Source: an optimization exercise on an open RTL-to-GDS flow (aim: small area, a short achievable clock period and few clock cycles per item). Production flows keep margins and buffers that such runs may drop.
RTL that was checked went through simulation tests only; none was proved equivalent to the original.
Some runs may be left out. An edit can pass the tests and still lose a function that they never use.
Function not checked in runs 2 to 4 and 8: the RTL went through the layout flow alone.

==> flow/design.v <==
module CompDiv(
	input [31:0] Divisor_input,
	input [31:0] Dividend_input,
	input run,
	input rst,
	input clk,
	output ready,
	output [31:0] Quotient_output,
	output [31:0] Remainder_output
	);
	localparam IDLE = 2'd0, ALIGN = 2'd1, ITER = 2'd2, DONE = 2'd3;
	reg [1:0] state;
	reg rdy;
	reg [4:0] cnt;
	reg [31:0] R, Q, D;
	assign ready = rdy;
	assign Quotient_output = Q;
	assign Remainder_output = R;
	wire [5:0] za, zb;
	Clz32 clza(.x(R), .z(za));
	Clz32 clzb(.x(D), .z(zb));
	wire [6:0] dd = {1'b0, zb} - {1'b0, za};
	wire dneg = dd[6];
	wire bzero = zb[5];
	wire [4:0] sh = dd[4:0];
	wire [31:0] s0 = sh[0] ? {D[30:0], 1'b0} : D;
	wire [31:0] s1 = sh[1] ? {s0[29:0], 2'b0} : s0;
	wire [31:0] s2 = sh[2] ? {s1[27:0], 4'b0} : s1;
	wire [31:0] s3 = sh[3] ? {s2[23:0], 8'b0} : s2;
	wire [31:0] s4 = sh[4] ? {s3[15:0], 16'b0} : s3;
	wire [32:0] diff = {1'b0, R} - {1'b0, D};
	wire ge = ~diff[32];
	always @(posedge clk or posedge rst) begin
		if (rst) begin
			state <= IDLE;
			rdy <= 1'b0;
		end else begin
			case (state)
				IDLE: if (run) state <= ALIGN;
				ALIGN: if (bzero | dneg) begin
						state <= DONE;
						rdy <= 1'b1;
					end else state <= ITER;
				ITER: if (cnt == 5'd0) begin
						state <= DONE;
						rdy <= 1'b1;
					end
				default: ;
			endcase
		end
	end
	always @(posedge clk) begin
		case (state)
			IDLE: begin
				R <= Dividend_input;
				D <= Divisor_input;
			end
			ALIGN: begin
				D <= s4;
				cnt <= sh;
				Q <= {32{bzero}};
			end
			ITER: begin
				if (ge) R <= diff[31:0];
				Q <= {Q[30:0], ge};
				D <= {1'b0, D[31:1]};
				cnt <= cnt - 5'd1;
			end
			default: ;
		endcase
	end
endmodule
module Clz32(input [31:0] x, output [5:0] z);
	wire [4:0] zh, zl;
	Clz16 h(.x(x[31:16]), .z(zh));
	Clz16 l(.x(x[15:0]), .z(zl));
	assign z = zh[4] ? (zl[4] ? 6'd32 : {2'b01, zl[3:0]}) : {2'b00, zh[3:0]};
endmodule
module Clz16(input [15:0] x, output [4:0] z);
	wire [3:0] zh, zl;
	Clz8 h(.x(x[15:8]), .z(zh));
	Clz8 l(.x(x[7:0]), .z(zl));
	assign z = zh[3] ? (zl[3] ? 5'd16 : {2'b01, zl[2:0]}) : {2'b00, zh[2:0]};
endmodule
module Clz8(input [7:0] x, output [3:0] z);
	wire [2:0] zh, zl;
	Clz4 h(.x(x[7:4]), .z(zh));
	Clz4 l(.x(x[3:0]), .z(zl));
	assign z = zh[2] ? (zl[2] ? 4'd8 : {2'b01, zl[1:0]}) : {2'b00, zh[1:0]};
endmodule
module Clz4(input [3:0] x, output [2:0] z);
	assign z[2] = ~|x;
	assign z[1] = ~|x[3:2] & |x[1:0];
	assign z[0] = (~x[3] & x[2]) | (~x[3] & ~x[2] & ~x[1] & x[0]);
endmodule
==> flow/run.sh <==
#!/bin/bash
# synth_recipe.tcl (not shown) runs the flow's synth.tcl, then flattens the netlist and writes it again
# the make line also repeats each setting of config.mk as NAME=value (left out here)
make -C /OpenROAD-flow-scripts/flow DESIGN_CONFIG=/design/flow/config.mk WORK_HOME=/design/flow/orfs CLKGATE_MAP_FILE= SYNTH_SCRIPT=/design/flow/synth_recipe.tcl finish
==> flow/config.mk <==
export PLATFORM = sky130hd
export DESIGN_NAME = CompDiv
export DESIGN_NICKNAME = CompDiv
export VERILOG_FILES = /design/flow/design.v
export SDC_FILE = /design/flow/constraint.sdc
export NUM_CORES = 4
export LEC_CHECK = 0
export CAP_MARGIN = 20
export CORE_MARGIN = 2
export CORE_UTILIZATION = 40
export SLEW_MARGIN = 20
==> flow/constraint.sdc <==
create_clock -name core_clock -period 10.0 [get_ports {clk}]
set_input_delay 2.0000 -clock core_clock [delete_from_list [all_inputs] [get_ports {clk}]]
set_output_delay 2.0000 -clock core_clock [all_outputs]
set_load 0.01 [all_outputs]
==> run_1/cell_classes.png <==
The bar under the picture is 50 um long. Fill, decap, tap and diode cells in gray.
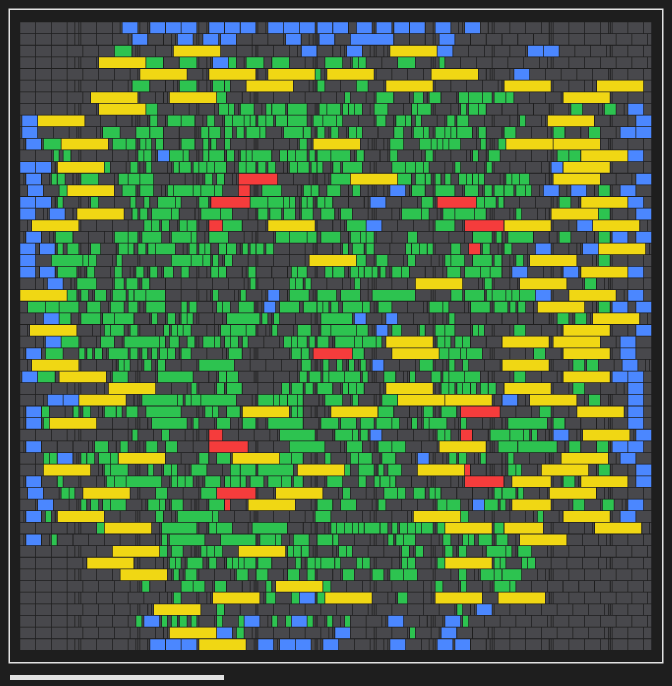
color	class	cells
red	clock drivers and dummy loads	16
blue	other buffers and delay cells	143
yellow	flip-flops	104
green	all other logic	820

==> run_1/registers.png <==
Other sequential cells in the stronger gray, the rest of the logic in the fainter gray.
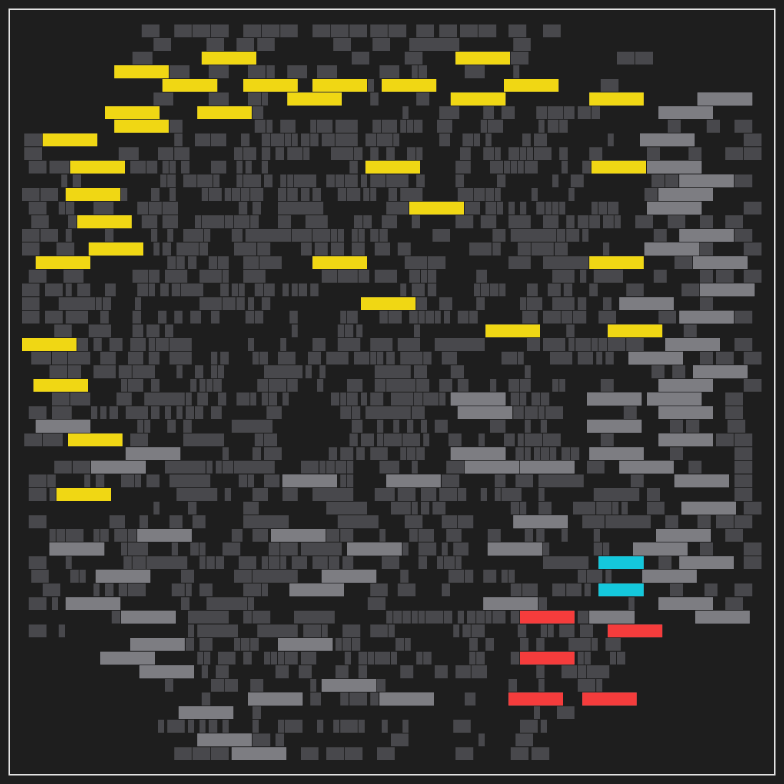
color	name in the netlist	placed flops
red	cnt	5
yellow	R	32
cyan	state	2
not colored	65

==> out/qor.tcl, run 1 <==
set qor(run_status) {no timing/DRC/antenna violations}
set qor(first_drt_iteration_drcs) 667
set qor(antenna_violating_nets_post_route) 0
set qor(core_region_area_um2) 21700
set qor(synth_most_common_cell) {sky130_fd_sc_hd__edfxtp_1}
set qor(grt_pass1_vias) 7730
set qor(met3_wirelength_mm) 1.65
set qor(synth_area_leader_cell) {sky130_fd_sc_hd__edfxtp_1}
set qor(rows) 54
set qor(wl_met2_mm) 13.3
set qor(wl_met1_mm) 12.2
set qor(fin_worst_hold_slack_ns) 0.503
set qor(synthesis.instances) 970
set qor(post_dp_cell_area_um2) 10400
set qor(ys.warnings.count) 1
set qor(fmaxAchievable_mhz) 196
set qor(firstDrtPassIters) 7
set qor(synth-xor-area-share_pct) 3.30
set qor(grt.met2_usage_pct) 39.7
set qor(hold_path_startpoint) {rdy}
set qor(dieHeight_um) 152
set qor(die_area_um2) 23200
set qor(globalplace.congestion) 0.938
set qor(reg2reg_from) {D[7]}
set qor(reg.largest.list) {D (32), Q (32), R (32)}
set qor(dpl_hpwl_mm) 20.8
set qor(cp.required_ns) 10.21
set qor(cts_h_tree_lvls) 3
set qor(finalCritPeriodShare_pct) 51.0
set qor(grt_start_max_net_pins) 70
set qor(final_cells) 1363
set qor(drt_drc_violations_left) 0
set qor(r2r-end) {D[21]}
set qor(post_cts_setup_inserts) 0
set qor(synth_seq_cells) 104
set qor(bufs_and_invs_on_worst_path) 2
set qor(layout_commonest_cell) {sky130_fd_sc_hd__clkdlybuf4s50_1}
set qor(synth_simple_gate_area_share_pct) 15.2
set qor(share_of_async_settable_or_async_resettable_flops_after_synthesis_pct) 2.88
set qor(critical-path-top-delay-family) {simple AND/OR/NAND/NOR gates}
set qor(grt_pass1_wl_mm) 43.4
set qor(share_of_cells_above_drive_strength_1_pct) 7.94
set qor(post_synth_most_frequent_cells) {sky130_fd_sc_hd__edfxtp_1, sky130_fd_sc_hd__a21oi_1, sky130_fd_sc_hd__nand2_1}
set qor(setup_viol) 0
set qor(filler_cell_count) 2072
set qor(post_synth_mux_area_share_pct) 10.8
set qor(numCtsBuffers) 9
set qor(max-slew-margin-rel_pct) 33.1
set qor(clockRootBuffer) {sky130_fd_sc_hd__clkbuf_16}
set qor(synth.net_count) 1083
set qor(adder_cell_share_of_the_synthesized_area_pct) 6.70
set qor(worstMarginPinSlew_ns) 0.995
set qor(totalWireLength_mm) 27.6
set qor(groute.usage.overall_pct) 23.4
set qor(insertion_delay_ns) 0.36
set qor(synthToLayoutAreaGrowth_pct) 21.4
set qor(synth-compound-area-share_pct) 23.6
set qor(avgViaCountPerCell) 5.94
set qor(hold_path_end) {rdy}
set qor(layout_common_cells) {sky130_fd_sc_hd__clkdlybuf4s50_1, sky130_fd_sc_hd__edfxtp_1, sky130_fd_sc_hd__a21oi_1}
set qor(total_of_max_cap_violations) 0
set qor(average_footprint_of_a_synthesized_cell_um2) 9.08
set qor(critPathKind) {register to register}
set qor(synth.area.top_cells) {sky130_fd_sc_hd__edfxtp_1, sky130_fd_sc_hd__ha_1, sky130_fd_sc_hd__a21oi_1, sky130_fd_sc_hd__mux4_2, sky130_fd_sc_hd__nand2_1}
set qor(final.setup_skew_ns) 0.0102
set qor(layout.nets) 1191
set qor(globalRoute.busiestLayer) {met2}
set qor(setup_ws_ns) 4.90
set qor(synth_top_area_share_pct) 34.4
set qor(cts_max_path_buffers) 2
set qor(cts_tree) {built}
set qor(preCtsSetupSlack_ns) 5.06
set qor(largest_family_of_logic_cells_by_synthesized_area) {compound AO/OA/AOI/OAI gates}
set qor(tritoncts_num_sinks) 104
set qor(groute.layer.met1.usage_pct) 31.7
set qor(route.vias.total) 8099
set qor(final.setup.tns_ns) 0
set qor(post-place-cells) 1346
set qor(hold_path.class) {register to register}
set qor(timing.critical_path.mode_cell) {sky130_fd_sc_hd__nor2_1}
set qor(finalInstanceArea_um2) 10700
set qor(r2r.worst_path.cells) 17
set qor(synth_enable_flop_cells) 101
set qor(ctsHoldBuffers) 0
set qor(worst-path-max-fanout) 15
set qor(startpoint_type) {register}
set qor(crit_slowest_cell) {sky130_fd_sc_hd__nor2_1}
set qor(slew_viol_final) 0
set qor(setup_repair_after_global_routing_missed_its_margin) {no}
set qor(post_cts.resized_instances) 0
set qor(initial_antenna_violation_count) 0
set qor(floorplan.initialDensity_pct) 40.6
set qor(topRoutingLayerUsed) {met4}
set qor(port_buffers) 131
set qor(ff2ff_setup_slack_ns) 4.90
set qor(postSynth.topFlopCell) {sky130_fd_sc_hd__edfxtp_1}
set qor(timing.critical_path.to_type) {register}
Testbench counts for the RTL of run 1, summed over its fixed seeds: cycles 18,514, items 2,400.
==> run_1/final_ir_drop.png <==
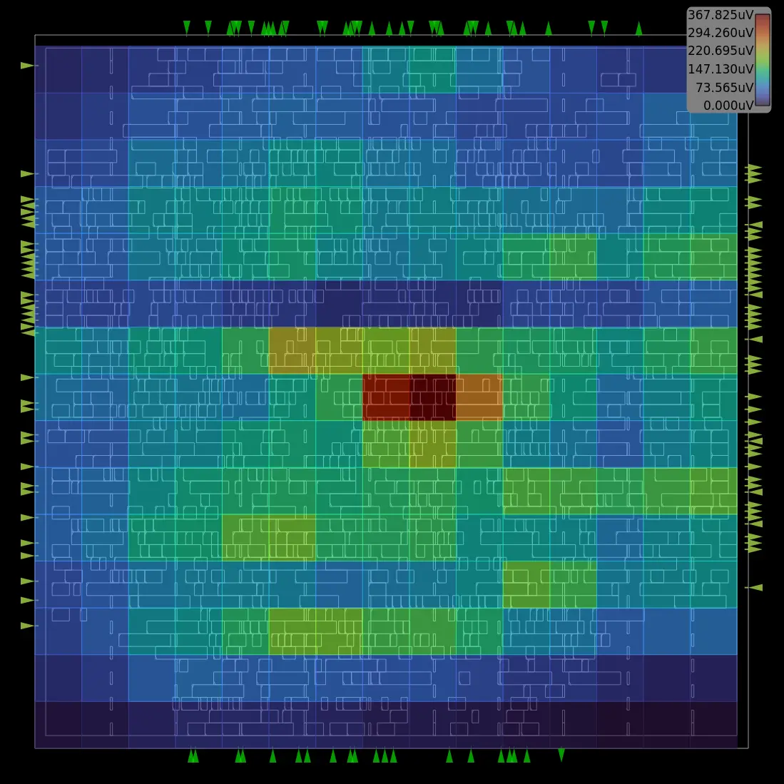

-- run 1: cell type report --
| cell class | instances | area, um^2 | share of cell area, % |
|---|---|---|---|
| Tap cell | 280 | 350 | 3.28 |
| Sequential cell | 104 | 3110 | 29.1 |
| Clock buffer | 10 | 229 | 2.14 |
| Inverter | 63 | 236 | 2.21 |
| Timing Repair Buffer | 143 | 1420 | 13.3 |
| Clock inverter | 6 | 43.8 | 0.409 |
| Multi-Input combinational cell | 757 | 5310 | 49.6 |
-- run 1: how the worst max path moves through the flow --
stage                     slack [ns]    end  depth (start not counted)  start
after global placement          5.15  D[21]                         17   D[6]
final                           4.90  D[21]                         17   D[7]
after global routing            4.44  D[22]                         17   D[7]
after floorplan                 5.79  D[23]                         16  R[22]
after CTS                       5.03  D[21]                         17   D[6]
after detailed placement        5.06  D[21]                         17   D[7]
==> run_1/port_nets.png <==
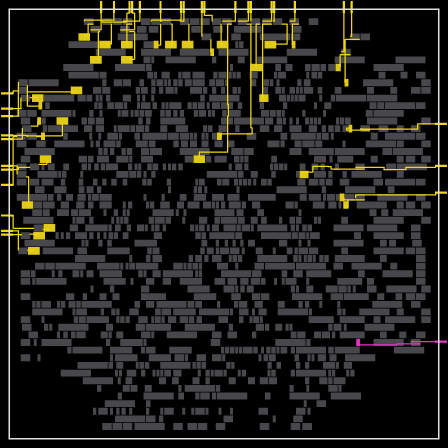

==> run 2, diff against run 1 <==
--- a/flow/design.v
+++ b/flow/design.v
@@ -9,8 +9,9 @@
 	output [31:0] Remainder_output
 	);
-	localparam IDLE = 2'd0, ALIGN = 2'd1, ITER = 2'd2, DONE = 2'd3;
-	reg [1:0] state;
+	localparam IDLE = 3'd0, AL1 = 3'd1, AL2 = 3'd2, ITER = 3'd3, DONE = 3'd4;
+	reg [2:0] state;
 	reg rdy;
 	reg [4:0] cnt;
+	reg [4:0] sh;
 	reg [31:0] R, Q, D;
 	assign ready = rdy;
@@ -23,5 +24,4 @@
 	wire dneg = dd[6];
 	wire bzero = zb[5];
-	wire [4:0] sh = dd[4:0];
 	wire [31:0] s0 = sh[0] ? {D[30:0], 1'b0} : D;
 	wire [31:0] s1 = sh[1] ? {s0[29:0], 2'b0} : s0;
@@ -37,9 +37,10 @@
 		end else begin
 			case (state)
-				IDLE: if (run) state <= ALIGN;
-				ALIGN: if (bzero | dneg) begin
+				IDLE: if (run) state <= AL1;
+				AL1: if (bzero | dneg) begin
 						state <= DONE;
 						rdy <= 1'b1;
-					end else state <= ITER;
+					end else state <= AL2;
+				AL2: state <= ITER;
 				ITER: if (cnt == 5'd0) begin
 						state <= DONE;
@@ -51,12 +52,12 @@
 	end
 	always @(posedge clk) begin
+		sh <= (state == AL1) ? dd[4:0] : 5'd0;
+		if (state == IDLE) D <= Divisor_input;
+		else if (state == ITER) D <= {1'b0, D[31:1]};
+		else D <= s4;
 		case (state)
-			IDLE: begin
-				R <= Dividend_input;
-				D <= Divisor_input;
-			end
-			ALIGN: begin
-				D <= s4;
-				cnt <= sh;
+			IDLE: R <= Dividend_input;
+			AL1: begin
+				cnt <= dd[4:0];
 				Q <= {32{bzero}};
 			end
@@ -64,5 +65,4 @@
 				if (ge) R <= diff[31:0];
 				Q <= {Q[30:0], ge};
-				D <= {1'b0, D[31:1]};
 				cnt <= cnt - 5'd1;
 			end
==> run_2/port_nets.png <==
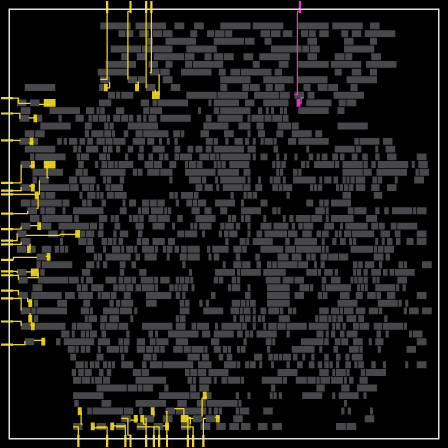
color	port	bits	direction	end cells	wire
magenta	rst	1	input	1	35.6 um
yellow	Dividend_input	32	input	32	419 um

==> run_2/cell_classes.png <==
The bar under the picture is 50 um long. Fill, decap, tap and diode cells in gray.
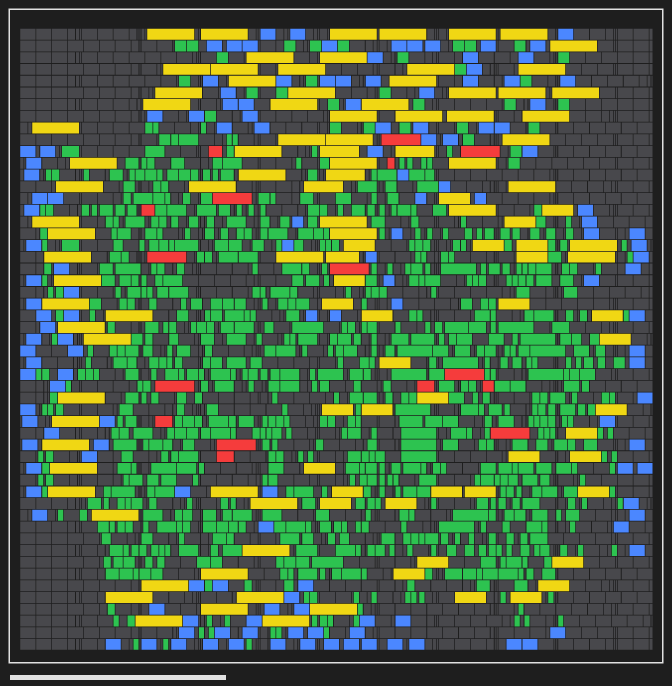
color	class	cells
yellow	flip-flops	110
blue	other buffers and delay cells	143
red	clock drivers and dummy loads	16
green	all other logic	843

==> out/qor.tcl, run 2 <==
set qor(run_status) {no timing/DRC/antenna violations} ;# unchanged
set qor(synth.area.top_cells) {sky130_fd_sc_hd__edfxtp_1, sky130_fd_sc_hd__dfxtp_1, sky130_fd_sc_hd__ha_1, sky130_fd_sc_hd__nor2_1, sky130_fd_sc_hd__a21o_1} ;# was sky130_fd_sc_hd__edfxtp_1, sky130_fd_sc_hd__ha_1, sky130_fd_sc_hd__a21oi_1, sky130_fd_sc_hd__mux4_2, sky130_fd_sc_hd__nand2_1
set qor(layout_commonest_cell) {sky130_fd_sc_hd__clkdlybuf4s50_1} ;# unchanged
set qor(finalCritPeriodShare_pct) 37.7 ;# was 51.0%
set qor(fin_worst_hold_slack_ns) 0.484 ;# was 0.503 ns
set qor(n_multi_input_combinational_cell) 786 ;# was 757
set qor(reg.largest.list) {D (32), Q (32), R (32)} ;# unchanged
set qor(firstDrtPassIters) 12 ;# was 7
set qor(preCtsSetupSlack_ns) 6.32 ;# was 5.06 ns
set qor(critPathKind) {register to register} ;# unchanged
set qor(topRoutingLayerUsed) {met4} ;# unchanged
set qor(final.setup.tns_ns) 0 ;# unchanged
set qor(share_of_async_settable_or_async_resettable_flops_after_synthesis_pct) 3.64 ;# was 2.88%
set qor(final.setup_skew_ns) 0.0119 ;# was 0.0102 ns
set qor(clk_buffers) 9 ;# was 10
set qor(grt_start_max_net_pins) 76 ;# was 70
set qor(layout.nets) 1216 ;# was 1191
set qor(startpoint_type) {register} ;# unchanged
set qor(crit_slowest_cell) {sky130_fd_sc_hd__nor4_1} ;# was sky130_fd_sc_hd__nor2_1
set qor(synth_top_area_share_pct) 24.6 ;# was 34.4%
set qor(fmaxAchievable_mhz) 265 ;# was 196 MHz
set qor(multi_input_area_share_pct) 50.4 ;# was 49.6%
set qor(antenna_violating_nets_post_route) 0 ;# unchanged
set qor(groute.usage.overall_pct) 23.6 ;# was 23.4%
set qor(hold_path.class) {register to register} ;# unchanged
set qor(dpl_hpwl_mm) 20.0 ;# was 20.8 mm
set qor(grt_pass1_wl_mm) 41.8 ;# was 43.4 mm
set qor(synth_enable_flop_cells) 71 ;# was 101
set qor(ff2ff_setup_slack_ns) 6.23 ;# was 4.90 ns
set qor(critical-path-top-delay-family) {simple AND/OR/NAND/NOR gates} ;# unchanged
set qor(wl_met2_mm) 12.1 ;# was 13.3 mm
set qor(floorplan.tapcells) 275 ;# was 280
set qor(signal_inverters) 57 ;# was 63
set qor(route.vias.total) 8120 ;# was 8099
set qor(average_footprint_of_a_synthesized_cell_um2) 8.52 ;# was 9.08 um^2
set qor(finalInstanceArea_um2) 10400 ;# was 10700 um^2
set qor(core_region_area_um2) 21200 ;# was 21700 um^2
set qor(slew_viol_final) 0 ;# unchanged
set qor(port_buffers) 131 ;# unchanged
set qor(post-place-cells) 1371 ;# was 1346
set qor(initial_antenna_violation_count) 0 ;# unchanged
set qor(first_drt_iteration_drcs) 719 ;# was 667
set qor(flops_and_latches) 110 ;# was 104
set qor(cts_max_path_buffers) 2 ;# unchanged
==> run_2/final_all.png <==
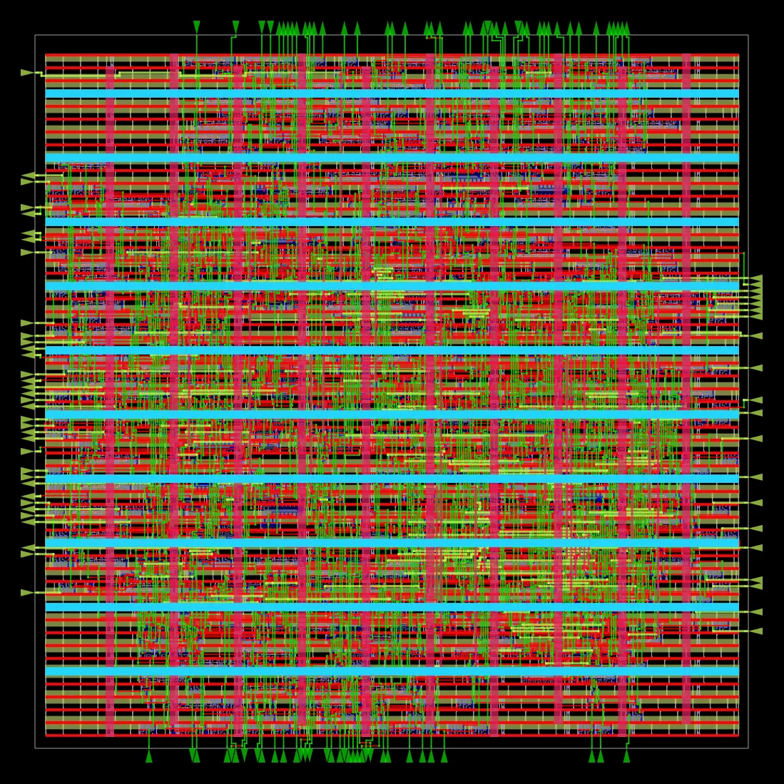
die outline area: 22800 um^2
count of boundary I/O pins: 132
Post-Layout Cell Count: 1387
die boundary height: 151 um
wire length reported by the detailed router: 27.0 mm

==> run_2/zoom.png <==
Window x 66 to 86, y 96 to 116 um. Cells in gray, sequential cells in the stronger gray; small squares are vias.
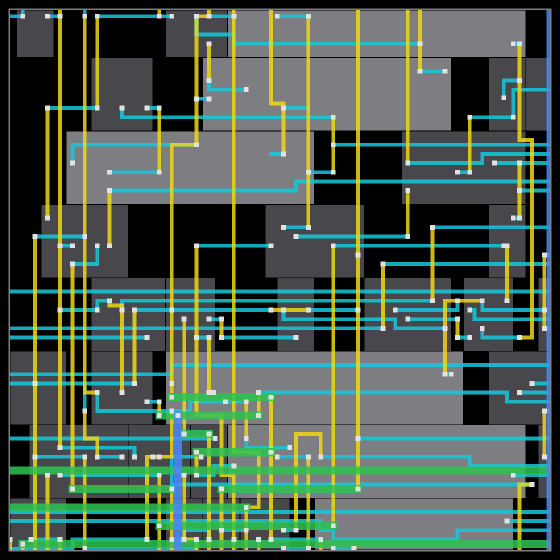
color	layer
green	met3
cyan	met1
yellow	met2
blue	met4
cells with their middle in the window	29
sequential cells in the window	6
most frequent	inv_1 (3), nor2_1 (3), edfxtp_1 (3)
netlist names of flops here include	cnt (3)

run 2: cell types whose count changed after synthesis, sizes merged, moves of 7 or more:
cell,before,now
a22oi,17,2
a21o,40,54
edfxtp,101,71
a21oi,97,82
o21ai,65,92
dfxtp,0,35
nor2,87,127
inv,63,56
o22ai,4,13
mux2,24,15
a221oi,2,16
clkbuf,29,40
run 2: kinds of logic after synthesis:
| family | count (synthesis) | synth area share (%) |
|---|---|---|
| adder cells (fa/ha/maj) | 42 | 6.24 |
| buffers and inverters | 120 | 5.64 |
| XOR/XNOR | 30 | 3.03 |
| AND/OR/NAND/NOR | 317 | 16.4 |
| multiplexers | 61 | 9.42 |
| AO/OA/AOI/OAI | 336 | 25.4 |
| flip-flops | 110 | 33.9 |
run 2: worst paths after layout:
| check | from | end |
|---|---|---|
| hold / removal | rdy | rdy |
| setup / recovery | D[15] | state[2] |
| hold reg to reg | rdy | rdy |
| min in group asynchronous | rst | state[2] |
| setup reg to reg | D[15] | state[2] |
| max in group asynchronous | rst | state[0] |
run 2: worst reg2reg max path: cells and delay by family (launching register included):
family,cells,cell delay (ns)
flops,1,0.40
simple gates,6,1.58
compound gates,7,1.03
fa+ha+maj,2,0.65
==> run 3, diff against run 2 <==
--- a/flow/config.mk
+++ b/flow/config.mk
@@ -6,6 +6,8 @@
 export NUM_CORES = 4
 export LEC_CHECK = 0
+export ABC_CLOCK_PERIOD_IN_PS = 2000
 export CAP_MARGIN = 20
 export CORE_MARGIN = 2
 export CORE_UTILIZATION = 40
+export SETUP_SLACK_MARGIN = 5
 export SLEW_MARGIN = 20
==> run_3/registers.png <==
Other sequential cells in the stronger gray, the rest of the logic in the fainter gray.
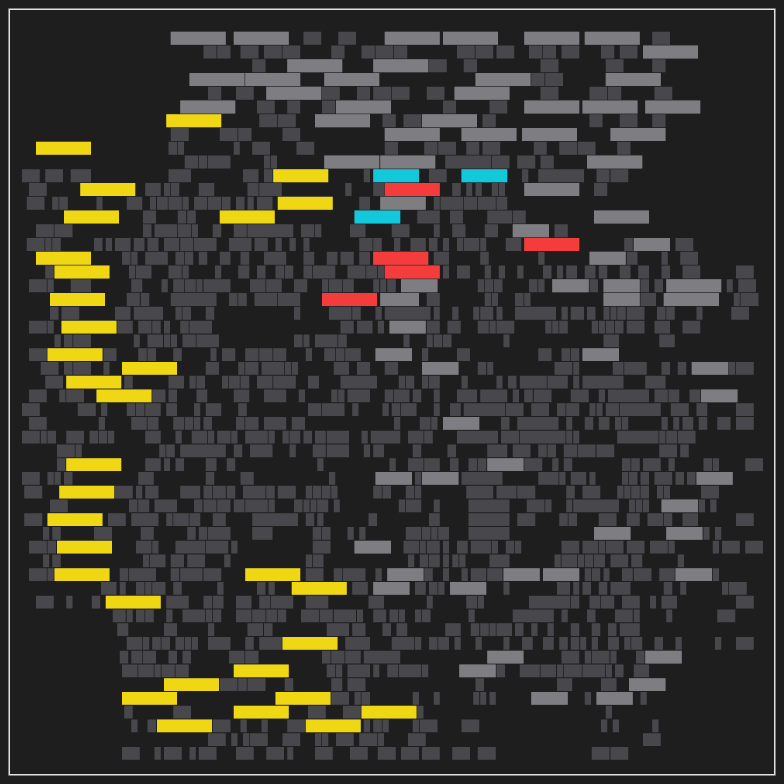
color	name in the netlist	placed flops
red	cnt	5
cyan	state	3
yellow	R	32
not colored	70

==> out/qor.tcl, run 3 <==
set qor(largest_family_of_logic_cells_by_synthesized_area) {compound AO/OA/AOI/OAI gates} ;# unchanged
set qor(post_synth_most_frequent_cells) {sky130_fd_sc_hd__nor2_1, sky130_fd_sc_hd__nand2_1, sky130_fd_sc_hd__a21oi_1} ;# unchanged
set qor(final_cells) 1387 ;# unchanged
set qor(adder_cell_share_of_the_synthesized_area_pct) 6.24 ;# unchanged
set qor(final.setup_skew_ns) 0.0119 ;# unchanged
set qor(floorplan.initialDensity_pct) 40.9 ;# unchanged
set qor(worst-path-max-fanout) 9 ;# unchanged
set qor(dominant_cells) {multi-input combinational cells} ;# unchanged
set qor(clk_share_pct) 2.77 ;# unchanged
set qor(slew_viol_final) 0 ;# unchanged
set qor(startpoint_type) {register} ;# unchanged
set qor(tritoncts_num_sinks) 110 ;# unchanged
set qor(floorplan.tapcells) 275 ;# unchanged
set qor(fmaxAchievable_mhz) 265 ;# unchanged
set qor(crit_cells) 15 ;# unchanged
set qor(flops_and_latches) 110 ;# unchanged
set qor(post_cts_setup_inserts) 0 ;# unchanged
set qor(synth-compound-area-share_pct) 25.4 ;# unchanged
set qor(cp.required_ns) 10.25 ;# about the same
set qor(critical-path-top-delay-family) {simple AND/OR/NAND/NOR gates} ;# unchanged
set qor(route.vias.total) 8120 ;# unchanged
set qor(die_area_um2) 22800 ;# unchanged
set qor(grt_start_max_net_pins) 76 ;# unchanged
set qor(area_used_by_multi_input_combinational_logic_um2) 5260 ;# unchanged
set qor(post-place-cells) 1371 ;# unchanged
set qor(timing.critical_path.from) {D[15]} ;# unchanged
set qor(synthesis.instances) 1016 ;# unchanged
set qor(post_synth_mux_area_share_pct) 9.42 ;# unchanged
set qor(globalplace.congestion) 0.934 ;# unchanged
set qor(bufs_and_invs_on_worst_path) 0 ;# unchanged
set qor(synth.area.top_cells) {sky130_fd_sc_hd__edfxtp_1, sky130_fd_sc_hd__dfxtp_1, sky130_fd_sc_hd__ha_1, sky130_fd_sc_hd__nor2_1, sky130_fd_sc_hd__a21o_1} ;# unchanged
set qor(worstMarginPinSlew_ns) 0.948 ;# unchanged
set qor(synth_simple_gate_area_share_pct) 16.4 ;# unchanged
set qor(finalCritPeriodShare_pct) 37.7 ;# unchanged
set qor(reg2reg_from) {D[15]} ;# unchanged
set qor(run_status) {no timing/DRC/antenna violations} ;# unchanged
set qor(non_clock_buffer_count) 143 ;# unchanged
set qor(post_dp_cell_area_um2) 10200 ;# unchanged
==> run_3/final_ir_drop.png <==
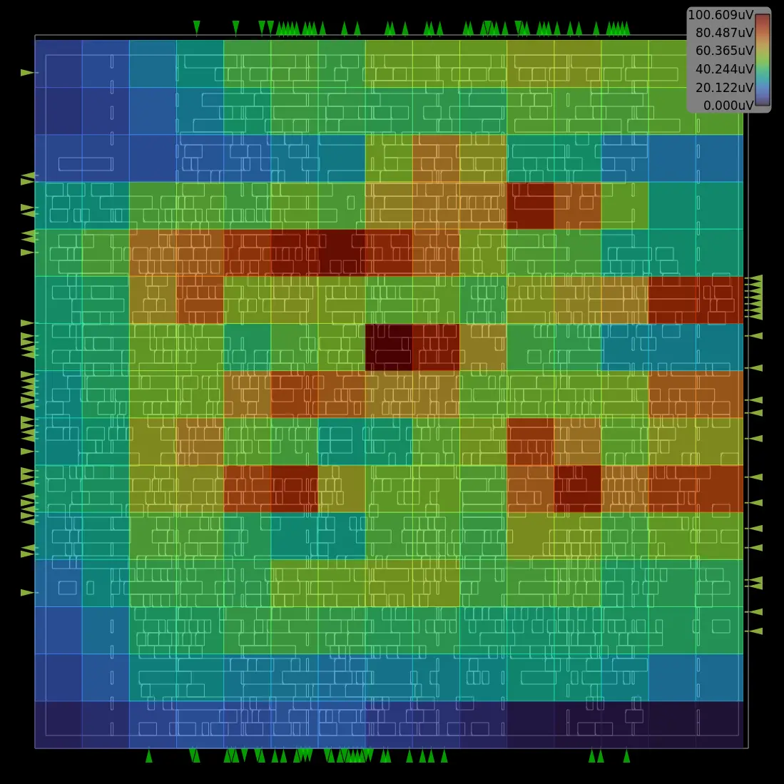

## run 3: routing by layer
| metal | part of all wire, % | wire (um) | up-vias | global-route usage, % |
|---|---|---|---|---|
| li1 | - | - | 3906 | - |
| met1 | 46 | 12300 | 3843 | 33.3 |
| met2 | 45 | 12100 | 318 | 37.2 |
| met3 | 6.9 | 1850 | 53 | 3.92 |
| met4 | 2.6 | 711 | 0 | 7.38 |
| met5 | 0 | 0 | - | 0 |
## run 3: how the worst min path moves through the flow
| stage | start | endpoint | slack (ns) | cells after the start |
|---|---|---|---|---|
| floorplan | state[0] | state[0] | 0.50 | 2 |
| global placement | rdy | rdy | 0.46 | 1 |
| detailed placement | rdy | rdy | 0.47 | 1 |
| CTS | rdy | rdy | 0.48 | 1 |
| global route | rdy | rdy | 0.51 | 1 |
| finish | rdy | rdy | 0.48 | 1 |
==> run 4, diff against run 3 <==
==> flow/design.v (replaced) <==
module CompDiv(
	input [31:0] Divisor_input,
	input [31:0] Dividend_input,
	input run,
	input rst,
	input clk,
	output ready,
	output [31:0] Quotient_output,
	output [31:0] Remainder_output
	);
	localparam IDLE = 2'd0, ALIGN = 2'd1, ITER = 2'd2, DONE = 2'd3;
	reg [1:0] state;
	reg rdy;
	reg [4:0] cnt;
	reg [31:0] R, Q, D;
	assign ready = rdy;
	assign Quotient_output = Q;
	assign Remainder_output = R;
	wire [2:0] ia, ib;
	wire [1:0] fa, fb;
	wire a0, b0;
	Lead32 la(.x(R), .i(ia), .f(fa), .z(a0));
	Lead32 lb(.x(D), .i(ib), .f(fb), .z(b0));
	wire [3:0] di = {1'b0, ib} - {1'b0, ia};	 
	wire [2:0] df = {1'b0, fb} - {1'b0, fa};	 
	wire [5:0] dd = {di[3], di, 2'b00} + {{3{df[2]}}, df};	 
	wire dneg = a0 | dd[5];
	wire [31:0] c0 = di[0] ? {D[27:0], 4'b0} : D;
	wire [31:0] c1 = di[1] ? {c0[23:0], 8'b0} : c0;
	wire [31:0] c2 = di[2] ? {c1[15:0], 16'b0} : c1;
	wire [2:0] fs = df + 3'd3;
	wire [34:0] t0 = {3'b000, c2};
	wire [34:0] t1 = fs[0] ? {t0[33:0], 1'b0} : t0;
	wire [34:0] t2 = fs[1] ? {t1[32:0], 2'b0} : t1;
	wire [34:0] t3 = fs[2] ? {t2[30:0], 4'b0} : t2;
	wire [31:0] aligned = t3[34:3];
	wire [32:0] diff = {1'b0, R} - {1'b0, D};
	wire ge = ~diff[32];
	always @(posedge clk or posedge rst) begin
		if (rst) begin
			state <= IDLE;
			rdy <= 1'b0;
		end else begin
			case (state)
				IDLE: if (run) state <= ALIGN;
				ALIGN: if (b0 | dneg) begin
						state <= DONE;
						rdy <= 1'b1;
					end else state <= ITER;
				ITER: if (cnt == 5'd0) begin
						state <= DONE;
						rdy <= 1'b1;
					end
				default: ;
			endcase
		end
	end
	always @(posedge clk) begin
		if (state == IDLE) D <= Divisor_input;
		else if (state == ALIGN) D <= aligned;
		else D <= {1'b0, D[31:1]};
		case (state)
			IDLE: R <= Dividend_input;
			ALIGN: begin
				cnt <= dd[4:0];
				Q <= {32{b0}};
			end
			ITER: begin
				if (ge) R <= diff[31:0];
				Q <= {Q[30:0], ge};
				cnt <= cnt - 5'd1;
			end
			default: ;
		endcase
	end
endmodule
module Lead32(input [31:0] x, output [2:0] i, output [1:0] f, output z);
	wire [7:0] nz;
	genvar k;
	generate for (k = 0; k < 8; k = k + 1) begin : g
		assign nz[k] = |x[4*k+3:4*k];
	end endgenerate
	assign z = ~|nz;
	assign i[2] = ~|nz[7:4];
	assign i[1] = i[2] ? ~|nz[3:2] : ~|nz[7:6];
	assign i[0] = i[2] ? (i[1] ? ~nz[1] : ~nz[3]) : (i[1] ? ~nz[5] : ~nz[7]);
	wire [3:0] lead = x[4*(7-i) +: 4];
	assign f[1] = ~|lead[3:2];
	assign f[0] = f[1] ? ~lead[1] : ~lead[3];
endmodule
==> flow/flow/run.sh (new file) <==
#!/bin/bash
# The standard layout (standard.sh, unchanged synthesis) with these optimisation knobs:
#  - port buffers are buf_1 cells (buffer_ports' own pick is a delay cell)
#  - after global routing, gates off the critical paths are sized down (RECOVER_POWER)
# Each tool's output goes to standard.log here; ORFS's own logs stay under orfs/logs.
export SETUP_SLACK_MARGIN=${MARGIN:-7.2}
export BUFFER_PORTS_ARGS="-buffer_cell sky130_fd_sc_hd__buf_1"
export RECOVER_POWER=${RECOVER:-100}
bash standard.sh > standard.log 2>&1
==> flow/standard.sh (new file) <==
#!/bin/bash
# synth_recipe.tcl (not shown) runs the flow's synth.tcl, then flattens the netlist and writes it again
# the make line also repeats each setting of config.mk as NAME=value (left out here)
make -C /OpenROAD-flow-scripts/flow DESIGN_CONFIG=/design/flow/config.mk WORK_HOME=/design/flow/orfs CLKGATE_MAP_FILE= SYNTH_SCRIPT=/design/flow/synth_recipe.tcl "${@:-finish}"
--- a/flow/config.mk
+++ b/flow/config.mk
@@ -6,8 +6,6 @@
 export NUM_CORES = 4
 export LEC_CHECK = 0
-export ABC_CLOCK_PERIOD_IN_PS = 2000
 export CAP_MARGIN = 20
 export CORE_MARGIN = 2
-export CORE_UTILIZATION = 40
-export SETUP_SLACK_MARGIN = 5
+export CORE_UTILIZATION = 60
 export SLEW_MARGIN = 20
removed: flow/run.sh
==> run_4/cell_classes.png <==
The bar under the picture is 50 um long. Fill, decap, tap and diode cells in gray.
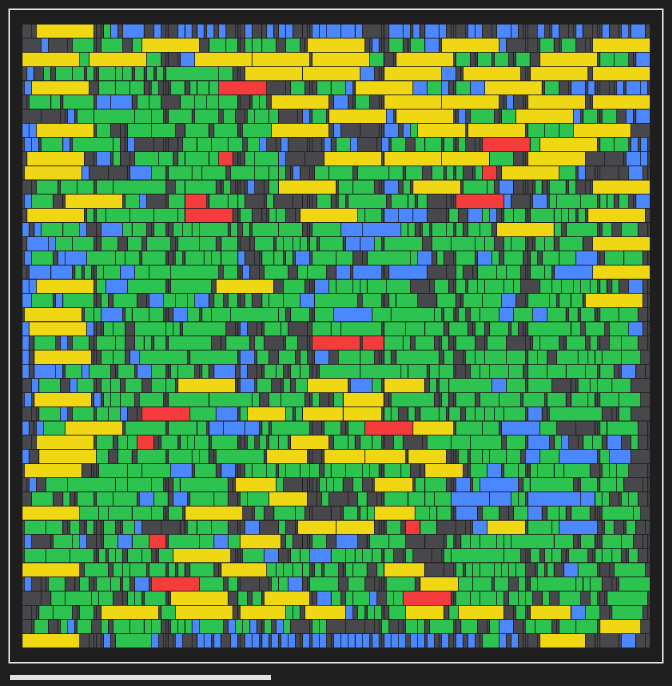
cell area after layout: 11500 um^2
Floorplan Core Area: 14400 um^2
Finished Core Util: 79.8%

==> run_4/registers.png <==
Other sequential cells in the stronger gray, the rest of the logic in the fainter gray.
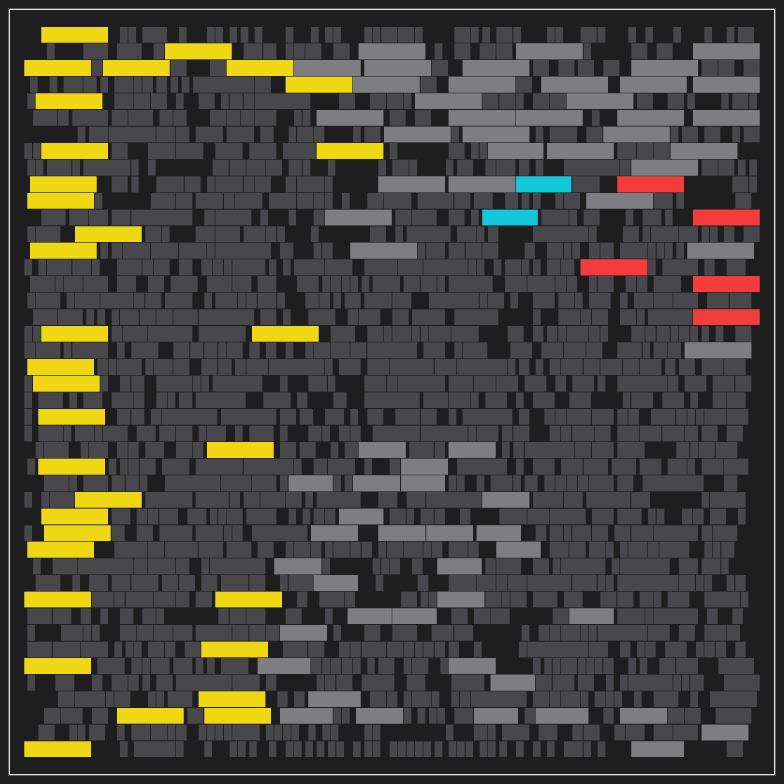
color	name in the netlist	placed flops
cyan	state	2
red	cnt	5
yellow	R	32
not colored	65

==> run_4/zoom.png <==
Window x 53 to 73, y 78 to 98 um. Cells in gray, sequential cells in the stronger gray; small squares are vias.
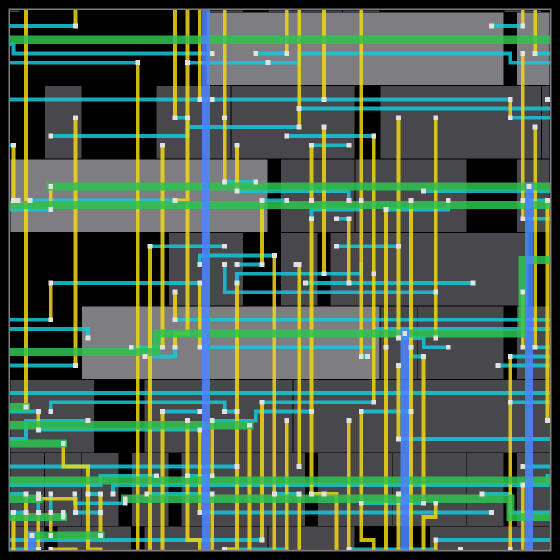

==> run_4/final_ir_drop.png <==
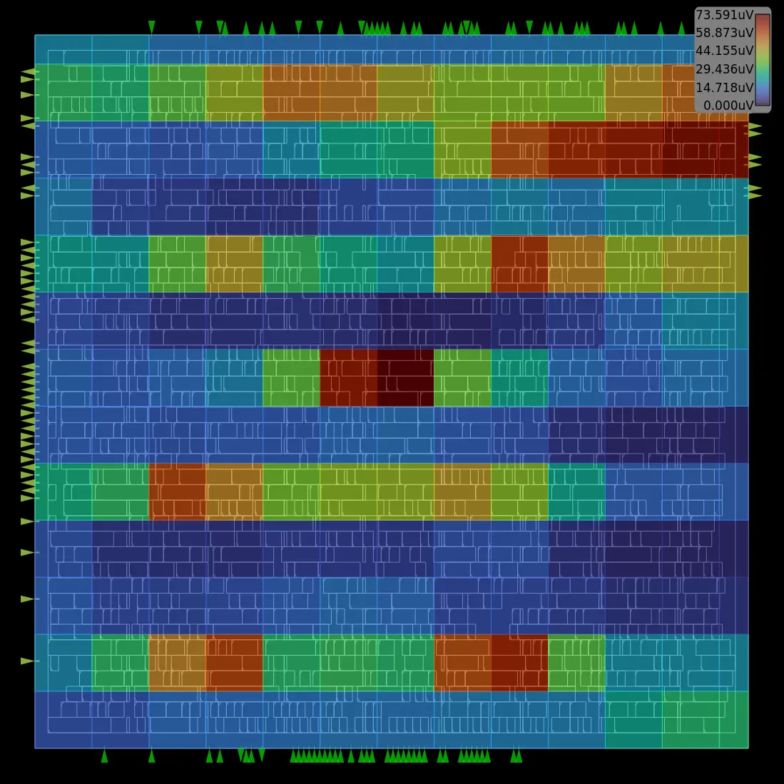

==> out/qor.tcl, run 4 <==
set qor(run_status) {failed layout checks} ;# was no timing/DRC/antenna violations
set qor(violatedChecks) {max-capacitance violations, max-slew violations}
set qor(synth.net_count) 1123 ;# was 1125
set qor(average_footprint_of_a_synthesized_cell_um2) 8.72 ;# was 8.52 um^2
set qor(synth_area_leader_cell) {sky130_fd_sc_hd__edfxtp_1} ;# unchanged
set qor(crit_slowest_cell) {sky130_fd_sc_hd__o21ai_0} ;# was sky130_fd_sc_hd__nor4_1
set qor(reg.largest.list) {D (32), Q (32), R (32)} ;# unchanged
set qor(ys.warnings.count) 1 ;# unchanged
set qor(critPathKind) {register to register} ;# unchanged
set qor(grtUsageMet3_pct) 7.92 ;# was 3.92%
set qor(synthesis.instances) 1009 ;# was 1016
set qor(largest_family_of_logic_cells_by_synthesized_area) {compound AO/OA/AOI/OAI gates} ;# unchanged
set qor(total_of_max_cap_violations) 2 ;# was 0
set qor(layout.nets) 1332 ;# was 1216
set qor(synth_top_area_share_pct) 23.5 ;# was 24.6%
set qor(filler_cell_count) 993 ;# was 2057
set qor(cts_max_path_buffers) 2 ;# unchanged
set qor(initial_antenna_violation_count) 0 ;# unchanged
set qor(finalCritPeriodShare_pct) 63.4 ;# was 37.7%
set qor(max-slew-margin-rel_pct) -125 ;# was 36.5%
set qor(groute.layer.met1.usage_pct) 52.1 ;# was 33.3%
set qor(preCtsSetupSlack_ns) 4.37 ;# was 6.32 ns
set qor(fmaxAchievable_mhz) 158 ;# was 265 MHz
set qor(synth-xor-area-share_pct) 2.89 ;# was 3.03%
set qor(firstDrtPassIters) 9 ;# was 12
set qor(synth.area.top_cells) {sky130_fd_sc_hd__edfxtp_1, sky130_fd_sc_hd__mux2i_1, sky130_fd_sc_hd__dfxtp_1, sky130_fd_sc_hd__ha_1, sky130_fd_sc_hd__mux2_2} ;# was sky130_fd_sc_hd__edfxtp_1, sky130_fd_sc_hd__dfxtp_1, sky130_fd_sc_hd__ha_1, sky130_fd_sc_hd__nor2_1, sky130_fd_sc_hd__a21o_1
set qor(timing.critical_path.to_type) {register} ;# unchanged
set qor(cts_tree) {built} ;# unchanged
set qor(insertion_delay_ns) 0.37 ;# about the same
set qor(synth-compound-area-share_pct) 24.1 ;# was 25.4%
set qor(post-place-cells) 1271 ;# was 1371
set qor(hold_path.class) {register to register} ;# unchanged
set qor(layout_commonest_cell) {sky130_fd_sc_hd__buf_1} ;# was sky130_fd_sc_hd__clkdlybuf4s50_1
set qor(dominant_cells) {multi-input combinational cells} ;# unchanged
set qor(adder_cell_share_of_the_synthesized_area_pct) 6.94 ;# was 6.24%
set qor(drt_drc_violations_left) 0 ;# unchanged
set qor(startpoint_type) {register} ;# unchanged
set qor(slew_viol_final) 108 ;# was 0
set qor(signal_inverters) 68 ;# was 57
## run 4: changes by cell type in the layout (fill, tap and decap cells not counted), moves of 14 or more
cell,change
sky130_fd_sc_hd__buf_1,+100
sky130_fd_sc_hd__dfxtp_2,+14
sky130_fd_sc_hd__buf_6,+24
sky130_fd_sc_hd__a21oi_1,-28
sky130_fd_sc_hd__o211ai_1,+16
sky130_fd_sc_hd__dfxtp_1,-22
sky130_fd_sc_hd__o21ai_0,-42
sky130_fd_sc_hd__clkbuf_1,+43
sky130_fd_sc_hd__mux2_2,+23
sky130_fd_sc_hd__clkdlybuf4s50_1,-131
sky130_fd_sc_hd__nor2_1,-58
sky130_fd_sc_hd__a221oi_1,-15
sky130_fd_sc_hd__buf_4,+64
sky130_fd_sc_hd__mux2i_1,+29
## run 4: final timing paths
check,slack [ns],startpoint,endpoint,cells past startpoint
worst min-delay path,0.56,Q[21],Q[22],1
worst max register to register,3.66,D[16],D[9],18
min in group asynchronous,1.45,rst,state[0],2
max in group asynchronous,8.41,rst,rdy,2
worst min register to register,0.56,Q[21],Q[22],1
worst max-delay path,3.66,D[16],D[9],18
==> run_4/port_nets.png <==
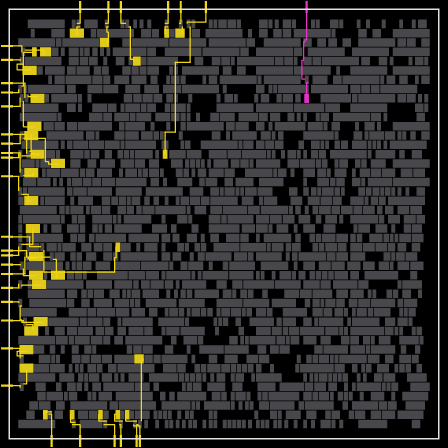

==> run 5, diff against run 4 <==
==> flow/design.v (replaced) <==
module CompDiv(
	input [31:0] Divisor_input,
	input [31:0] Dividend_input,
	input run,
	input rst,
	input clk,
	output ready,
	output [31:0] Quotient_output,
	output [31:0] Remainder_output
	);
	reg al1, al2, it, done;
	wire idle = ~(al1 | al2 | it | done);
	reg [4:0] cnt;
	reg [31:0] R, Q, D;
	assign ready = done;
	assign Quotient_output = Q;
	assign Remainder_output = R;
	wire [31:0] diff;
	wire ge;
	SubBK sub(.a(R), .b(D), .d(diff), .nb(ge));
	wire [5:0] za, zb;
	Clz32 clza(.x(R), .z(za));
	Clz32 clzb(.x(D), .z(zb));
	wire [4:0] d = zb[4:0] - za[4:0];
	wire b0 = ~|D;
	wire [31:0] s0 = cnt[0] ? {D[30:0], 1'b0} : D;
	wire [31:0] s1 = cnt[1] ? {s0[29:0], 2'b0} : s0;
	wire [31:0] s2 = cnt[2] ? {s1[27:0], 4'b0} : s1;
	wire [31:0] s3 = cnt[3] ? {s2[23:0], 8'b0} : s2;
	wire [31:0] s4 = cnt[4] ? {s3[15:0], 16'b0} : s3;
	always @(posedge clk or posedge rst) begin
		if (rst) begin
			al1 <= 1'b0;
			al2 <= 1'b0;
			it <= 1'b0;
			done <= 1'b0;
		end else begin
			al1 <= idle & run;
			al2 <= al1 & ge & ~b0;
			it <= al2 | (it & (cnt != 5'd0));
			done <= done | (al1 & (~ge | b0)) | (it & (cnt == 5'd0));
		end
	end
	always @(posedge clk) begin
		if (idle) D <= Divisor_input;
		else if (it) D <= {1'b0, D[31:1]};
		else D <= s4;
		if (idle) cnt <= 5'd0;
		else if (al1) cnt <= d;
		else if (it) cnt <= cnt - 5'd1;
		if (idle) R <= Dividend_input;
		else if (it & ge) R <= diff;
		if (al1) Q <= {32{b0}};
		else if (it) Q <= {Q[30:0], ge};
	end
endmodule
module Clz32(input [31:0] x, output [5:0] z);
	wire [4:0] zh, zl;
	Clz16 h(.x(x[31:16]), .z(zh));
	Clz16 l(.x(x[15:0]), .z(zl));
	assign z = zh[4] ? (zl[4] ? 6'd32 : {2'b01, zl[3:0]}) : {2'b00, zh[3:0]};
endmodule
module Clz16(input [15:0] x, output [4:0] z);
	wire [3:0] zh, zl;
	Clz8 h(.x(x[15:8]), .z(zh));
	Clz8 l(.x(x[7:0]), .z(zl));
	assign z = zh[3] ? (zl[3] ? 5'd16 : {2'b01, zl[2:0]}) : {2'b00, zh[2:0]};
endmodule
module Clz8(input [7:0] x, output [3:0] z);
	wire [2:0] zh, zl;
	Clz4 h(.x(x[7:4]), .z(zh));
	Clz4 l(.x(x[3:0]), .z(zl));
	assign z = zh[2] ? (zl[2] ? 4'd8 : {2'b01, zl[1:0]}) : {2'b00, zh[1:0]};
endmodule
module Clz4(input [3:0] x, output [2:0] z);
	assign z[2] = ~|x;
	assign z[1] = ~|x[3:2] & |x[1:0];
	assign z[0] = (~x[3] & x[2]) | (~x[3] & ~x[2] & ~x[1] & x[0]);
endmodule
module SubBK(input [31:0] a, input [31:0] b, output [31:0] d, output nb);
	wire [31:0] p = ~(a ^ b);
	wire [31:0] g0 = a & ~b;
	wire [31:0] gi = {g0[31:1], g0[0] | p[0]};
	wire [31:0] g [0:9];
	wire [31:0] q [0:9];
	assign g[0] = gi;
	assign q[0] = p;
	genvar l, i;
	generate
		for (l = 0; l < 5; l = l + 1) begin : up
			for (i = 0; i < 32; i = i + 1) begin : b
				if ((i + 1) % (2 << l) == 0) begin : n
					assign g[l+1][i] = g[l][i] | (q[l][i] & g[l][i - (1 << l)]);
					assign q[l+1][i] = q[l][i] & q[l][i - (1 << l)];
				end else begin : t
					assign g[l+1][i] = g[l][i];
					assign q[l+1][i] = q[l][i];
				end
			end
		end
		for (l = 3; l >= 0; l = l - 1) begin : dn
			for (i = 0; i < 32; i = i + 1) begin : b
				if ((i + 1) % (2 << l) == (1 << l) && i >= (2 << l)) begin : n
					assign g[9-l][i] = g[8-l][i] | (q[8-l][i] & g[8-l][i - (1 << l)]);
					assign q[9-l][i] = q[8-l][i] & q[8-l][i - (1 << l)];
				end else begin : t
					assign g[9-l][i] = g[8-l][i];
					assign q[9-l][i] = q[8-l][i];
				end
			end
		end
	endgenerate
	wire [31:0] c = {g[9][30:0], 1'b1};
	assign d = p ^ c;
	assign nb = g[9][31];
endmodule
==> flow/flow/run.sh (replaced) <==
#!/bin/bash
# The standard layout (standard.sh, unchanged synthesis) with two optimisation knobs:
#  - port buffers are buf_1 cells (buffer_ports' own pick is a larger delay cell)
# standard.sh's output goes to standard.log here; ORFS's own logs stay under orfs/logs.
export SETUP_SLACK_MARGIN=7
export BUFFER_PORTS_ARGS="-buffer_cell sky130_fd_sc_hd__buf_1"
bash standard.sh > standard.log 2>&1
==> run_5/port_nets.png <==
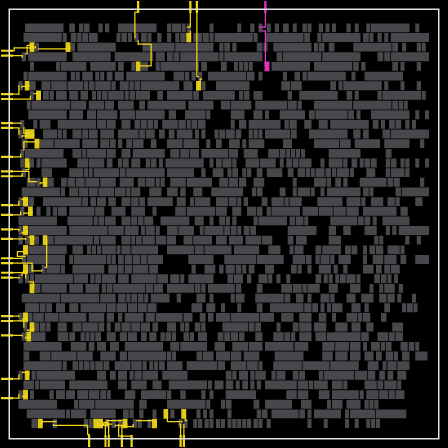
number of I/O port buffers: 131

==> run_5/registers.png <==
Other sequential cells in the stronger gray, the rest of the logic in the fainter gray.
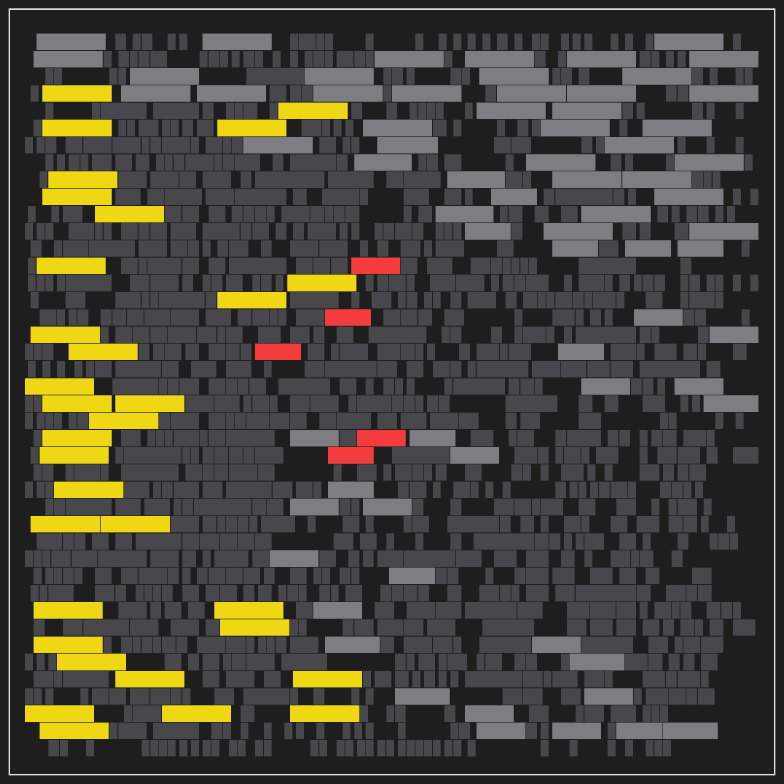
color	name in the netlist	placed flops
red	cnt	5
yellow	R	32
not colored	68

==> out/qor.tcl, run 5 <==
set qor(final_cells) 1293 ;# was 1407
set qor(setup_repair_after_global_routing_missed_its_margin) {yes} ;# unchanged
set qor(final.setup_skew_ns) 0.0101 ;# was 0.0132 ns
set qor(groute.layer.met1.usage_pct) 50.9 ;# was 52.1%
set qor(synthesis.instances) 956 ;# was 1009
set qor(grt_start_max_net_pins) 78 ;# was 73
set qor(floorplan.tapcells) 176 ;# was 184
set qor(total_of_max_cap_violations) 0 ;# was 2
set qor(multi_input_area_share_pct) 51.2 ;# was 54.6%
set qor(synth_seq_cells) 105 ;# was 104
set qor(seqAreaFraction_pct) 28.6 ;# was 24.5%
set qor(bufs_and_invs_on_worst_path) 2 ;# was 3
set qor(share_of_cells_above_drive_strength_1_pct) 17.8 ;# was 26.2%
set qor(wl_met2_mm) 11.7 ;# was 14.9 mm
set qor(hold_path.class) {register to register} ;# unchanged
set qor(post_cts_setup_inserts) 31 ;# was 80
set qor(finalInstanceArea_um2) 9870 ;# was 11500 um^2
set qor(synth_enable_flop_cells) 66 ;# was 69
set qor(timing.critical_path.mode_cell) {sky130_fd_sc_hd__buf_6} ;# was sky130_fd_sc_hd__ha_1
set qor(initial_antenna_violation_count) 0 ;# unchanged
set qor(crit_slowest_cell) {sky130_fd_sc_hd__edfxtp_1} ;# was sky130_fd_sc_hd__o21ai_0
set qor(cts_h_tree_lvls) 3 ;# unchanged
set qor(signal_buffer_area_fraction_pct) 11.5 ;# was 14.0%
set qor(adder_cell_share_of_the_synthesized_area_pct) 9.84 ;# was 6.94%
set qor(post_dp_cell_area_um2) 8700 ;# was 9600 um^2
set qor(globalRoute.busiestLayer) {met1} ;# was met2
set qor(ctsHoldBuffers) 0 ;# unchanged
set qor(fin_util_pct) 74.5 ;# was 79.8%
set qor(synth-xor-area-share_pct) 2.53 ;# was 2.89%
set qor(final.setup.tns_ns) 0 ;# unchanged
set qor(first_drt_iteration_drcs) 931 ;# was 1147
set qor(grt_pass1_wl_mm) 39.6 ;# was 48.0 mm
set qor(area_used_by_multi_input_combinational_logic_um2) 5050 ;# was 6290 um^2
set qor(drt_drc_violations_left) 0 ;# unchanged
set qor(globalplace.congestion) 0.963 ;# was 0.986
set qor(floorplan.initialDensity_pct) 61.6 ;# was 61.0%
set qor(wl_met1_mm) 11.0 ;# was 12.3 mm
set qor(avgViaCountPerCell) 6.35 ;# was 6.69
set qor(synth_top_area_share_pct) 24.3 ;# was 23.5%
set qor(antenna_violating_nets_post_route) 0 ;# unchanged
set qor(synth_area_leader_cell) {sky130_fd_sc_hd__edfxtp_1} ;# unchanged
set qor(max-slew-margin-rel_pct) 40.1 ;# was -125%
set qor(insertion_delay_ns) 0.37 ;# about the same
set qor(core_region_area_um2) 13200 ;# was 14400 um^2
set qor(topRoutingLayerUsed) {met4} ;# unchanged
set qor(ys.warnings.count) 2 ;# was 1
set qor(cts_max_path_buffers) 2 ;# unchanged
set qor(slew_viol_final) 0 ;# was 108
set qor(share_of_async_settable_or_async_resettable_flops_after_synthesis_pct) 3.81 ;# was 2.88%
set qor(worst-path-max-fanout) 5 ;# was 20
set qor(layout_common_cells) {sky130_fd_sc_hd__nand2_1, sky130_fd_sc_hd__buf_1, sky130_fd_sc_hd__o21ai_0} ;# was sky130_fd_sc_hd__buf_1, sky130_fd_sc_hd__nand2_1, sky130_fd_sc_hd__buf_4
set qor(firstDrtPassIters) 6 ;# was 9
set qor(cp.required_ns) 8.00 ;# was 10.30 ns
set qor(n_multi_input_combinational_cell) 709 ;# was 778
set qor(setup_ws_ns) 6.87 ;# was 3.66 ns
set qor(average_footprint_of_a_synthesized_cell_um2) 8.54 ;# was 8.72 um^2
set qor(preCtsSetupSlack_ns) 6.67 ;# was 4.37 ns
set qor(clk_buffers) 9 ;# unchanged
set qor(clk_share_pct) 3.22 ;# was 2.50%
set qor(largest_family_of_logic_cells_by_synthesized_area) {compound AO/OA/AOI/OAI gates} ;# unchanged
set qor(layout.nets) 1233 ;# was 1332
set qor(synth_most_common_cell) {sky130_fd_sc_hd__nand2_1} ;# unchanged
set qor(reg.largest.list) {D (32), Q (32), R (32)} ;# unchanged
set qor(critical-path-top-delay-family) {flip-flops} ;# was compound AO/OA/AOI/OAI gates
set qor(run_status) {no timing/DRC/antenna violations} ;# was failed layout checks
set qor(critPathKind) {register to output port} ;# was register to register
set qor(post_cts.resized_instances) 28 ;# was 123
Testbench counts for the RTL of run 5, summed over its fixed seeds: cycles 19,557, items 2,400.
==> run_5/cell_classes.png <==
The bar under the picture is 20 um long. Fill, decap, tap and diode cells in gray.
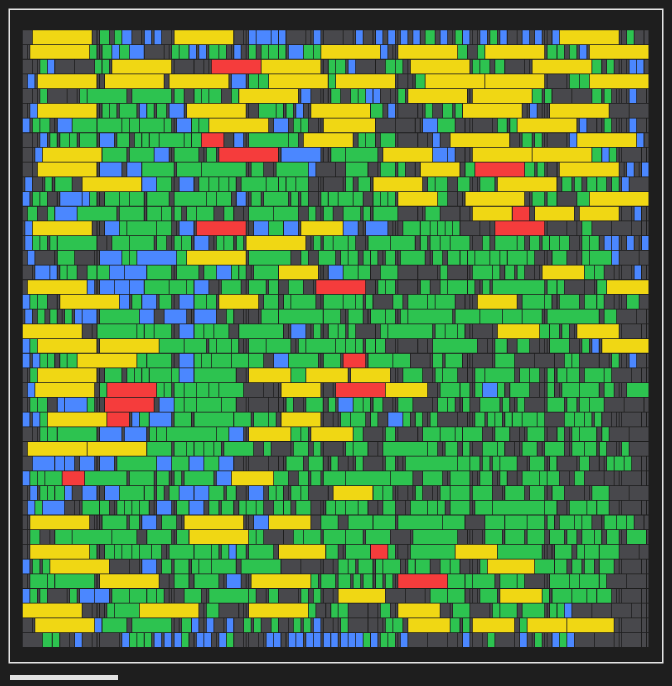
color	class	cells
blue	other buffers and delay cells	202
green	all other logic	794
yellow	flip-flops	105
red	clock drivers and dummy loads	16

==> run_5/final_all.png <==
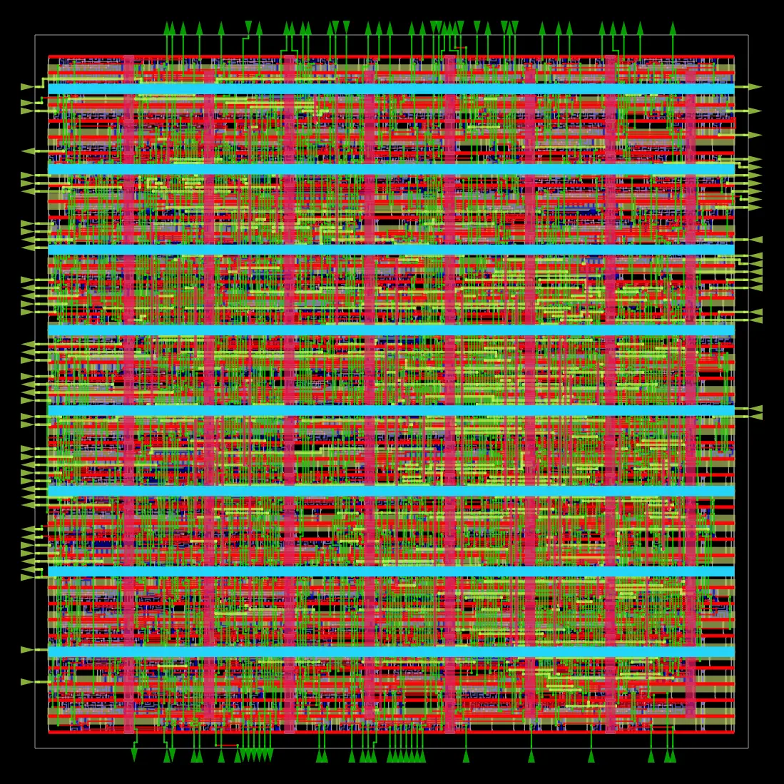
die outline area: 14600 um^2
wire length reported by the detailed router: 26.1 mm
standard-cell rows: 42
die boundary height: 121 um

-- run 5: cell count changes after synthesis, moves of 8 or more --
cell	change
sky130_fd_sc_hd__o22ai_1	+11
sky130_fd_sc_hd__nand2_1	+41
sky130_fd_sc_hd__fa_1	+14
sky130_fd_sc_hd__o21ai_0	+64
sky130_fd_sc_hd__o21ai_1	-27
sky130_fd_sc_hd__a21o_1	-45
sky130_fd_sc_hd__mux2i_1	-36
sky130_fd_sc_hd__xor2_1	-9
sky130_fd_sc_hd__mux2_2	-28
sky130_fd_sc_hd__a2bb2oi_1	-9
sky130_fd_sc_hd__nor3_1	-9
sky130_fd_sc_hd__buf_2	+8
sky130_fd_sc_hd__inv_1	+20
sky130_fd_sc_hd__clkbuf_1	-23
-- run 5: worst paths after layout --
kind / cells past startpoint / slack [ns] / to / start
max: 2 / 6.87 / Remainder_output[20] / R[20]
min: 1 / 0.54 / it / al2
max reg2reg: 12 / 6.93 / cnt[4] / R[4]
min reg2reg: 1 / 0.54 / it / al2
max in group asynchronous: 2 / 8.35 / done / rst
min in group asynchronous: 2 / 1.48 / al1 / rst
==> run_5/final_ir_drop.png <==
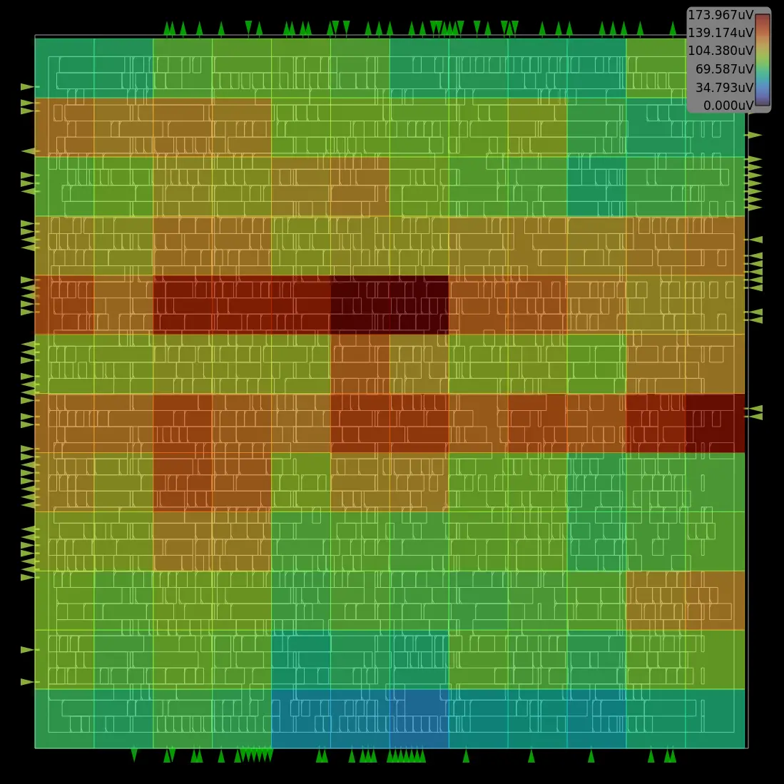

==> run 6, diff against run 5 <==
--- a/flow/config.mk
+++ b/flow/config.mk
@@ -8,4 +8,4 @@
 export CAP_MARGIN = 20
 export CORE_MARGIN = 2
-export CORE_UTILIZATION = 60
+export CORE_UTILIZATION = 40
 export SLEW_MARGIN = 20
==> run_6/final_ir_drop.png <==
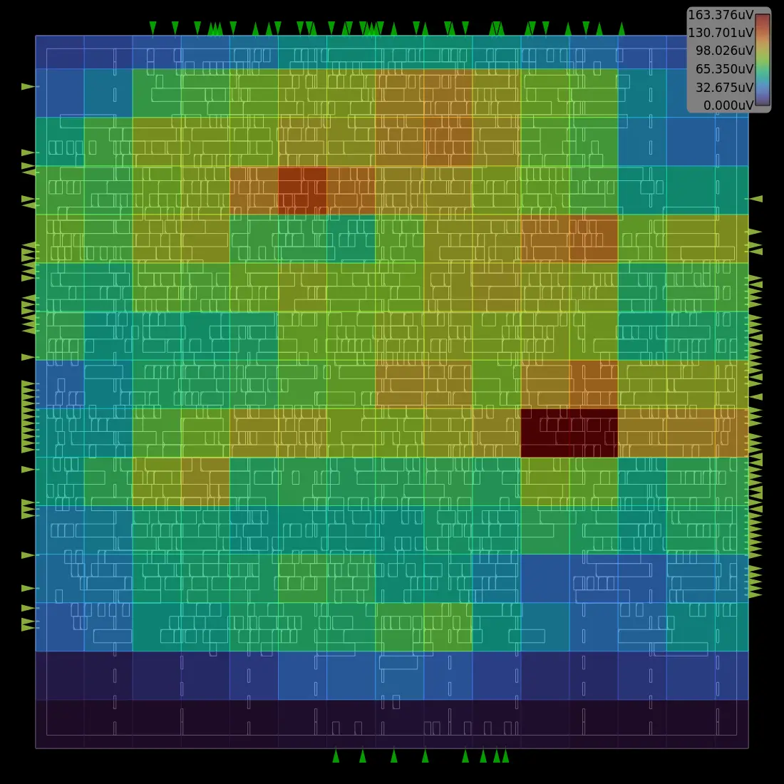

==> run_6/zoom.png <==
Window x 63 to 83, y 93 to 113 um. Cells in gray, sequential cells in the stronger gray; small squares are vias.
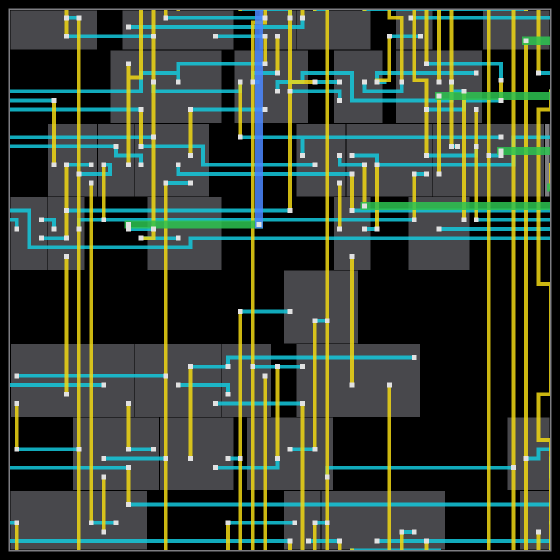
color	layer
green	met3
blue	met4
yellow	met2
cyan	met1
sequential cells in the window	0
cells with their middle in the window	32
most frequent	ha_1 (4), nand2_1 (3), buf_4 (3)

==> run_6/port_nets.png <==
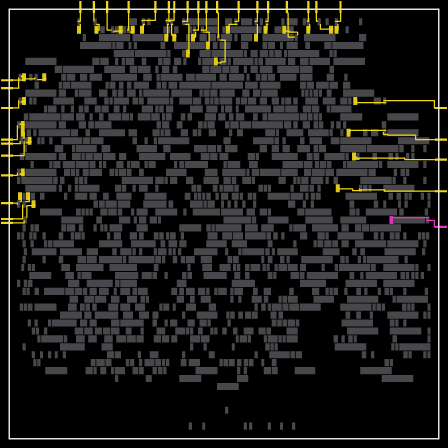
color	port	bits	direction	end cells	wire
magenta	rst	1	input	1	19.8 um
yellow	Dividend_input	32	input	32	420 um

==> run_6/registers.png <==
Other sequential cells in the stronger gray, the rest of the logic in the fainter gray.
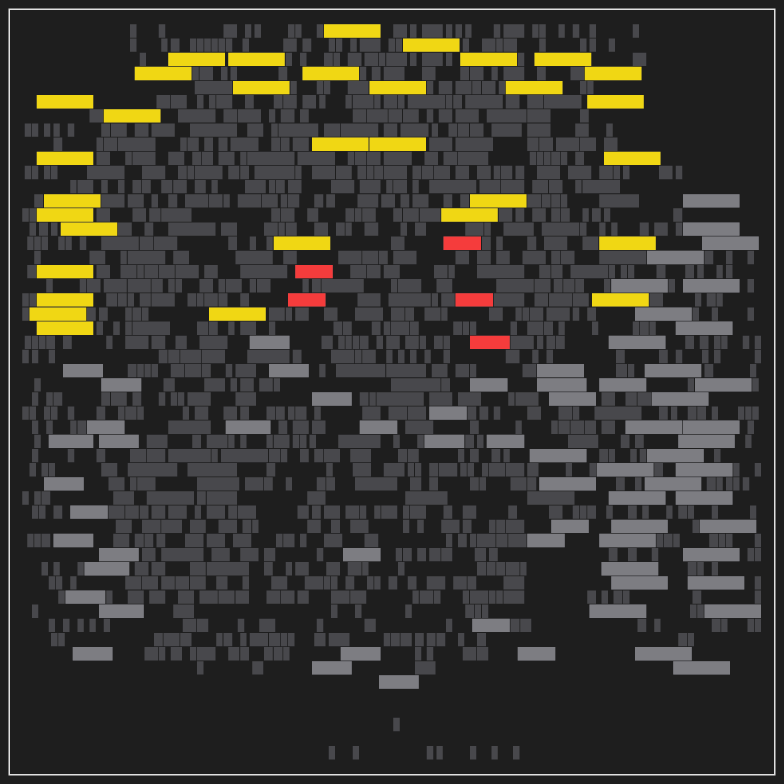
color	name in the netlist	placed flops
red	cnt	5
yellow	R	32
not colored	68

==> out/qor.tcl, run 6 <==
set qor(max-slew-margin-rel_pct) 41.6 ;# was 40.1%
set qor(final.setup_skew_ns) 0.0128 ;# was 0.0101 ns
set qor(final_cells) 1390 ;# was 1293
set qor(total_of_max_cap_violations) 0 ;# unchanged
set qor(synth.area.top_cells) {sky130_fd_sc_hd__edfxtp_1, sky130_fd_sc_hd__dfxtp_1, sky130_fd_sc_hd__nand2_1, sky130_fd_sc_hd__o21ai_0, sky130_fd_sc_hd__ha_1} ;# unchanged
set qor(ys.warnings.count) 2 ;# unchanged
set qor(r2r.worst_path.cells) 13 ;# was 12
set qor(synth_most_common_cell) {sky130_fd_sc_hd__nand2_1} ;# unchanged
set qor(postSynth.topFlopCell) {sky130_fd_sc_hd__edfxtp_1} ;# unchanged
set qor(critPathKind) {register to output port} ;# unchanged
set qor(globalRoute.busiestLayer) {met2} ;# was met1
set qor(grtUsageMet3_pct) 5.00 ;# was 7.50%
set qor(share_of_cells_above_drive_strength_1_pct) 18.2 ;# was 17.8%
set qor(worst-path-max-fanout) 2 ;# was 5
set qor(timing.critical_path.to_type) {output port} ;# unchanged
set qor(fmaxAchievable_mhz) 318 ;# was 319 MHz
set qor(slew_viol_final) 0 ;# unchanged
set qor(run_status) {no timing/DRC/antenna violations} ;# unchanged
set qor(tritoncts_num_sinks) 105 ;# unchanged
set qor(bufs_and_invs_on_worst_path) 3 ;# was 2
set qor(cts_h_tree_lvls) 3 ;# unchanged
set qor(synthesis.instances) 956 ;# unchanged
set qor(ff2ff_setup_slack_ns) 6.87 ;# was 6.93 ns
set qor(topRoutingLayerUsed) {met4} ;# unchanged
set qor(groute.layer.met1.usage_pct) 34.1 ;# was 50.9%
set qor(average_footprint_of_a_synthesized_cell_um2) 8.54 ;# unchanged
set qor(startpoint_type) {register} ;# unchanged
set qor(ctsHoldBuffers) 0 ;# unchanged
set qor(layout_common_cells) {sky130_fd_sc_hd__nand2_1, sky130_fd_sc_hd__buf_1, sky130_fd_sc_hd__o21ai_0} ;# unchanged
set qor(post_dp_cell_area_um2) 8810 ;# was 8700 um^2
set qor(dpl_hpwl_mm) 18.5 ;# was 17.5 mm
set qor(synth.net_count) 1077 ;# unchanged
set qor(cts_tree) {built} ;# unchanged
set qor(fin_util_pct) 49.9 ;# was 74.5%
set qor(share_of_async_settable_or_async_resettable_flops_after_synthesis_pct) 3.81 ;# unchanged
set qor(finalCritPeriodShare_pct) 31.5 ;# was 31.3%
set qor(synthToLayoutAreaGrowth_pct) 22.9 ;# was 20.9%
set qor(r2r-end) {cnt[4]} ;# unchanged
set qor(worstMarginPinSlew_ns) 0.874 ;# was 0.895 ns
set qor(met3_wirelength_mm) 2.32 ;# was 2.52 mm
set qor(finalInstanceArea_um2) 10000 ;# was 9870 um^2
set qor(dieHeight_um) 147 ;# was 121 um
set qor(synth_seq_cells) 105 ;# unchanged
set qor(critical-path-top-delay-family) {flip-flops} ;# unchanged
set qor(grt_start_max_net_pins) 78 ;# unchanged
set qor(post_synth_most_frequent_cells) {sky130_fd_sc_hd__nand2_1, sky130_fd_sc_hd__o21ai_0, sky130_fd_sc_hd__inv_1} ;# unchanged
set qor(antenna_violating_nets_post_route) 0 ;# unchanged
set qor(numCtsBuffers) 9 ;# unchanged
set qor(avgViaCountPerCell) 5.67 ;# was 6.35
set qor(totalWireLength_mm) 26.9 ;# was 26.1 mm
set qor(port_buffers) 131 ;# unchanged
set qor(hold_path.class) {register to register} ;# unchanged
set qor(wl_met1_mm) 11.6 ;# was 11.0 mm
set qor(synth_area_leader_cell) {sky130_fd_sc_hd__edfxtp_1} ;# unchanged
set qor(preCtsSetupSlack_ns) 6.61 ;# was 6.67 ns
set qor(layout_commonest_cell) {sky130_fd_sc_hd__nand2_1} ;# unchanged
set qor(grt.met2_usage_pct) 40.1 ;# was 50.9%
set qor(post-place-cells) 1308 ;# was 1215
set qor(core_region_area_um2) 20100 ;# was 13200 um^2
set qor(drt_drc_violations_left) 0 ;# unchanged
set qor(clockRootBuffer) {sky130_fd_sc_hd__clkbuf_16} ;# unchanged
set qor(setup_viol) 0 ;# unchanged
set qor(fin_worst_hold_slack_ns) 0.537 ;# was 0.544 ns
set qor(timing.hold.worst_path_depth) 1 ;# unchanged
set qor(insertion_delay_ns) 0.38 ;# was 0.37 ns
set qor(hold_path_end) {it} ;# unchanged
set qor(setup_ws_ns) 6.85 ;# was 6.87 ns
set qor(route.vias.total) 7881 ;# was 8211
set qor(initial_antenna_violation_count) 0 ;# unchanged
## run 6: final cells by class
type	count	area [um^2]
Clock buffer	9	225
Multi-Input combinational cell	709	5100
Clock inverter	7	88.8
Timing Repair Buffer	205	1140
Tap cell	270	338
Inverter	85	323
Fill cell	1946	10100
Sequential cell	105	2820
## run 6: how the worst max path moves through the flow
stage | start | to | slack (ns) | cells past startpoint
2_1_floorplan | R[17] | cnt[4] | 7.00 | 12
3_3_place_gp | D[0] | R[8] | 6.69 | 8
3_5_place_dp | D[0] | R[4] | 6.61 | 8
4_1_cts | R[23] | cnt[4] | 6.92 | 13
5_1_grt | R[23] | cnt[4] | 6.79 | 13
6_report | R[23] | Remainder_output[23] | 6.85 | 3
## run 6: cells by family (layout without fill, tap and decap cells)
family	Yosys count	count (layout)	share of synthesized area [%]
simple gates	298	298	16.1
mux	52	52	8.74
buf+inv	143	306	7.39
xor+xnor	22	22	2.53
fa+ha+maj	54	54	9.84
flops	105	105	34.1
compound gates	282	283	21.3
## run 6: timing repair
action | CTS | global route
gates cloned | 1 | 0
endpoints found under the setup margin | 71 | 70
pin swaps | 13 | 9
gates resized for setup | 57 | 50
buffers inserted | 55 | 10
==> run_6/final_all.png <==
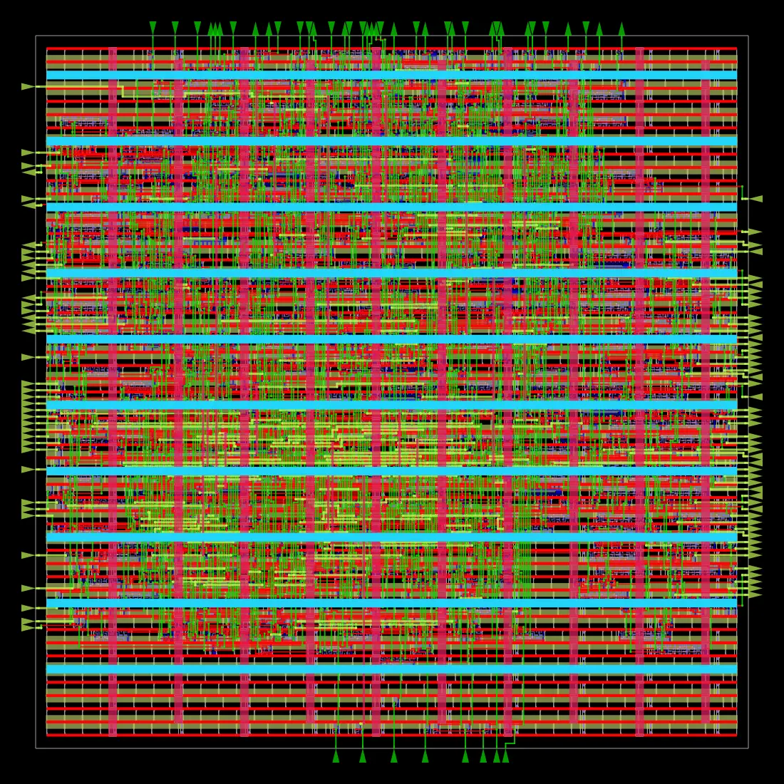

==> run 7, diff against run 6 <==
==> flow/flow/run.sh (replaced) <==
#!/bin/bash
# The standard layout (standard.sh, unchanged synthesis) with these optimisation knobs:
#  - port buffers are buf_1 cells (buffer_ports' own pick is a larger delay cell)
#  - optional: sizing may change a cell's footprint (FOOTPRINT=0)
# standard.sh's output goes to standard.log here; ORFS's own logs stay under orfs/logs.
export SETUP_SLACK_MARGIN=7
export BUFFER_PORTS_ARGS="-buffer_cell sky130_fd_sc_hd__buf_1"
bash standard.sh MATCH_CELL_FOOTPRINT=0 finish > standard.log 2>&1
--- a/flow/config.mk
+++ b/flow/config.mk
@@ -8,4 +8,4 @@
 export CAP_MARGIN = 20
 export CORE_MARGIN = 2
-export CORE_UTILIZATION = 40
+export CORE_UTILIZATION = 60
 export SLEW_MARGIN = 20
==> run_7/final_all.png <==
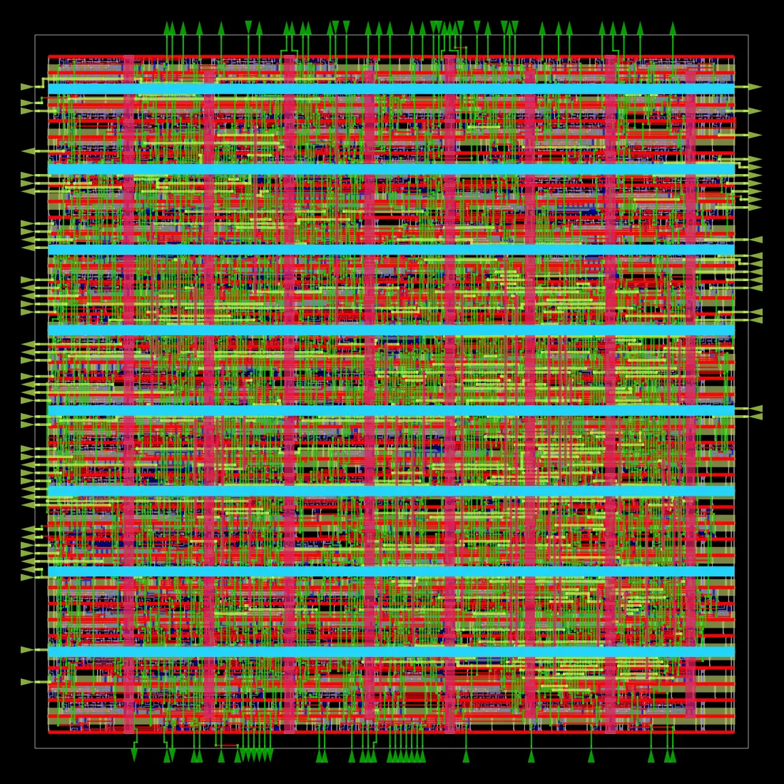
Finished Core Util: 74.5%
DIE WIDTH: 121 um
cell area after layout: 9870 um^2
Post-Layout Cell Count: 1293
wire length reported by the detailed router: 26.1 mm

==> run_7/registers.png <==
Other sequential cells in the stronger gray, the rest of the logic in the fainter gray.
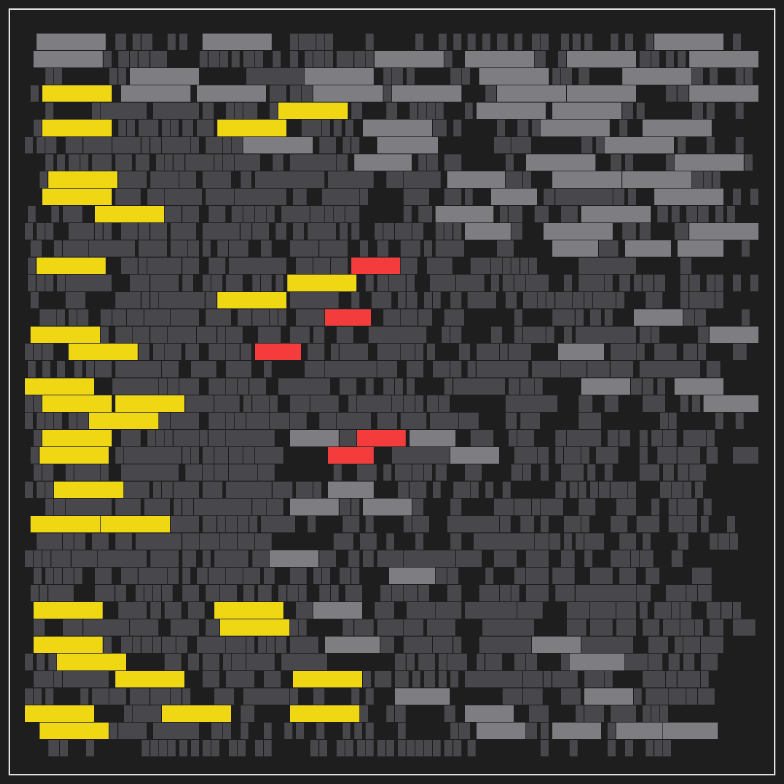
sequential share of cell area: 28.6%

==> run_7/port_nets.png <==
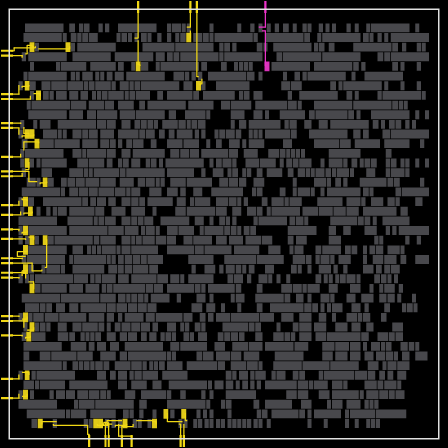
color	port	bits	direction	end cells	wire
magenta	rst	1	input	1	17.4 um
yellow	Dividend_input	32	input	32	305 um

==> run_7/final_ir_drop.png <==
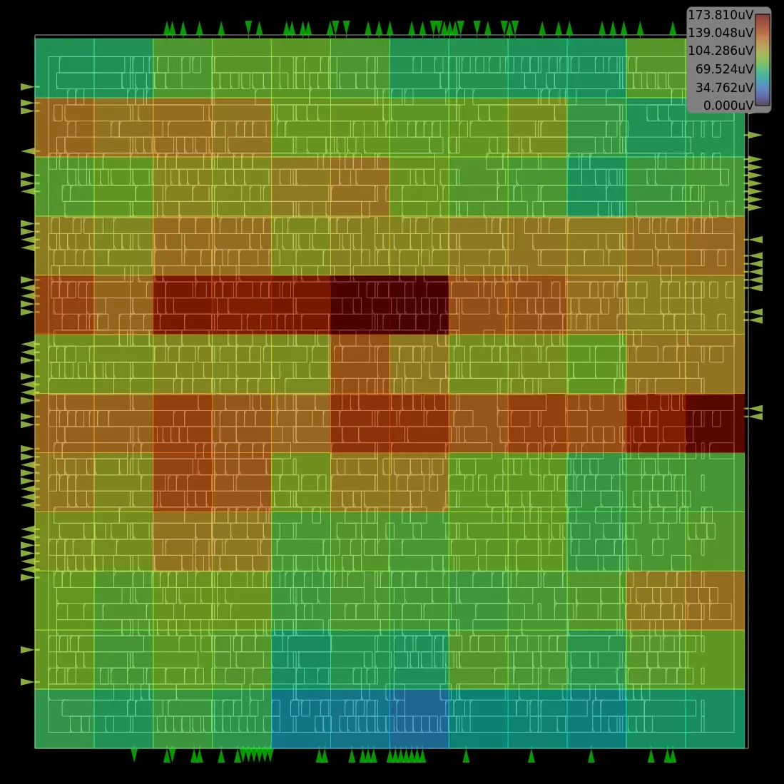

==> out/qor.tcl, run 7 <==
set qor(hold_path.class) {register to register} ;# unchanged
set qor(worstMarginPinSlew_ns) 0.875 ;# was 0.874 ns
set qor(cp_endpoint) {Remainder_output[20]} ;# was Remainder_output[23]
set qor(numCtsBuffers) 9 ;# unchanged
set qor(finalCritPeriodShare_pct) 31.3 ;# was 31.5%
set qor(floorplan.tapcells) 176 ;# was 270
set qor(signal_buffer_area_fraction_pct) 11.5 ;# was 11.3%
set qor(drt_drc_violations_left) 0 ;# unchanged
set qor(postSynth.topFlopCell) {sky130_fd_sc_hd__edfxtp_1} ;# unchanged
set qor(r2r.worst_path.cells) 12 ;# was 13
set qor(grt_pass1_vias) 7440 ;# was 7536
set qor(reg2reg_from) {R[4]} ;# was R[23]
set qor(post_synth_most_frequent_cells) {sky130_fd_sc_hd__nand2_1, sky130_fd_sc_hd__o21ai_0, sky130_fd_sc_hd__inv_1} ;# unchanged
set qor(area_used_by_multi_input_combinational_logic_um2) 5050 ;# was 5100 um^2
set qor(final.setup.tns_ns) 0 ;# unchanged
set qor(crit_slowest_cell) {sky130_fd_sc_hd__edfxtp_1} ;# unchanged
set qor(share_of_async_settable_or_async_resettable_flops_after_synthesis_pct) 3.81 ;# unchanged
set qor(wl_met1_mm) 11.0 ;# was 11.6 mm
set qor(r2r-end) {cnt[4]} ;# unchanged
set qor(n_multi_input_combinational_cell) 709 ;# unchanged
set qor(layout_common_cells) {sky130_fd_sc_hd__nand2_1, sky130_fd_sc_hd__buf_1, sky130_fd_sc_hd__o21ai_0} ;# unchanged
set qor(dpl_hpwl_mm) 17.5 ;# was 18.5 mm
set qor(layout_commonest_cell) {sky130_fd_sc_hd__nand2_1} ;# unchanged
set qor(cts_h_tree_lvls) 3 ;# unchanged
set qor(startpoint_type) {register} ;# unchanged
set qor(initial_antenna_violation_count) 0 ;# unchanged
set qor(avgViaCountPerCell) 6.34 ;# was 5.67
set qor(wl_met2_mm) 11.7 ;# was 12.4 mm
set qor(synthToLayoutAreaGrowth_pct) 20.9 ;# was 22.9%
set qor(core_region_area_um2) 13200 ;# was 20100 um^2
set qor(timing.critical_path.from) {R[20]} ;# was R[23]
set qor(grt_start_max_net_pins) 78 ;# unchanged
set qor(cts_tree) {built} ;# unchanged
set qor(insertion_delay_ns) 0.37 ;# was 0.38 ns
set qor(setup_viol) 0 ;# unchanged
set qor(critPathKind) {register to output port} ;# unchanged
set qor(ys.warnings.count) 2 ;# unchanged
set qor(tritoncts_num_sinks) 105 ;# unchanged
set qor(reg.largest.list) {D (32), Q (32), R (32)} ;# unchanged
set qor(post_synth_instance_area_um2) 8160 ;# unchanged
set qor(ff_latch_area_um2) 2820 ;# about the same
set qor(globalplace.congestion) 0.963 ;# was 0.944
set qor(max-slew-margin-rel_pct) 41.6 ;# about the same
set qor(clockRootBuffer) {sky130_fd_sc_hd__clkbuf_16} ;# unchanged
set qor(hold_path_startpoint) {al2} ;# unchanged
set qor(synth_seq_cells) 105 ;# unchanged
set qor(total_of_max_cap_violations) 0 ;# unchanged
set qor(fin_crit_ns) 3.13 ;# was 3.15 ns
set qor(port_buffers) 131 ;# unchanged
set qor(synth_top_area_share_pct) 24.3 ;# unchanged
set qor(fmaxAchievable_mhz) 319 ;# was 318 MHz
set qor(timing.critical_path.to_type) {output port} ;# unchanged
set qor(final.setup_skew_ns) 0.00977 ;# was 0.0128 ns
set qor(slew_viol_final) 0 ;# unchanged
set qor(share_of_cells_above_drive_strength_1_pct) 17.8 ;# was 18.2%
set qor(cts_max_path_buffers) 2 ;# unchanged
set qor(multi_input_area_share_pct) 51.1 ;# was 50.8%
set qor(critical-path-top-delay-family) {flip-flops} ;# unchanged
set qor(timing.hold.worst_path_depth) 1 ;# unchanged
set qor(filler_cell_count) 1037 ;# was 1946
set qor(die_area_um2) 14600 ;# was 21600 um^2
set qor(first_drt_iteration_drcs) 896 ;# was 675
set qor(fin_worst_hold_slack_ns) 0.543 ;# was 0.537 ns
set qor(synthesis.instances) 956 ;# unchanged
set qor(synth.net_count) 1077 ;# unchanged
set qor(topRoutingLayerUsed) {met4} ;# unchanged
set qor(signal_inverters) 85 ;# unchanged
set qor(setup_repair_after_global_routing_missed_its_margin) {yes} ;# unchanged
set qor(route.vias.total) 8202 ;# was 7881
set qor(run_status) {no timing/DRC/antenna violations} ;# unchanged
set qor(rows) 42 ;# was 52
set qor(synth.area.top_cells) {sky130_fd_sc_hd__edfxtp_1, sky130_fd_sc_hd__dfxtp_1, sky130_fd_sc_hd__nand2_1, sky130_fd_sc_hd__o21ai_0, sky130_fd_sc_hd__ha_1} ;# unchanged
set qor(firstDrtPassIters) 8 ;# was 5
set qor(cp.required_ns) 8.00 ;# about the same
set qor(preCtsSetupSlack_ns) 6.67 ;# was 6.61 ns
set qor(worst-path-max-fanout) 5 ;# was 2
set qor(floorplan.initialDensity_pct) 61.6 ;# was 40.6%
set qor(grt_pass1_wl_mm) 39.6 ;# was 42.0 mm
set qor(clk_share_pct) 3.22 ;# was 3.13%
set qor(average_footprint_of_a_synthesized_cell_um2) 8.54 ;# unchanged
set qor(crit_cells) 2 ;# was 3
set qor(timing.critical_path.mode_cell) {sky130_fd_sc_hd__buf_6} ;# unchanged
set qor(hold_path_end) {it} ;# unchanged
set qor(groute.usage.overall_pct) 35.1 ;# was 24.8%
set qor(dominant_cells) {multi-input combinational cells} ;# unchanged
set qor(layout.nets) 1233 ;# was 1236
set qor(non_clock_buffer_count) 202 ;# was 205
set qor(ff2ff_setup_slack_ns) 6.96 ;# was 6.87 ns
set qor(synth_most_common_cell) {sky130_fd_sc_hd__nand2_1} ;# unchanged
set qor(io_pins) 132 ;# unchanged
set qor(bufs_and_invs_on_worst_path) 2 ;# was 3
set qor(clk_buffers) 9 ;# unchanged
set qor(flops_and_latches) 105 ;# unchanged
set qor(setup_ws_ns) 6.87 ;# was 6.85 ns
set qor(met3_wirelength_mm) 2.54 ;# was 2.32 mm
## run 7: repair_timing
item | CTS | global route
gates resized for setup | 30 | 89
buffers inserted | 31 | 30
cloned | 1 | 0
endpoints found under the setup margin | 75 | 83
pin swaps | 4 | 19
hold buffers | 0 | 0
## run 7: cells by family (layout without fill, tap and decap cells)
family          Yosys count  after routing  synth area share (%)
compound gates          282            283                  21.3
xor+xnor                 22             22                  2.53
mux                      52             52                  8.74
fa+ha+maj                54             54                  9.84
buf+inv                 143            303                  7.39
flops                   105            105                  34.1
simple gates            298            298                  16.1
## run 7: per-layer routing
layer / vias to the layer above / GRT usage, %
li1: 3770 / -
met1: 3877 / 51.0
met2: 481 / 50.9
met3: 74 / 7.50
met4: 0 / 14.7
met5: - / 0
## run 7: stage by stage
stage          instances  instance area (um^2)
2_1_floorplan        956                  8190
3_3_place_gp        1215                  8700
3_5_place_dp        1215                  8700
4_1_cts             1263                  9380
5_1_grt             1293                  9870
6_report            1293                  9870
==> run_7/zoom.png <==
Window x 50 to 70, y 74 to 94 um. Cells in gray, sequential cells in the stronger gray; small squares are vias.
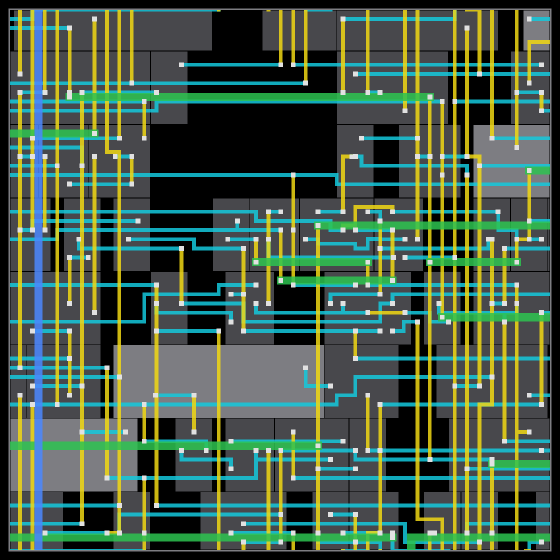

==> run 8, diff against run 7 <==
--- a/flow/design.v
+++ b/flow/design.v
@@ -23,10 +23,12 @@
 	Clz32 clzb(.x(D), .z(zb));
 	wire [4:0] d = zb[4:0] - za[4:0];
+	wire d0 = zb[4:0] == za[4:0];
 	wire b0 = ~|D;
-	wire [31:0] s0 = cnt[0] ? {D[30:0], 1'b0} : D;
-	wire [31:0] s1 = cnt[1] ? {s0[29:0], 2'b0} : s0;
-	wire [31:0] s2 = cnt[2] ? {s1[27:0], 4'b0} : s1;
-	wire [31:0] s3 = cnt[3] ? {s2[23:0], 8'b0} : s2;
-	wire [31:0] s4 = cnt[4] ? {s3[15:0], 16'b0} : s3;
+	wire [4:0] amt = it ? 5'd31 : cnt;
+	wire [31:0] s0 = amt[0] ? {D[30:0], D[31]} : D;
+	wire [31:0] s1 = amt[1] ? {s0[29:0], s0[31:30]} : s0;
+	wire [31:0] s2 = amt[2] ? {s1[27:0], s1[31:28]} : s1;
+	wire [31:0] s3 = amt[3] ? {s2[23:0], s2[31:24]} : s2;
+	wire [31:0] s4 = amt[4] ? {s3[15:0], s3[31:16]} : s3;
 	always @(posedge clk or posedge rst) begin
 		if (rst) begin
@@ -37,6 +39,6 @@
 		end else begin
 			al1 <= idle & run;
-			al2 <= al1 & ge & ~b0;
-			it <= al2 | (it & (cnt != 5'd0));
+			al2 <= al1 & ge & ~b0 & ~d0;
+			it <= (al1 & ge & ~b0 & d0) | al2 | (it & (cnt != 5'd0));
 			done <= done | (al1 & (~ge | b0)) | (it & (cnt == 5'd0));
 		end
@@ -44,5 +46,4 @@
 	always @(posedge clk) begin
 		if (idle) D <= Divisor_input;
-		else if (it) D <= {1'b0, D[31:1]};
 		else D <= s4;
 		if (idle) cnt <= 5'd0;
==> run_8/zoom.png <==
Window x 52 to 72, y 77 to 97 um. Cells in gray, sequential cells in the stronger gray; small squares are vias.
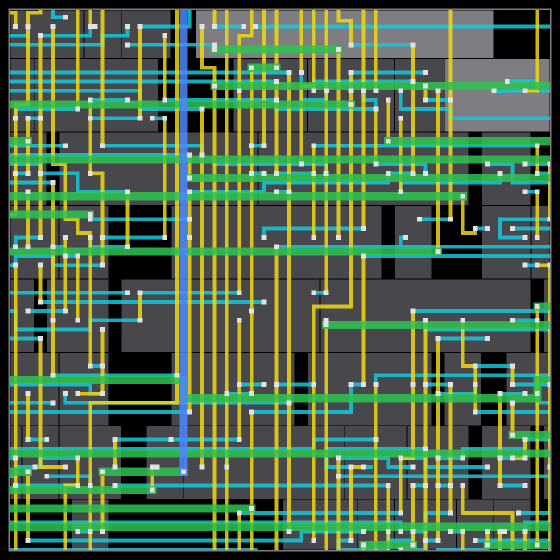
color	layer
yellow	met2
green	met3
blue	met4
cyan	met1
netlist names of flops here include	R (1)
most frequent	inv_1 (5), nand2_1 (4), o21ai_0 (4)
cells with their middle in the window	39
sequential cells in the window	1

==> run_8/final_all.png <==
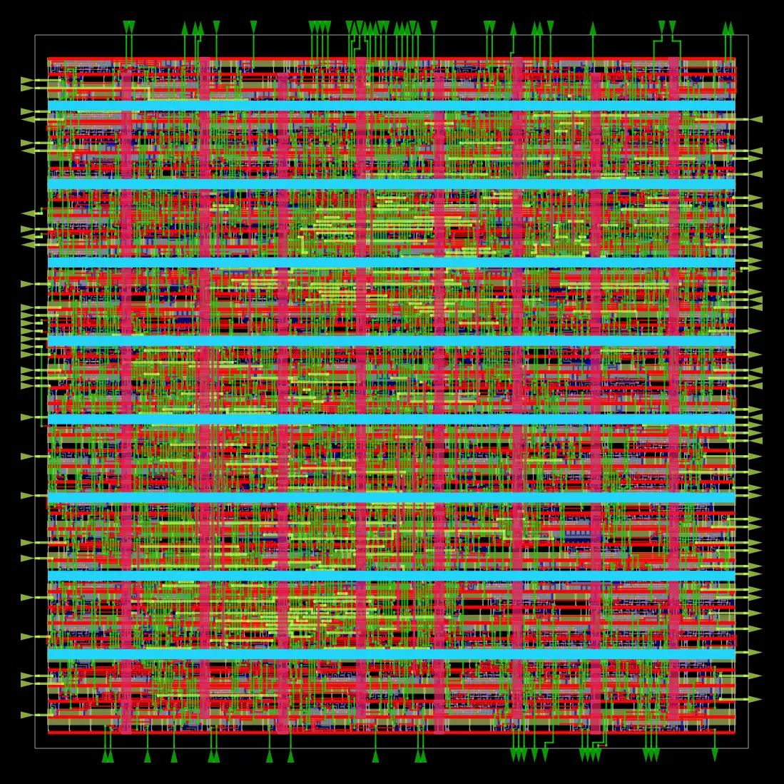
wire length reported by the detailed router: 24.9 mm
DIE WIDTH: 124 um
Post-Layout Cell Count: 1347

==> out/qor.tcl, run 8 <==
set qor(run_status) {no timing/DRC/antenna violations} ;# unchanged
set qor(synth_enable_flop_cells) 64 ;# was 66
set qor(first_drt_iteration_drcs) 1026 ;# was 896
set qor(core_region_area_um2) 13900 ;# was 13200 um^2
set qor(preCtsSetupSlack_ns) 6.36 ;# was 6.67 ns
set qor(fmaxAchievable_mhz) 331 ;# was 319 MHz
set qor(initial_antenna_violation_count) 0 ;# unchanged
set qor(grtUsageMet3_pct) 5.17 ;# was 7.50%
set qor(clockRootBuffer) {sky130_fd_sc_hd__clkbuf_16} ;# unchanged
set qor(critical-path-top-delay-family) {flip-flops} ;# unchanged
set qor(setup_repair_after_global_routing_missed_its_margin) {yes} ;# unchanged
set qor(grt_start_max_net_pins) 101 ;# was 78
set qor(firstDrtPassIters) 6 ;# was 8
set qor(cts_tree) {built} ;# unchanged
set qor(rows) 43 ;# was 42
set qor(postSynth.topFlopCell) {sky130_fd_sc_hd__edfxtp_1} ;# unchanged
set qor(grt_pass1_vias) 7233 ;# was 7440
set qor(synth.net_count) 1148 ;# was 1077
set qor(slew_viol_final) 0 ;# unchanged
set qor(synthToLayoutAreaGrowth_pct) 19.8 ;# was 20.9%
set qor(max-slew-margin-rel_pct) 24.1 ;# was 41.6%
set qor(r2r-end) {R[30]} ;# was cnt[4]
set qor(port_buffers) 131 ;# unchanged
set qor(fin_worst_hold_slack_ns) 0.537 ;# was 0.543 ns
set qor(post_cts_setup_inserts) 46 ;# was 31
set qor(groute.usage.overall_pct) 31.7 ;# was 35.1%
set qor(average_footprint_of_a_synthesized_cell_um2) 8.38 ;# was 8.54 um^2
set qor(hold_path.class) {register to register} ;# unchanged
set qor(drt_drc_violations_left) 0 ;# unchanged
set qor(synth_most_common_cell) {sky130_fd_sc_hd__nand2_1} ;# unchanged
set qor(avgViaCountPerCell) 6.18 ;# was 6.34
set qor(groute.layer.met1.usage_pct) 44.8 ;# was 51.0%
set qor(setup_ws_ns) 6.98 ;# was 6.87 ns
set qor(antenna_violating_nets_post_route) 0 ;# unchanged
set qor(synth_simple_gate_area_share_pct) 17.7 ;# was 16.1%
set qor(synth.area.top_cells) {sky130_fd_sc_hd__edfxtp_1, sky130_fd_sc_hd__mux2i_1, sky130_fd_sc_hd__dfxtp_1, sky130_fd_sc_hd__o21ai_0, sky130_fd_sc_hd__ha_1} ;# was sky130_fd_sc_hd__edfxtp_1, sky130_fd_sc_hd__dfxtp_1, sky130_fd_sc_hd__nand2_1, sky130_fd_sc_hd__o21ai_0, sky130_fd_sc_hd__ha_1
set qor(final.setup_skew_ns) 0.0141 ;# was 0.00977 ns
set qor(share_of_cells_above_drive_strength_1_pct) 15.1 ;# was 17.8%
set qor(ff2ff_setup_slack_ns) 7.04 ;# was 6.96 ns
set qor(synth-compound-area-share_pct) 20.2 ;# was 21.3%
set qor(cts_max_path_buffers) 2 ;# unchanged
set qor(globalRoute.busiestLayer) {met2} ;# was met1
set qor(floorplan.initialDensity_pct) 61.8 ;# was 61.6%
set qor(worst-path-max-fanout) 4 ;# was 5
set qor(adder_cell_share_of_the_synthesized_area_pct) 9.33 ;# was 9.84%
set qor(insertion_delay_ns) 0.37 ;# about the same
set qor(ys.warnings.count) 2 ;# unchanged
set qor(ctsHoldBuffers) 0 ;# unchanged
set qor(share_of_async_settable_or_async_resettable_flops_after_synthesis_pct) 3.81 ;# unchanged
set qor(total_of_max_cap_violations) 0 ;# unchanged
set qor(critPathKind) {register to output port} ;# unchanged
set qor(timing.critical_path.to_type) {output port} ;# unchanged
set qor(hold_path_startpoint) {al2} ;# unchanged
set qor(startpoint_type) {register} ;# unchanged
set qor(cp.required_ns) 8.00 ;# about the same
set qor(post_cts.resized_instances) 27 ;# was 30
set qor(setup_viol) 0 ;# unchanged
set qor(die_area_um2) 15300 ;# was 14600 um^2
set qor(crit_slowest_cell) {sky130_fd_sc_hd__edfxtp_1} ;# unchanged
set qor(clkTransAtPathRegs_ns) 0.08 ;# about the same
set qor(grt_pass1_wl_mm) 37.8 ;# was 39.6 mm
set qor(layout_commonest_cell) {sky130_fd_sc_hd__buf_1} ;# was sky130_fd_sc_hd__nand2_1
set qor(synth_top_area_share_pct) 22.3 ;# was 24.3%
set qor(crit_cells) 1 ;# was 2
set qor(synth_seq_cells) 105 ;# unchanged
set qor(cp_endpoint) {Remainder_output[9]} ;# was Remainder_output[20]
set qor(synthesis.instances) 1027 ;# was 956
set qor(numCtsBuffers) 9 ;# unchanged
set qor(final.setup.tns_ns) 0 ;# unchanged
set qor(synth_area_leader_cell) {sky130_fd_sc_hd__edfxtp_1} ;# unchanged
set qor(cts_h_tree_lvls) 3 ;# unchanged
set qor(synth_sequential_area_ratio_pct) 32.1 ;# was 34.1%
set qor(tritoncts_num_sinks) 105 ;# unchanged
set qor(bufs_and_invs_on_worst_path) 1 ;# was 2
set qor(reg.largest.list) {D (32), Q (32), R (32)} ;# unchanged
set qor(grt.met2_usage_pct) 50.0 ;# was 50.9%
set qor(synth-xor-area-share_pct) 2.12 ;# was 2.53%
set qor(dpl_hpwl_mm) 16.7 ;# was 17.5 mm
set qor(layout_common_cells) {sky130_fd_sc_hd__buf_1, sky130_fd_sc_hd__nand2_1, sky130_fd_sc_hd__o21ai_0} ;# was sky130_fd_sc_hd__nand2_1, sky130_fd_sc_hd__buf_1, sky130_fd_sc_hd__o21ai_0
set qor(post_dp_cell_area_um2) 9150 ;# was 8700 um^2
set qor(finalInstanceArea_um2) 10300 ;# was 9870 um^2
set qor(reg2reg_from) {R[0]} ;# was R[4]
set qor(io_pins) 132 ;# unchanged
set qor(fin_crit_ns) 3.02 ;# was 3.13 ns
set qor(post_synth_most_frequent_cells) {sky130_fd_sc_hd__nand2_1, sky130_fd_sc_hd__o21ai_0, sky130_fd_sc_hd__mux2i_1} ;# was sky130_fd_sc_hd__nand2_1, sky130_fd_sc_hd__o21ai_0, sky130_fd_sc_hd__inv_1
set qor(timing.hold.worst_path_depth) 2 ;# was 1
set qor(finalCritPeriodShare_pct) 30.2 ;# was 31.3%
set qor(globalplace.congestion) 0.909 ;# was 0.963
set qor(post_synth_instance_area_um2) 8610 ;# was 8160 um^2
==> run_8/registers.png <==
Other sequential cells in the stronger gray, the rest of the logic in the fainter gray.
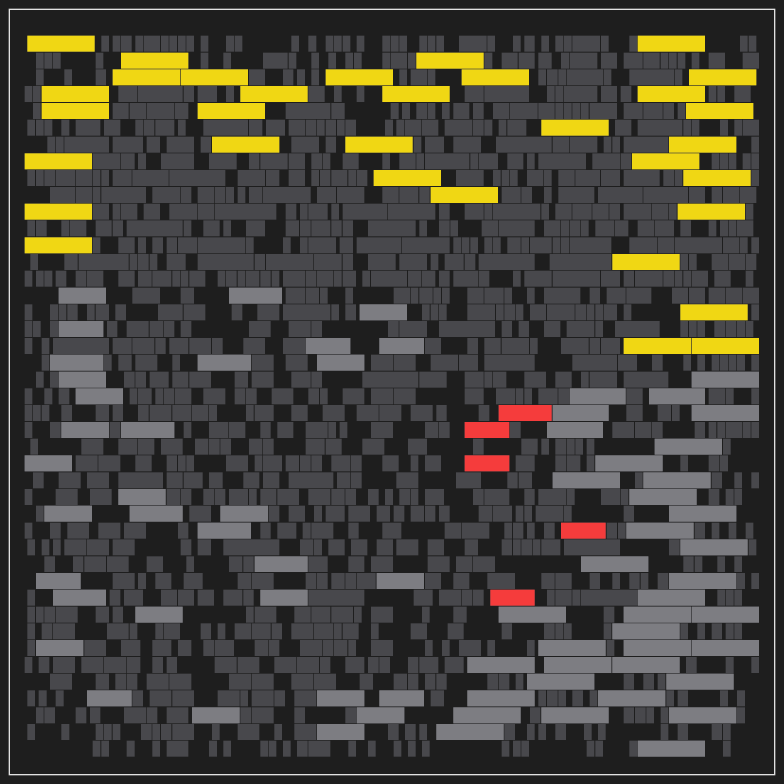
color	name in the netlist	placed flops
yellow	R	32
red	cnt	5

==> run_8/port_nets.png <==
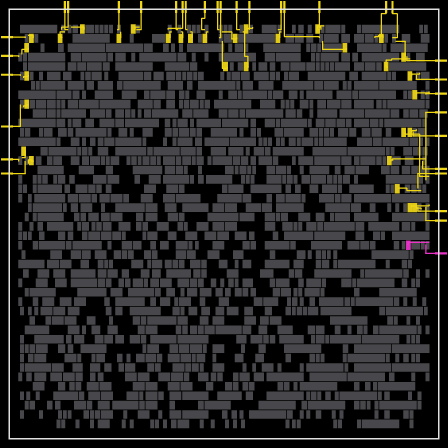
color	port	bits	direction	end cells	wire
yellow	Dividend_input	32	input	32	393 um
magenta	rst	1	input	1	12.5 um

-- run 8: area by class of cell --
| type | instances | area, um^2 |
|---|---|---|
| clock buffer | 10 | 229 |
| clock inverter | 6 | 61.3 |
| fill | 1087 | 3620 |
| inverter | 80 | 300 |
| multi-input combinational | 762 | 5570 |
| sequential | 105 | 2820 |
| tap | 180 | 225 |
| timing repair buffer | 204 | 1120 |
-- run 8: kinds of logic (layout without fill, tap and decap cells) --
family | count (synthesis) | in the layout
AO/OA/AOI/OAI | 280 | 281
multiplexers | 96 | 96
adder cells (fa/ha/maj) | 54 | 54
AND/OR/NAND/NOR | 311 | 311
flip-flops | 105 | 105
buffers and inverters | 161 | 300
XOR/XNOR | 20 | 20
-- run 8: metrics by stage --
step           cells  utilization (%)
5_1_grt         1347             74.0
2_1_floorplan   1027                -
6_report        1347             74.0
3_5_place_dp    1266             65.7
4_1_cts         1329             70.9
3_3_place_gp    1266             65.7
-- run 8: per-layer routing --
layer / vias to the layer above / share of wire [%]
li1: 3966 / -
met5: - / 0
met3: 49 / 7.3
met4: 0 / 2.4
met1: 3894 / 43
met2: 415 / 47
==> run_8/cell_classes.png <==
The bar under the picture is 20 um long. Fill, decap, tap and diode cells in gray.
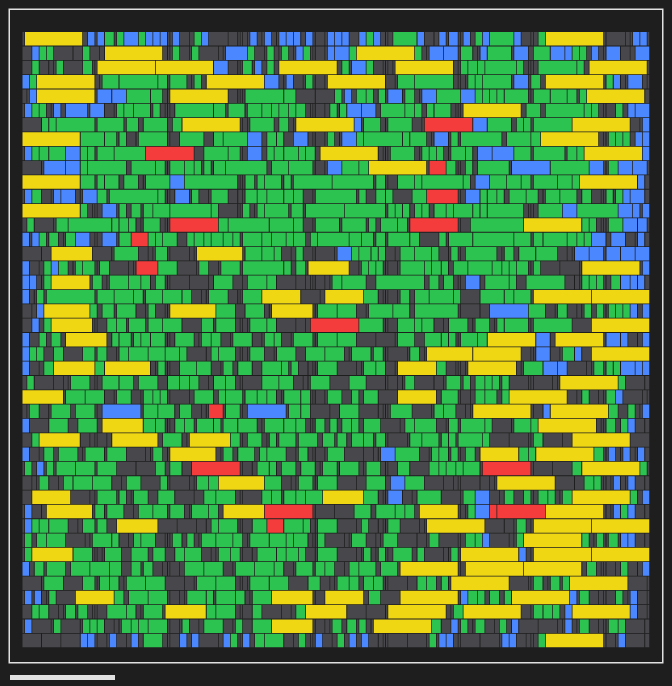

==> run 9, diff against run 8 <==
--- a/flow/design.v
+++ b/flow/design.v
@@ -25,10 +25,15 @@
 	wire d0 = zb[4:0] == za[4:0];
 	wire b0 = ~|D;
-	wire [4:0] amt = it ? 5'd31 : cnt;
-	wire [31:0] s0 = amt[0] ? {D[30:0], D[31]} : D;
-	wire [31:0] s1 = amt[1] ? {s0[29:0], s0[31:30]} : s0;
-	wire [31:0] s2 = amt[2] ? {s1[27:0], s1[31:28]} : s1;
-	wire [31:0] s3 = amt[3] ? {s2[23:0], s2[31:24]} : s2;
-	wire [31:0] s4 = amt[4] ? {s3[15:0], s3[31:16]} : s3;
+	wire [31:0] s0 = cnt[0] ? {D[30:0], 1'b0} : D;
+	wire [31:0] s1 = cnt[1] ? {s0[29:0], 2'b0} : s0;
+	wire [31:0] s2 = cnt[2] ? {s1[27:0], 4'b0} : s1;
+	wire [31:0] s3 = cnt[3] ? {s2[23:0], 8'b0} : s2;
+	wire [31:0] s4 = cnt[4] ? {s3[15:0], 16'b0} : s3;
+	wire r_ld = idle;
+	wire r_sub = it & ge;
+	wire r_keep = ~(r_ld | r_sub);
+	wire [31:0] R_next = ({32{r_ld}} & Dividend_input) | ({32{r_sub}} & diff) | ({32{r_keep}} & R);
+	wire q_keep = ~(al1 | it);
+	wire [31:0] Q_next = ({32{al1 & b0}}) | ({32{it}} & {Q[30:0], ge}) | ({32{q_keep}} & Q);
 	always @(posedge clk or posedge rst) begin
 		if (rst) begin
@@ -46,12 +51,11 @@
 	always @(posedge clk) begin
 		if (idle) D <= Divisor_input;
+		else if (it) D <= {1'b0, D[31:1]};
 		else D <= s4;
 		if (idle) cnt <= 5'd0;
 		else if (al1) cnt <= d;
 		else if (it) cnt <= cnt - 5'd1;
-		if (idle) R <= Dividend_input;
-		else if (it & ge) R <= diff;
-		if (al1) Q <= {32{b0}};
-		else if (it) Q <= {Q[30:0], ge};
+		R <= R_next;
+		Q <= Q_next;
 	end
 endmodule
--- a/flow/flow/run.sh
+++ b/flow/flow/run.sh
@@ -4,5 +4,5 @@
 #  - optional: sizing may change a cell's footprint (FOOTPRINT=0)
 # standard.sh's output goes to standard.log here; ORFS's own logs stay under orfs/logs.
-export SETUP_SLACK_MARGIN=7
+export SETUP_SLACK_MARGIN=7.2
 export BUFFER_PORTS_ARGS="-buffer_cell sky130_fd_sc_hd__buf_1"
 bash standard.sh MATCH_CELL_FOOTPRINT=0 finish > standard.log 2>&1
==> run_9/cell_classes.png <==
The bar under the picture is 20 um long. Fill, decap, tap and diode cells in gray.
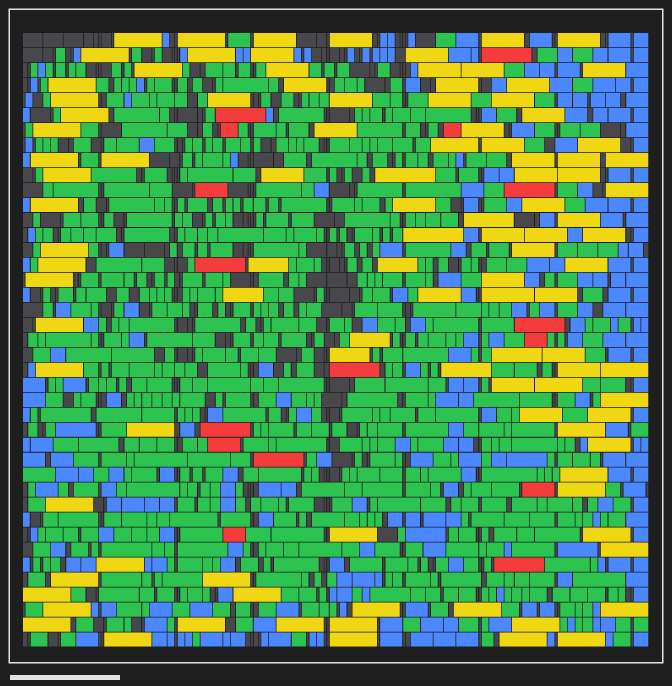
color	class	cells
green	all other logic	731
blue	other buffers and delay cells	269
yellow	flip-flops	105
red	clock drivers and dummy loads	16

==> run_9/port_nets.png <==
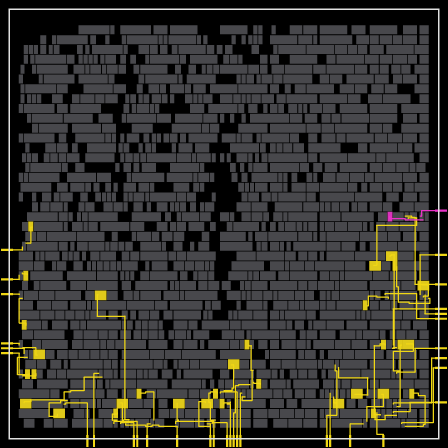
color	port	bits	direction	end cells	wire
yellow	Dividend_input	32	input	32	847 um
magenta	rst	1	input	1	16.4 um

==> out/qor.tcl, run 9 <==
set qor(run_status) {no timing/DRC/antenna violations} ;# unchanged
set qor(final.setup.tns_ns) 0 ;# unchanged
set qor(ys.warnings.count) 2 ;# unchanged
set qor(ctsHoldBuffers) 0 ;# unchanged
set qor(cts_max_path_buffers) 2 ;# unchanged
set qor(clk_share_pct) 2.84 ;# was 2.81%
set qor(filler_cell_count) 585 ;# was 1087
set qor(dieHeight_um) 118 ;# was 124 um
set qor(dpl_hpwl_mm) 16.8 ;# was 16.7 mm
set qor(wl_met2_mm) 15.7 ;# was 11.8 mm
set qor(bufs_and_invs_on_worst_path) 3 ;# was 1
set qor(area_used_by_multi_input_combinational_logic_um2) 5800 ;# was 5570 um^2
set qor(floorplan.initialDensity_pct) 61.9 ;# was 61.8%
set qor(fin_crit_ns) 3.56 ;# was 3.02 ns
set qor(share_of_cells_above_drive_strength_1_pct) 41.3 ;# was 15.1%
set qor(grt_pass1_wl_mm) 47.0 ;# was 37.8 mm
Testbench counts for the RTL of run 9, summed over its fixed seeds: cycles 19,444, items 2,400.
==> run_9/final_all.png <==
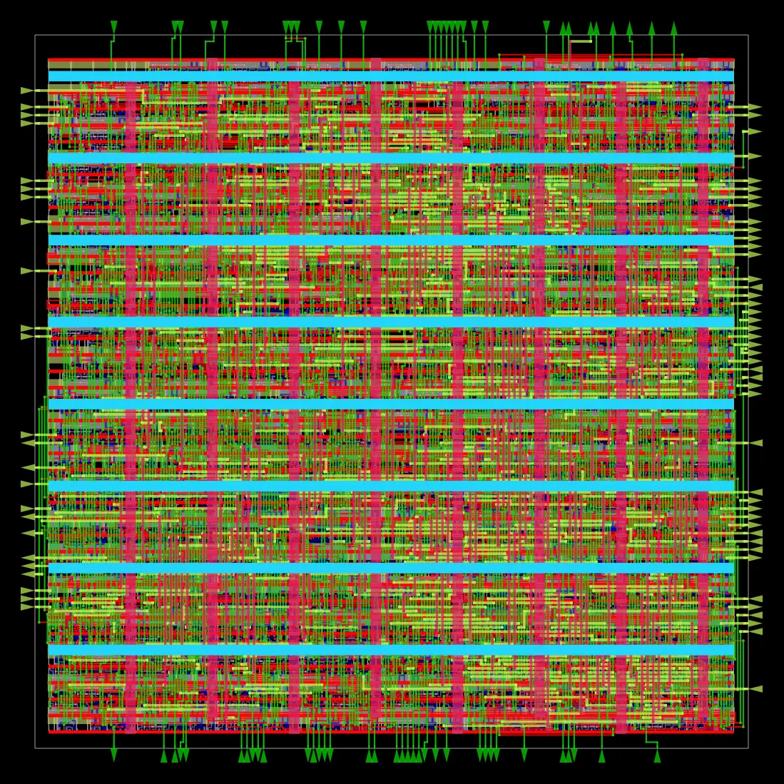
cell area after layout: 11100 um^2
Post-Layout Cell Count: 1293

==> run_9/final_ir_drop.png <==
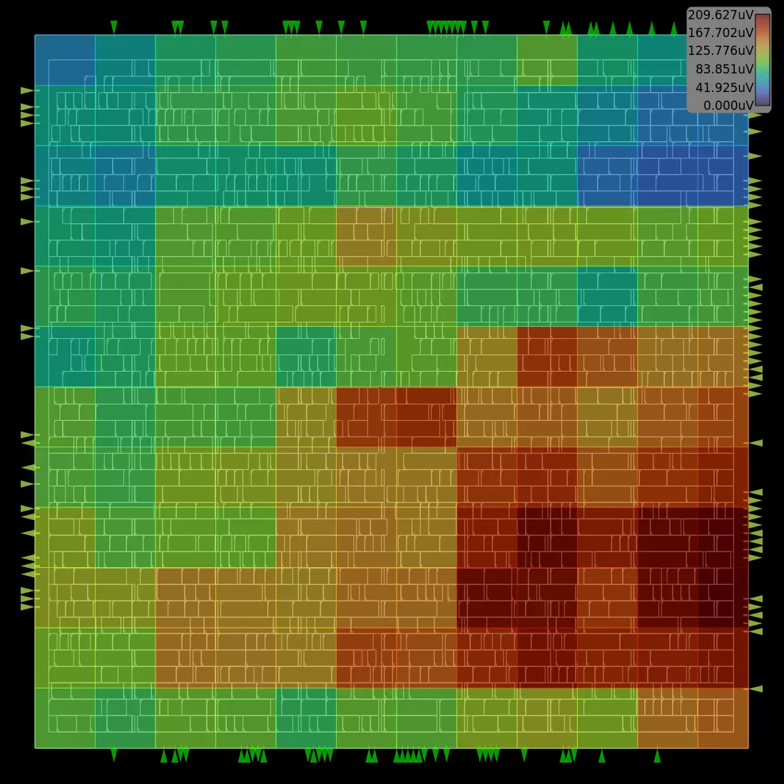

==> run 9: cell types whose count changed after synthesis, sizes merged, moves of 17 or more <==
cell,change
mux2i,-84
o21ai,-63
dfxtp,+62
edfxtp,-62
nand2,-50
nor2b,-34
a221o,+32
o2111ai,-32
mux4,+28
a22oi,-26
nor3,-24
nand3,+20
o311ai,+20
mux2,+17
==> run 9: kinds of logic (layout without fill, tap and decap cells) <==
family | after synthesis | count (layout) | synth area share (%)
compound gates | 292 | 295 | 27.2
flops | 105 | 105 | 27.3
simple gates | 236 | 236 | 14.1
xor+xnor | 19 | 19 | 2.22
fa+ha+maj | 54 | 54 | 10.2
buf+inv | 139 | 355 | 6.94
mux | 57 | 57 | 12.0
==> run 9: stage by stage <==
step | worst slack, ns | area [um^2]
finish | 6.44 | 11100
global route | 6.48 | 11100
CTS | 7.00 | 10400
detailed placement | 6.27 | 8420
global placement | 6.44 | 8420
floorplan | 7.11 | 7910

==> layout pictures side by side <==
Close-up of the layout.
(a)
Window x 49 to 69, y 73 to 93 um. Cells in gray, sequential cells in the stronger gray; small squares are vias.
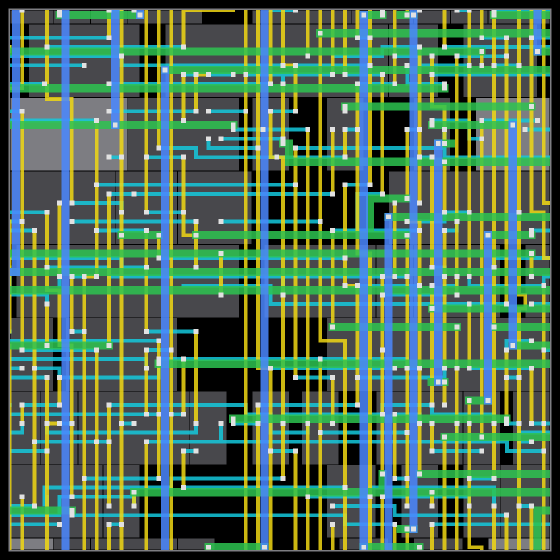
(b)
Window x 66 to 86, y 97 to 117 um. Cells in gray, sequential cells in the stronger gray; small squares are vias.
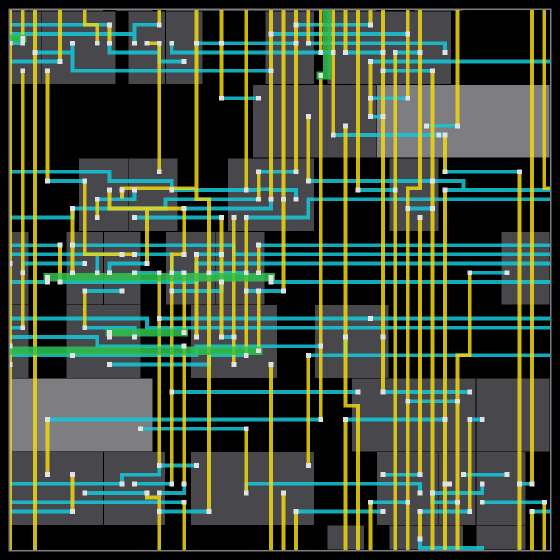
(c)
Window x 50 to 70, y 74 to 94 um. Cells in gray, sequential cells in the stronger gray; small squares are vias.
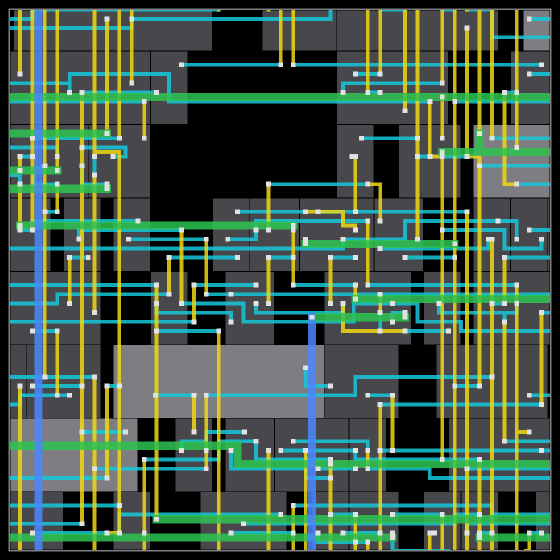
Run 9 is (a).
Run 1 is (b).
Run 5 is (c).

Key to (c):
color	layer
blue	met4
yellow	met2
cyan	met1
green	met3
cells with their middle in the window	41
sequential cells in the window	1
most frequent	inv_1 (7), nand2_1 (4), nor2_1 (4)
netlist names of flops here include	cnt (1)

[static timing again, ports no longer ideal]
The flow's constraints put no driver on any port. The routed layouts listed below were extracted and timed again, unchanged, in two steps. Step 1 assumes that a clkbuf_16 drives the clock port and a buf_2 every other input. Step 2 moves the port delays by t, midway between the first and last clock arrival at a register: inputs arrive t later, outputs are due t later. That takes back most of the time a late clock gives input paths. Slacks: no drivers / after step 1 / after step 2; pairs: no drivers / after step 1.
run | t (ns) | setup WS [ns] | worst setup path at the end | slew at the worst register clock pin (ns) | pins driven straight from the clock port
run 1 | 0.402 | 4.897 / 4.897 / 4.897 | register to register | 0.08 / 0.08 | 1
run 2 | 0.409 | 6.227 / 6.227 / 6.227 | register to register | 0.09 / 0.09 | 1
run 3 | 0.409 | 6.227 / 6.227 / 6.227 | register to register | 0.09 / 0.09 | 1
run 4 | 0.415 | 3.661 / 3.661 / 3.661 | register to register | 0.08 / 0.08 | 1
run 5 | 0.405 | 6.869 / 6.826 / 6.933 | register to register | 0.08 / 0.08 | 1
run 6 | 0.416 | 6.855 / 6.808 / 6.871 | register to register | 0.09 / 0.09 | 1
run 7 | 0.407 | 6.868 / 6.824 / 6.958 | register to register | 0.08 / 0.08 | 1
run 8 | 0.400 | 6.979 / 6.937 / 7.044 | register to register | 0.08 / 0.08 | 1
run 9 | 0.418 | 6.438 / 6.438 / 6.438 | register to register | 0.09 / 0.09 | 1
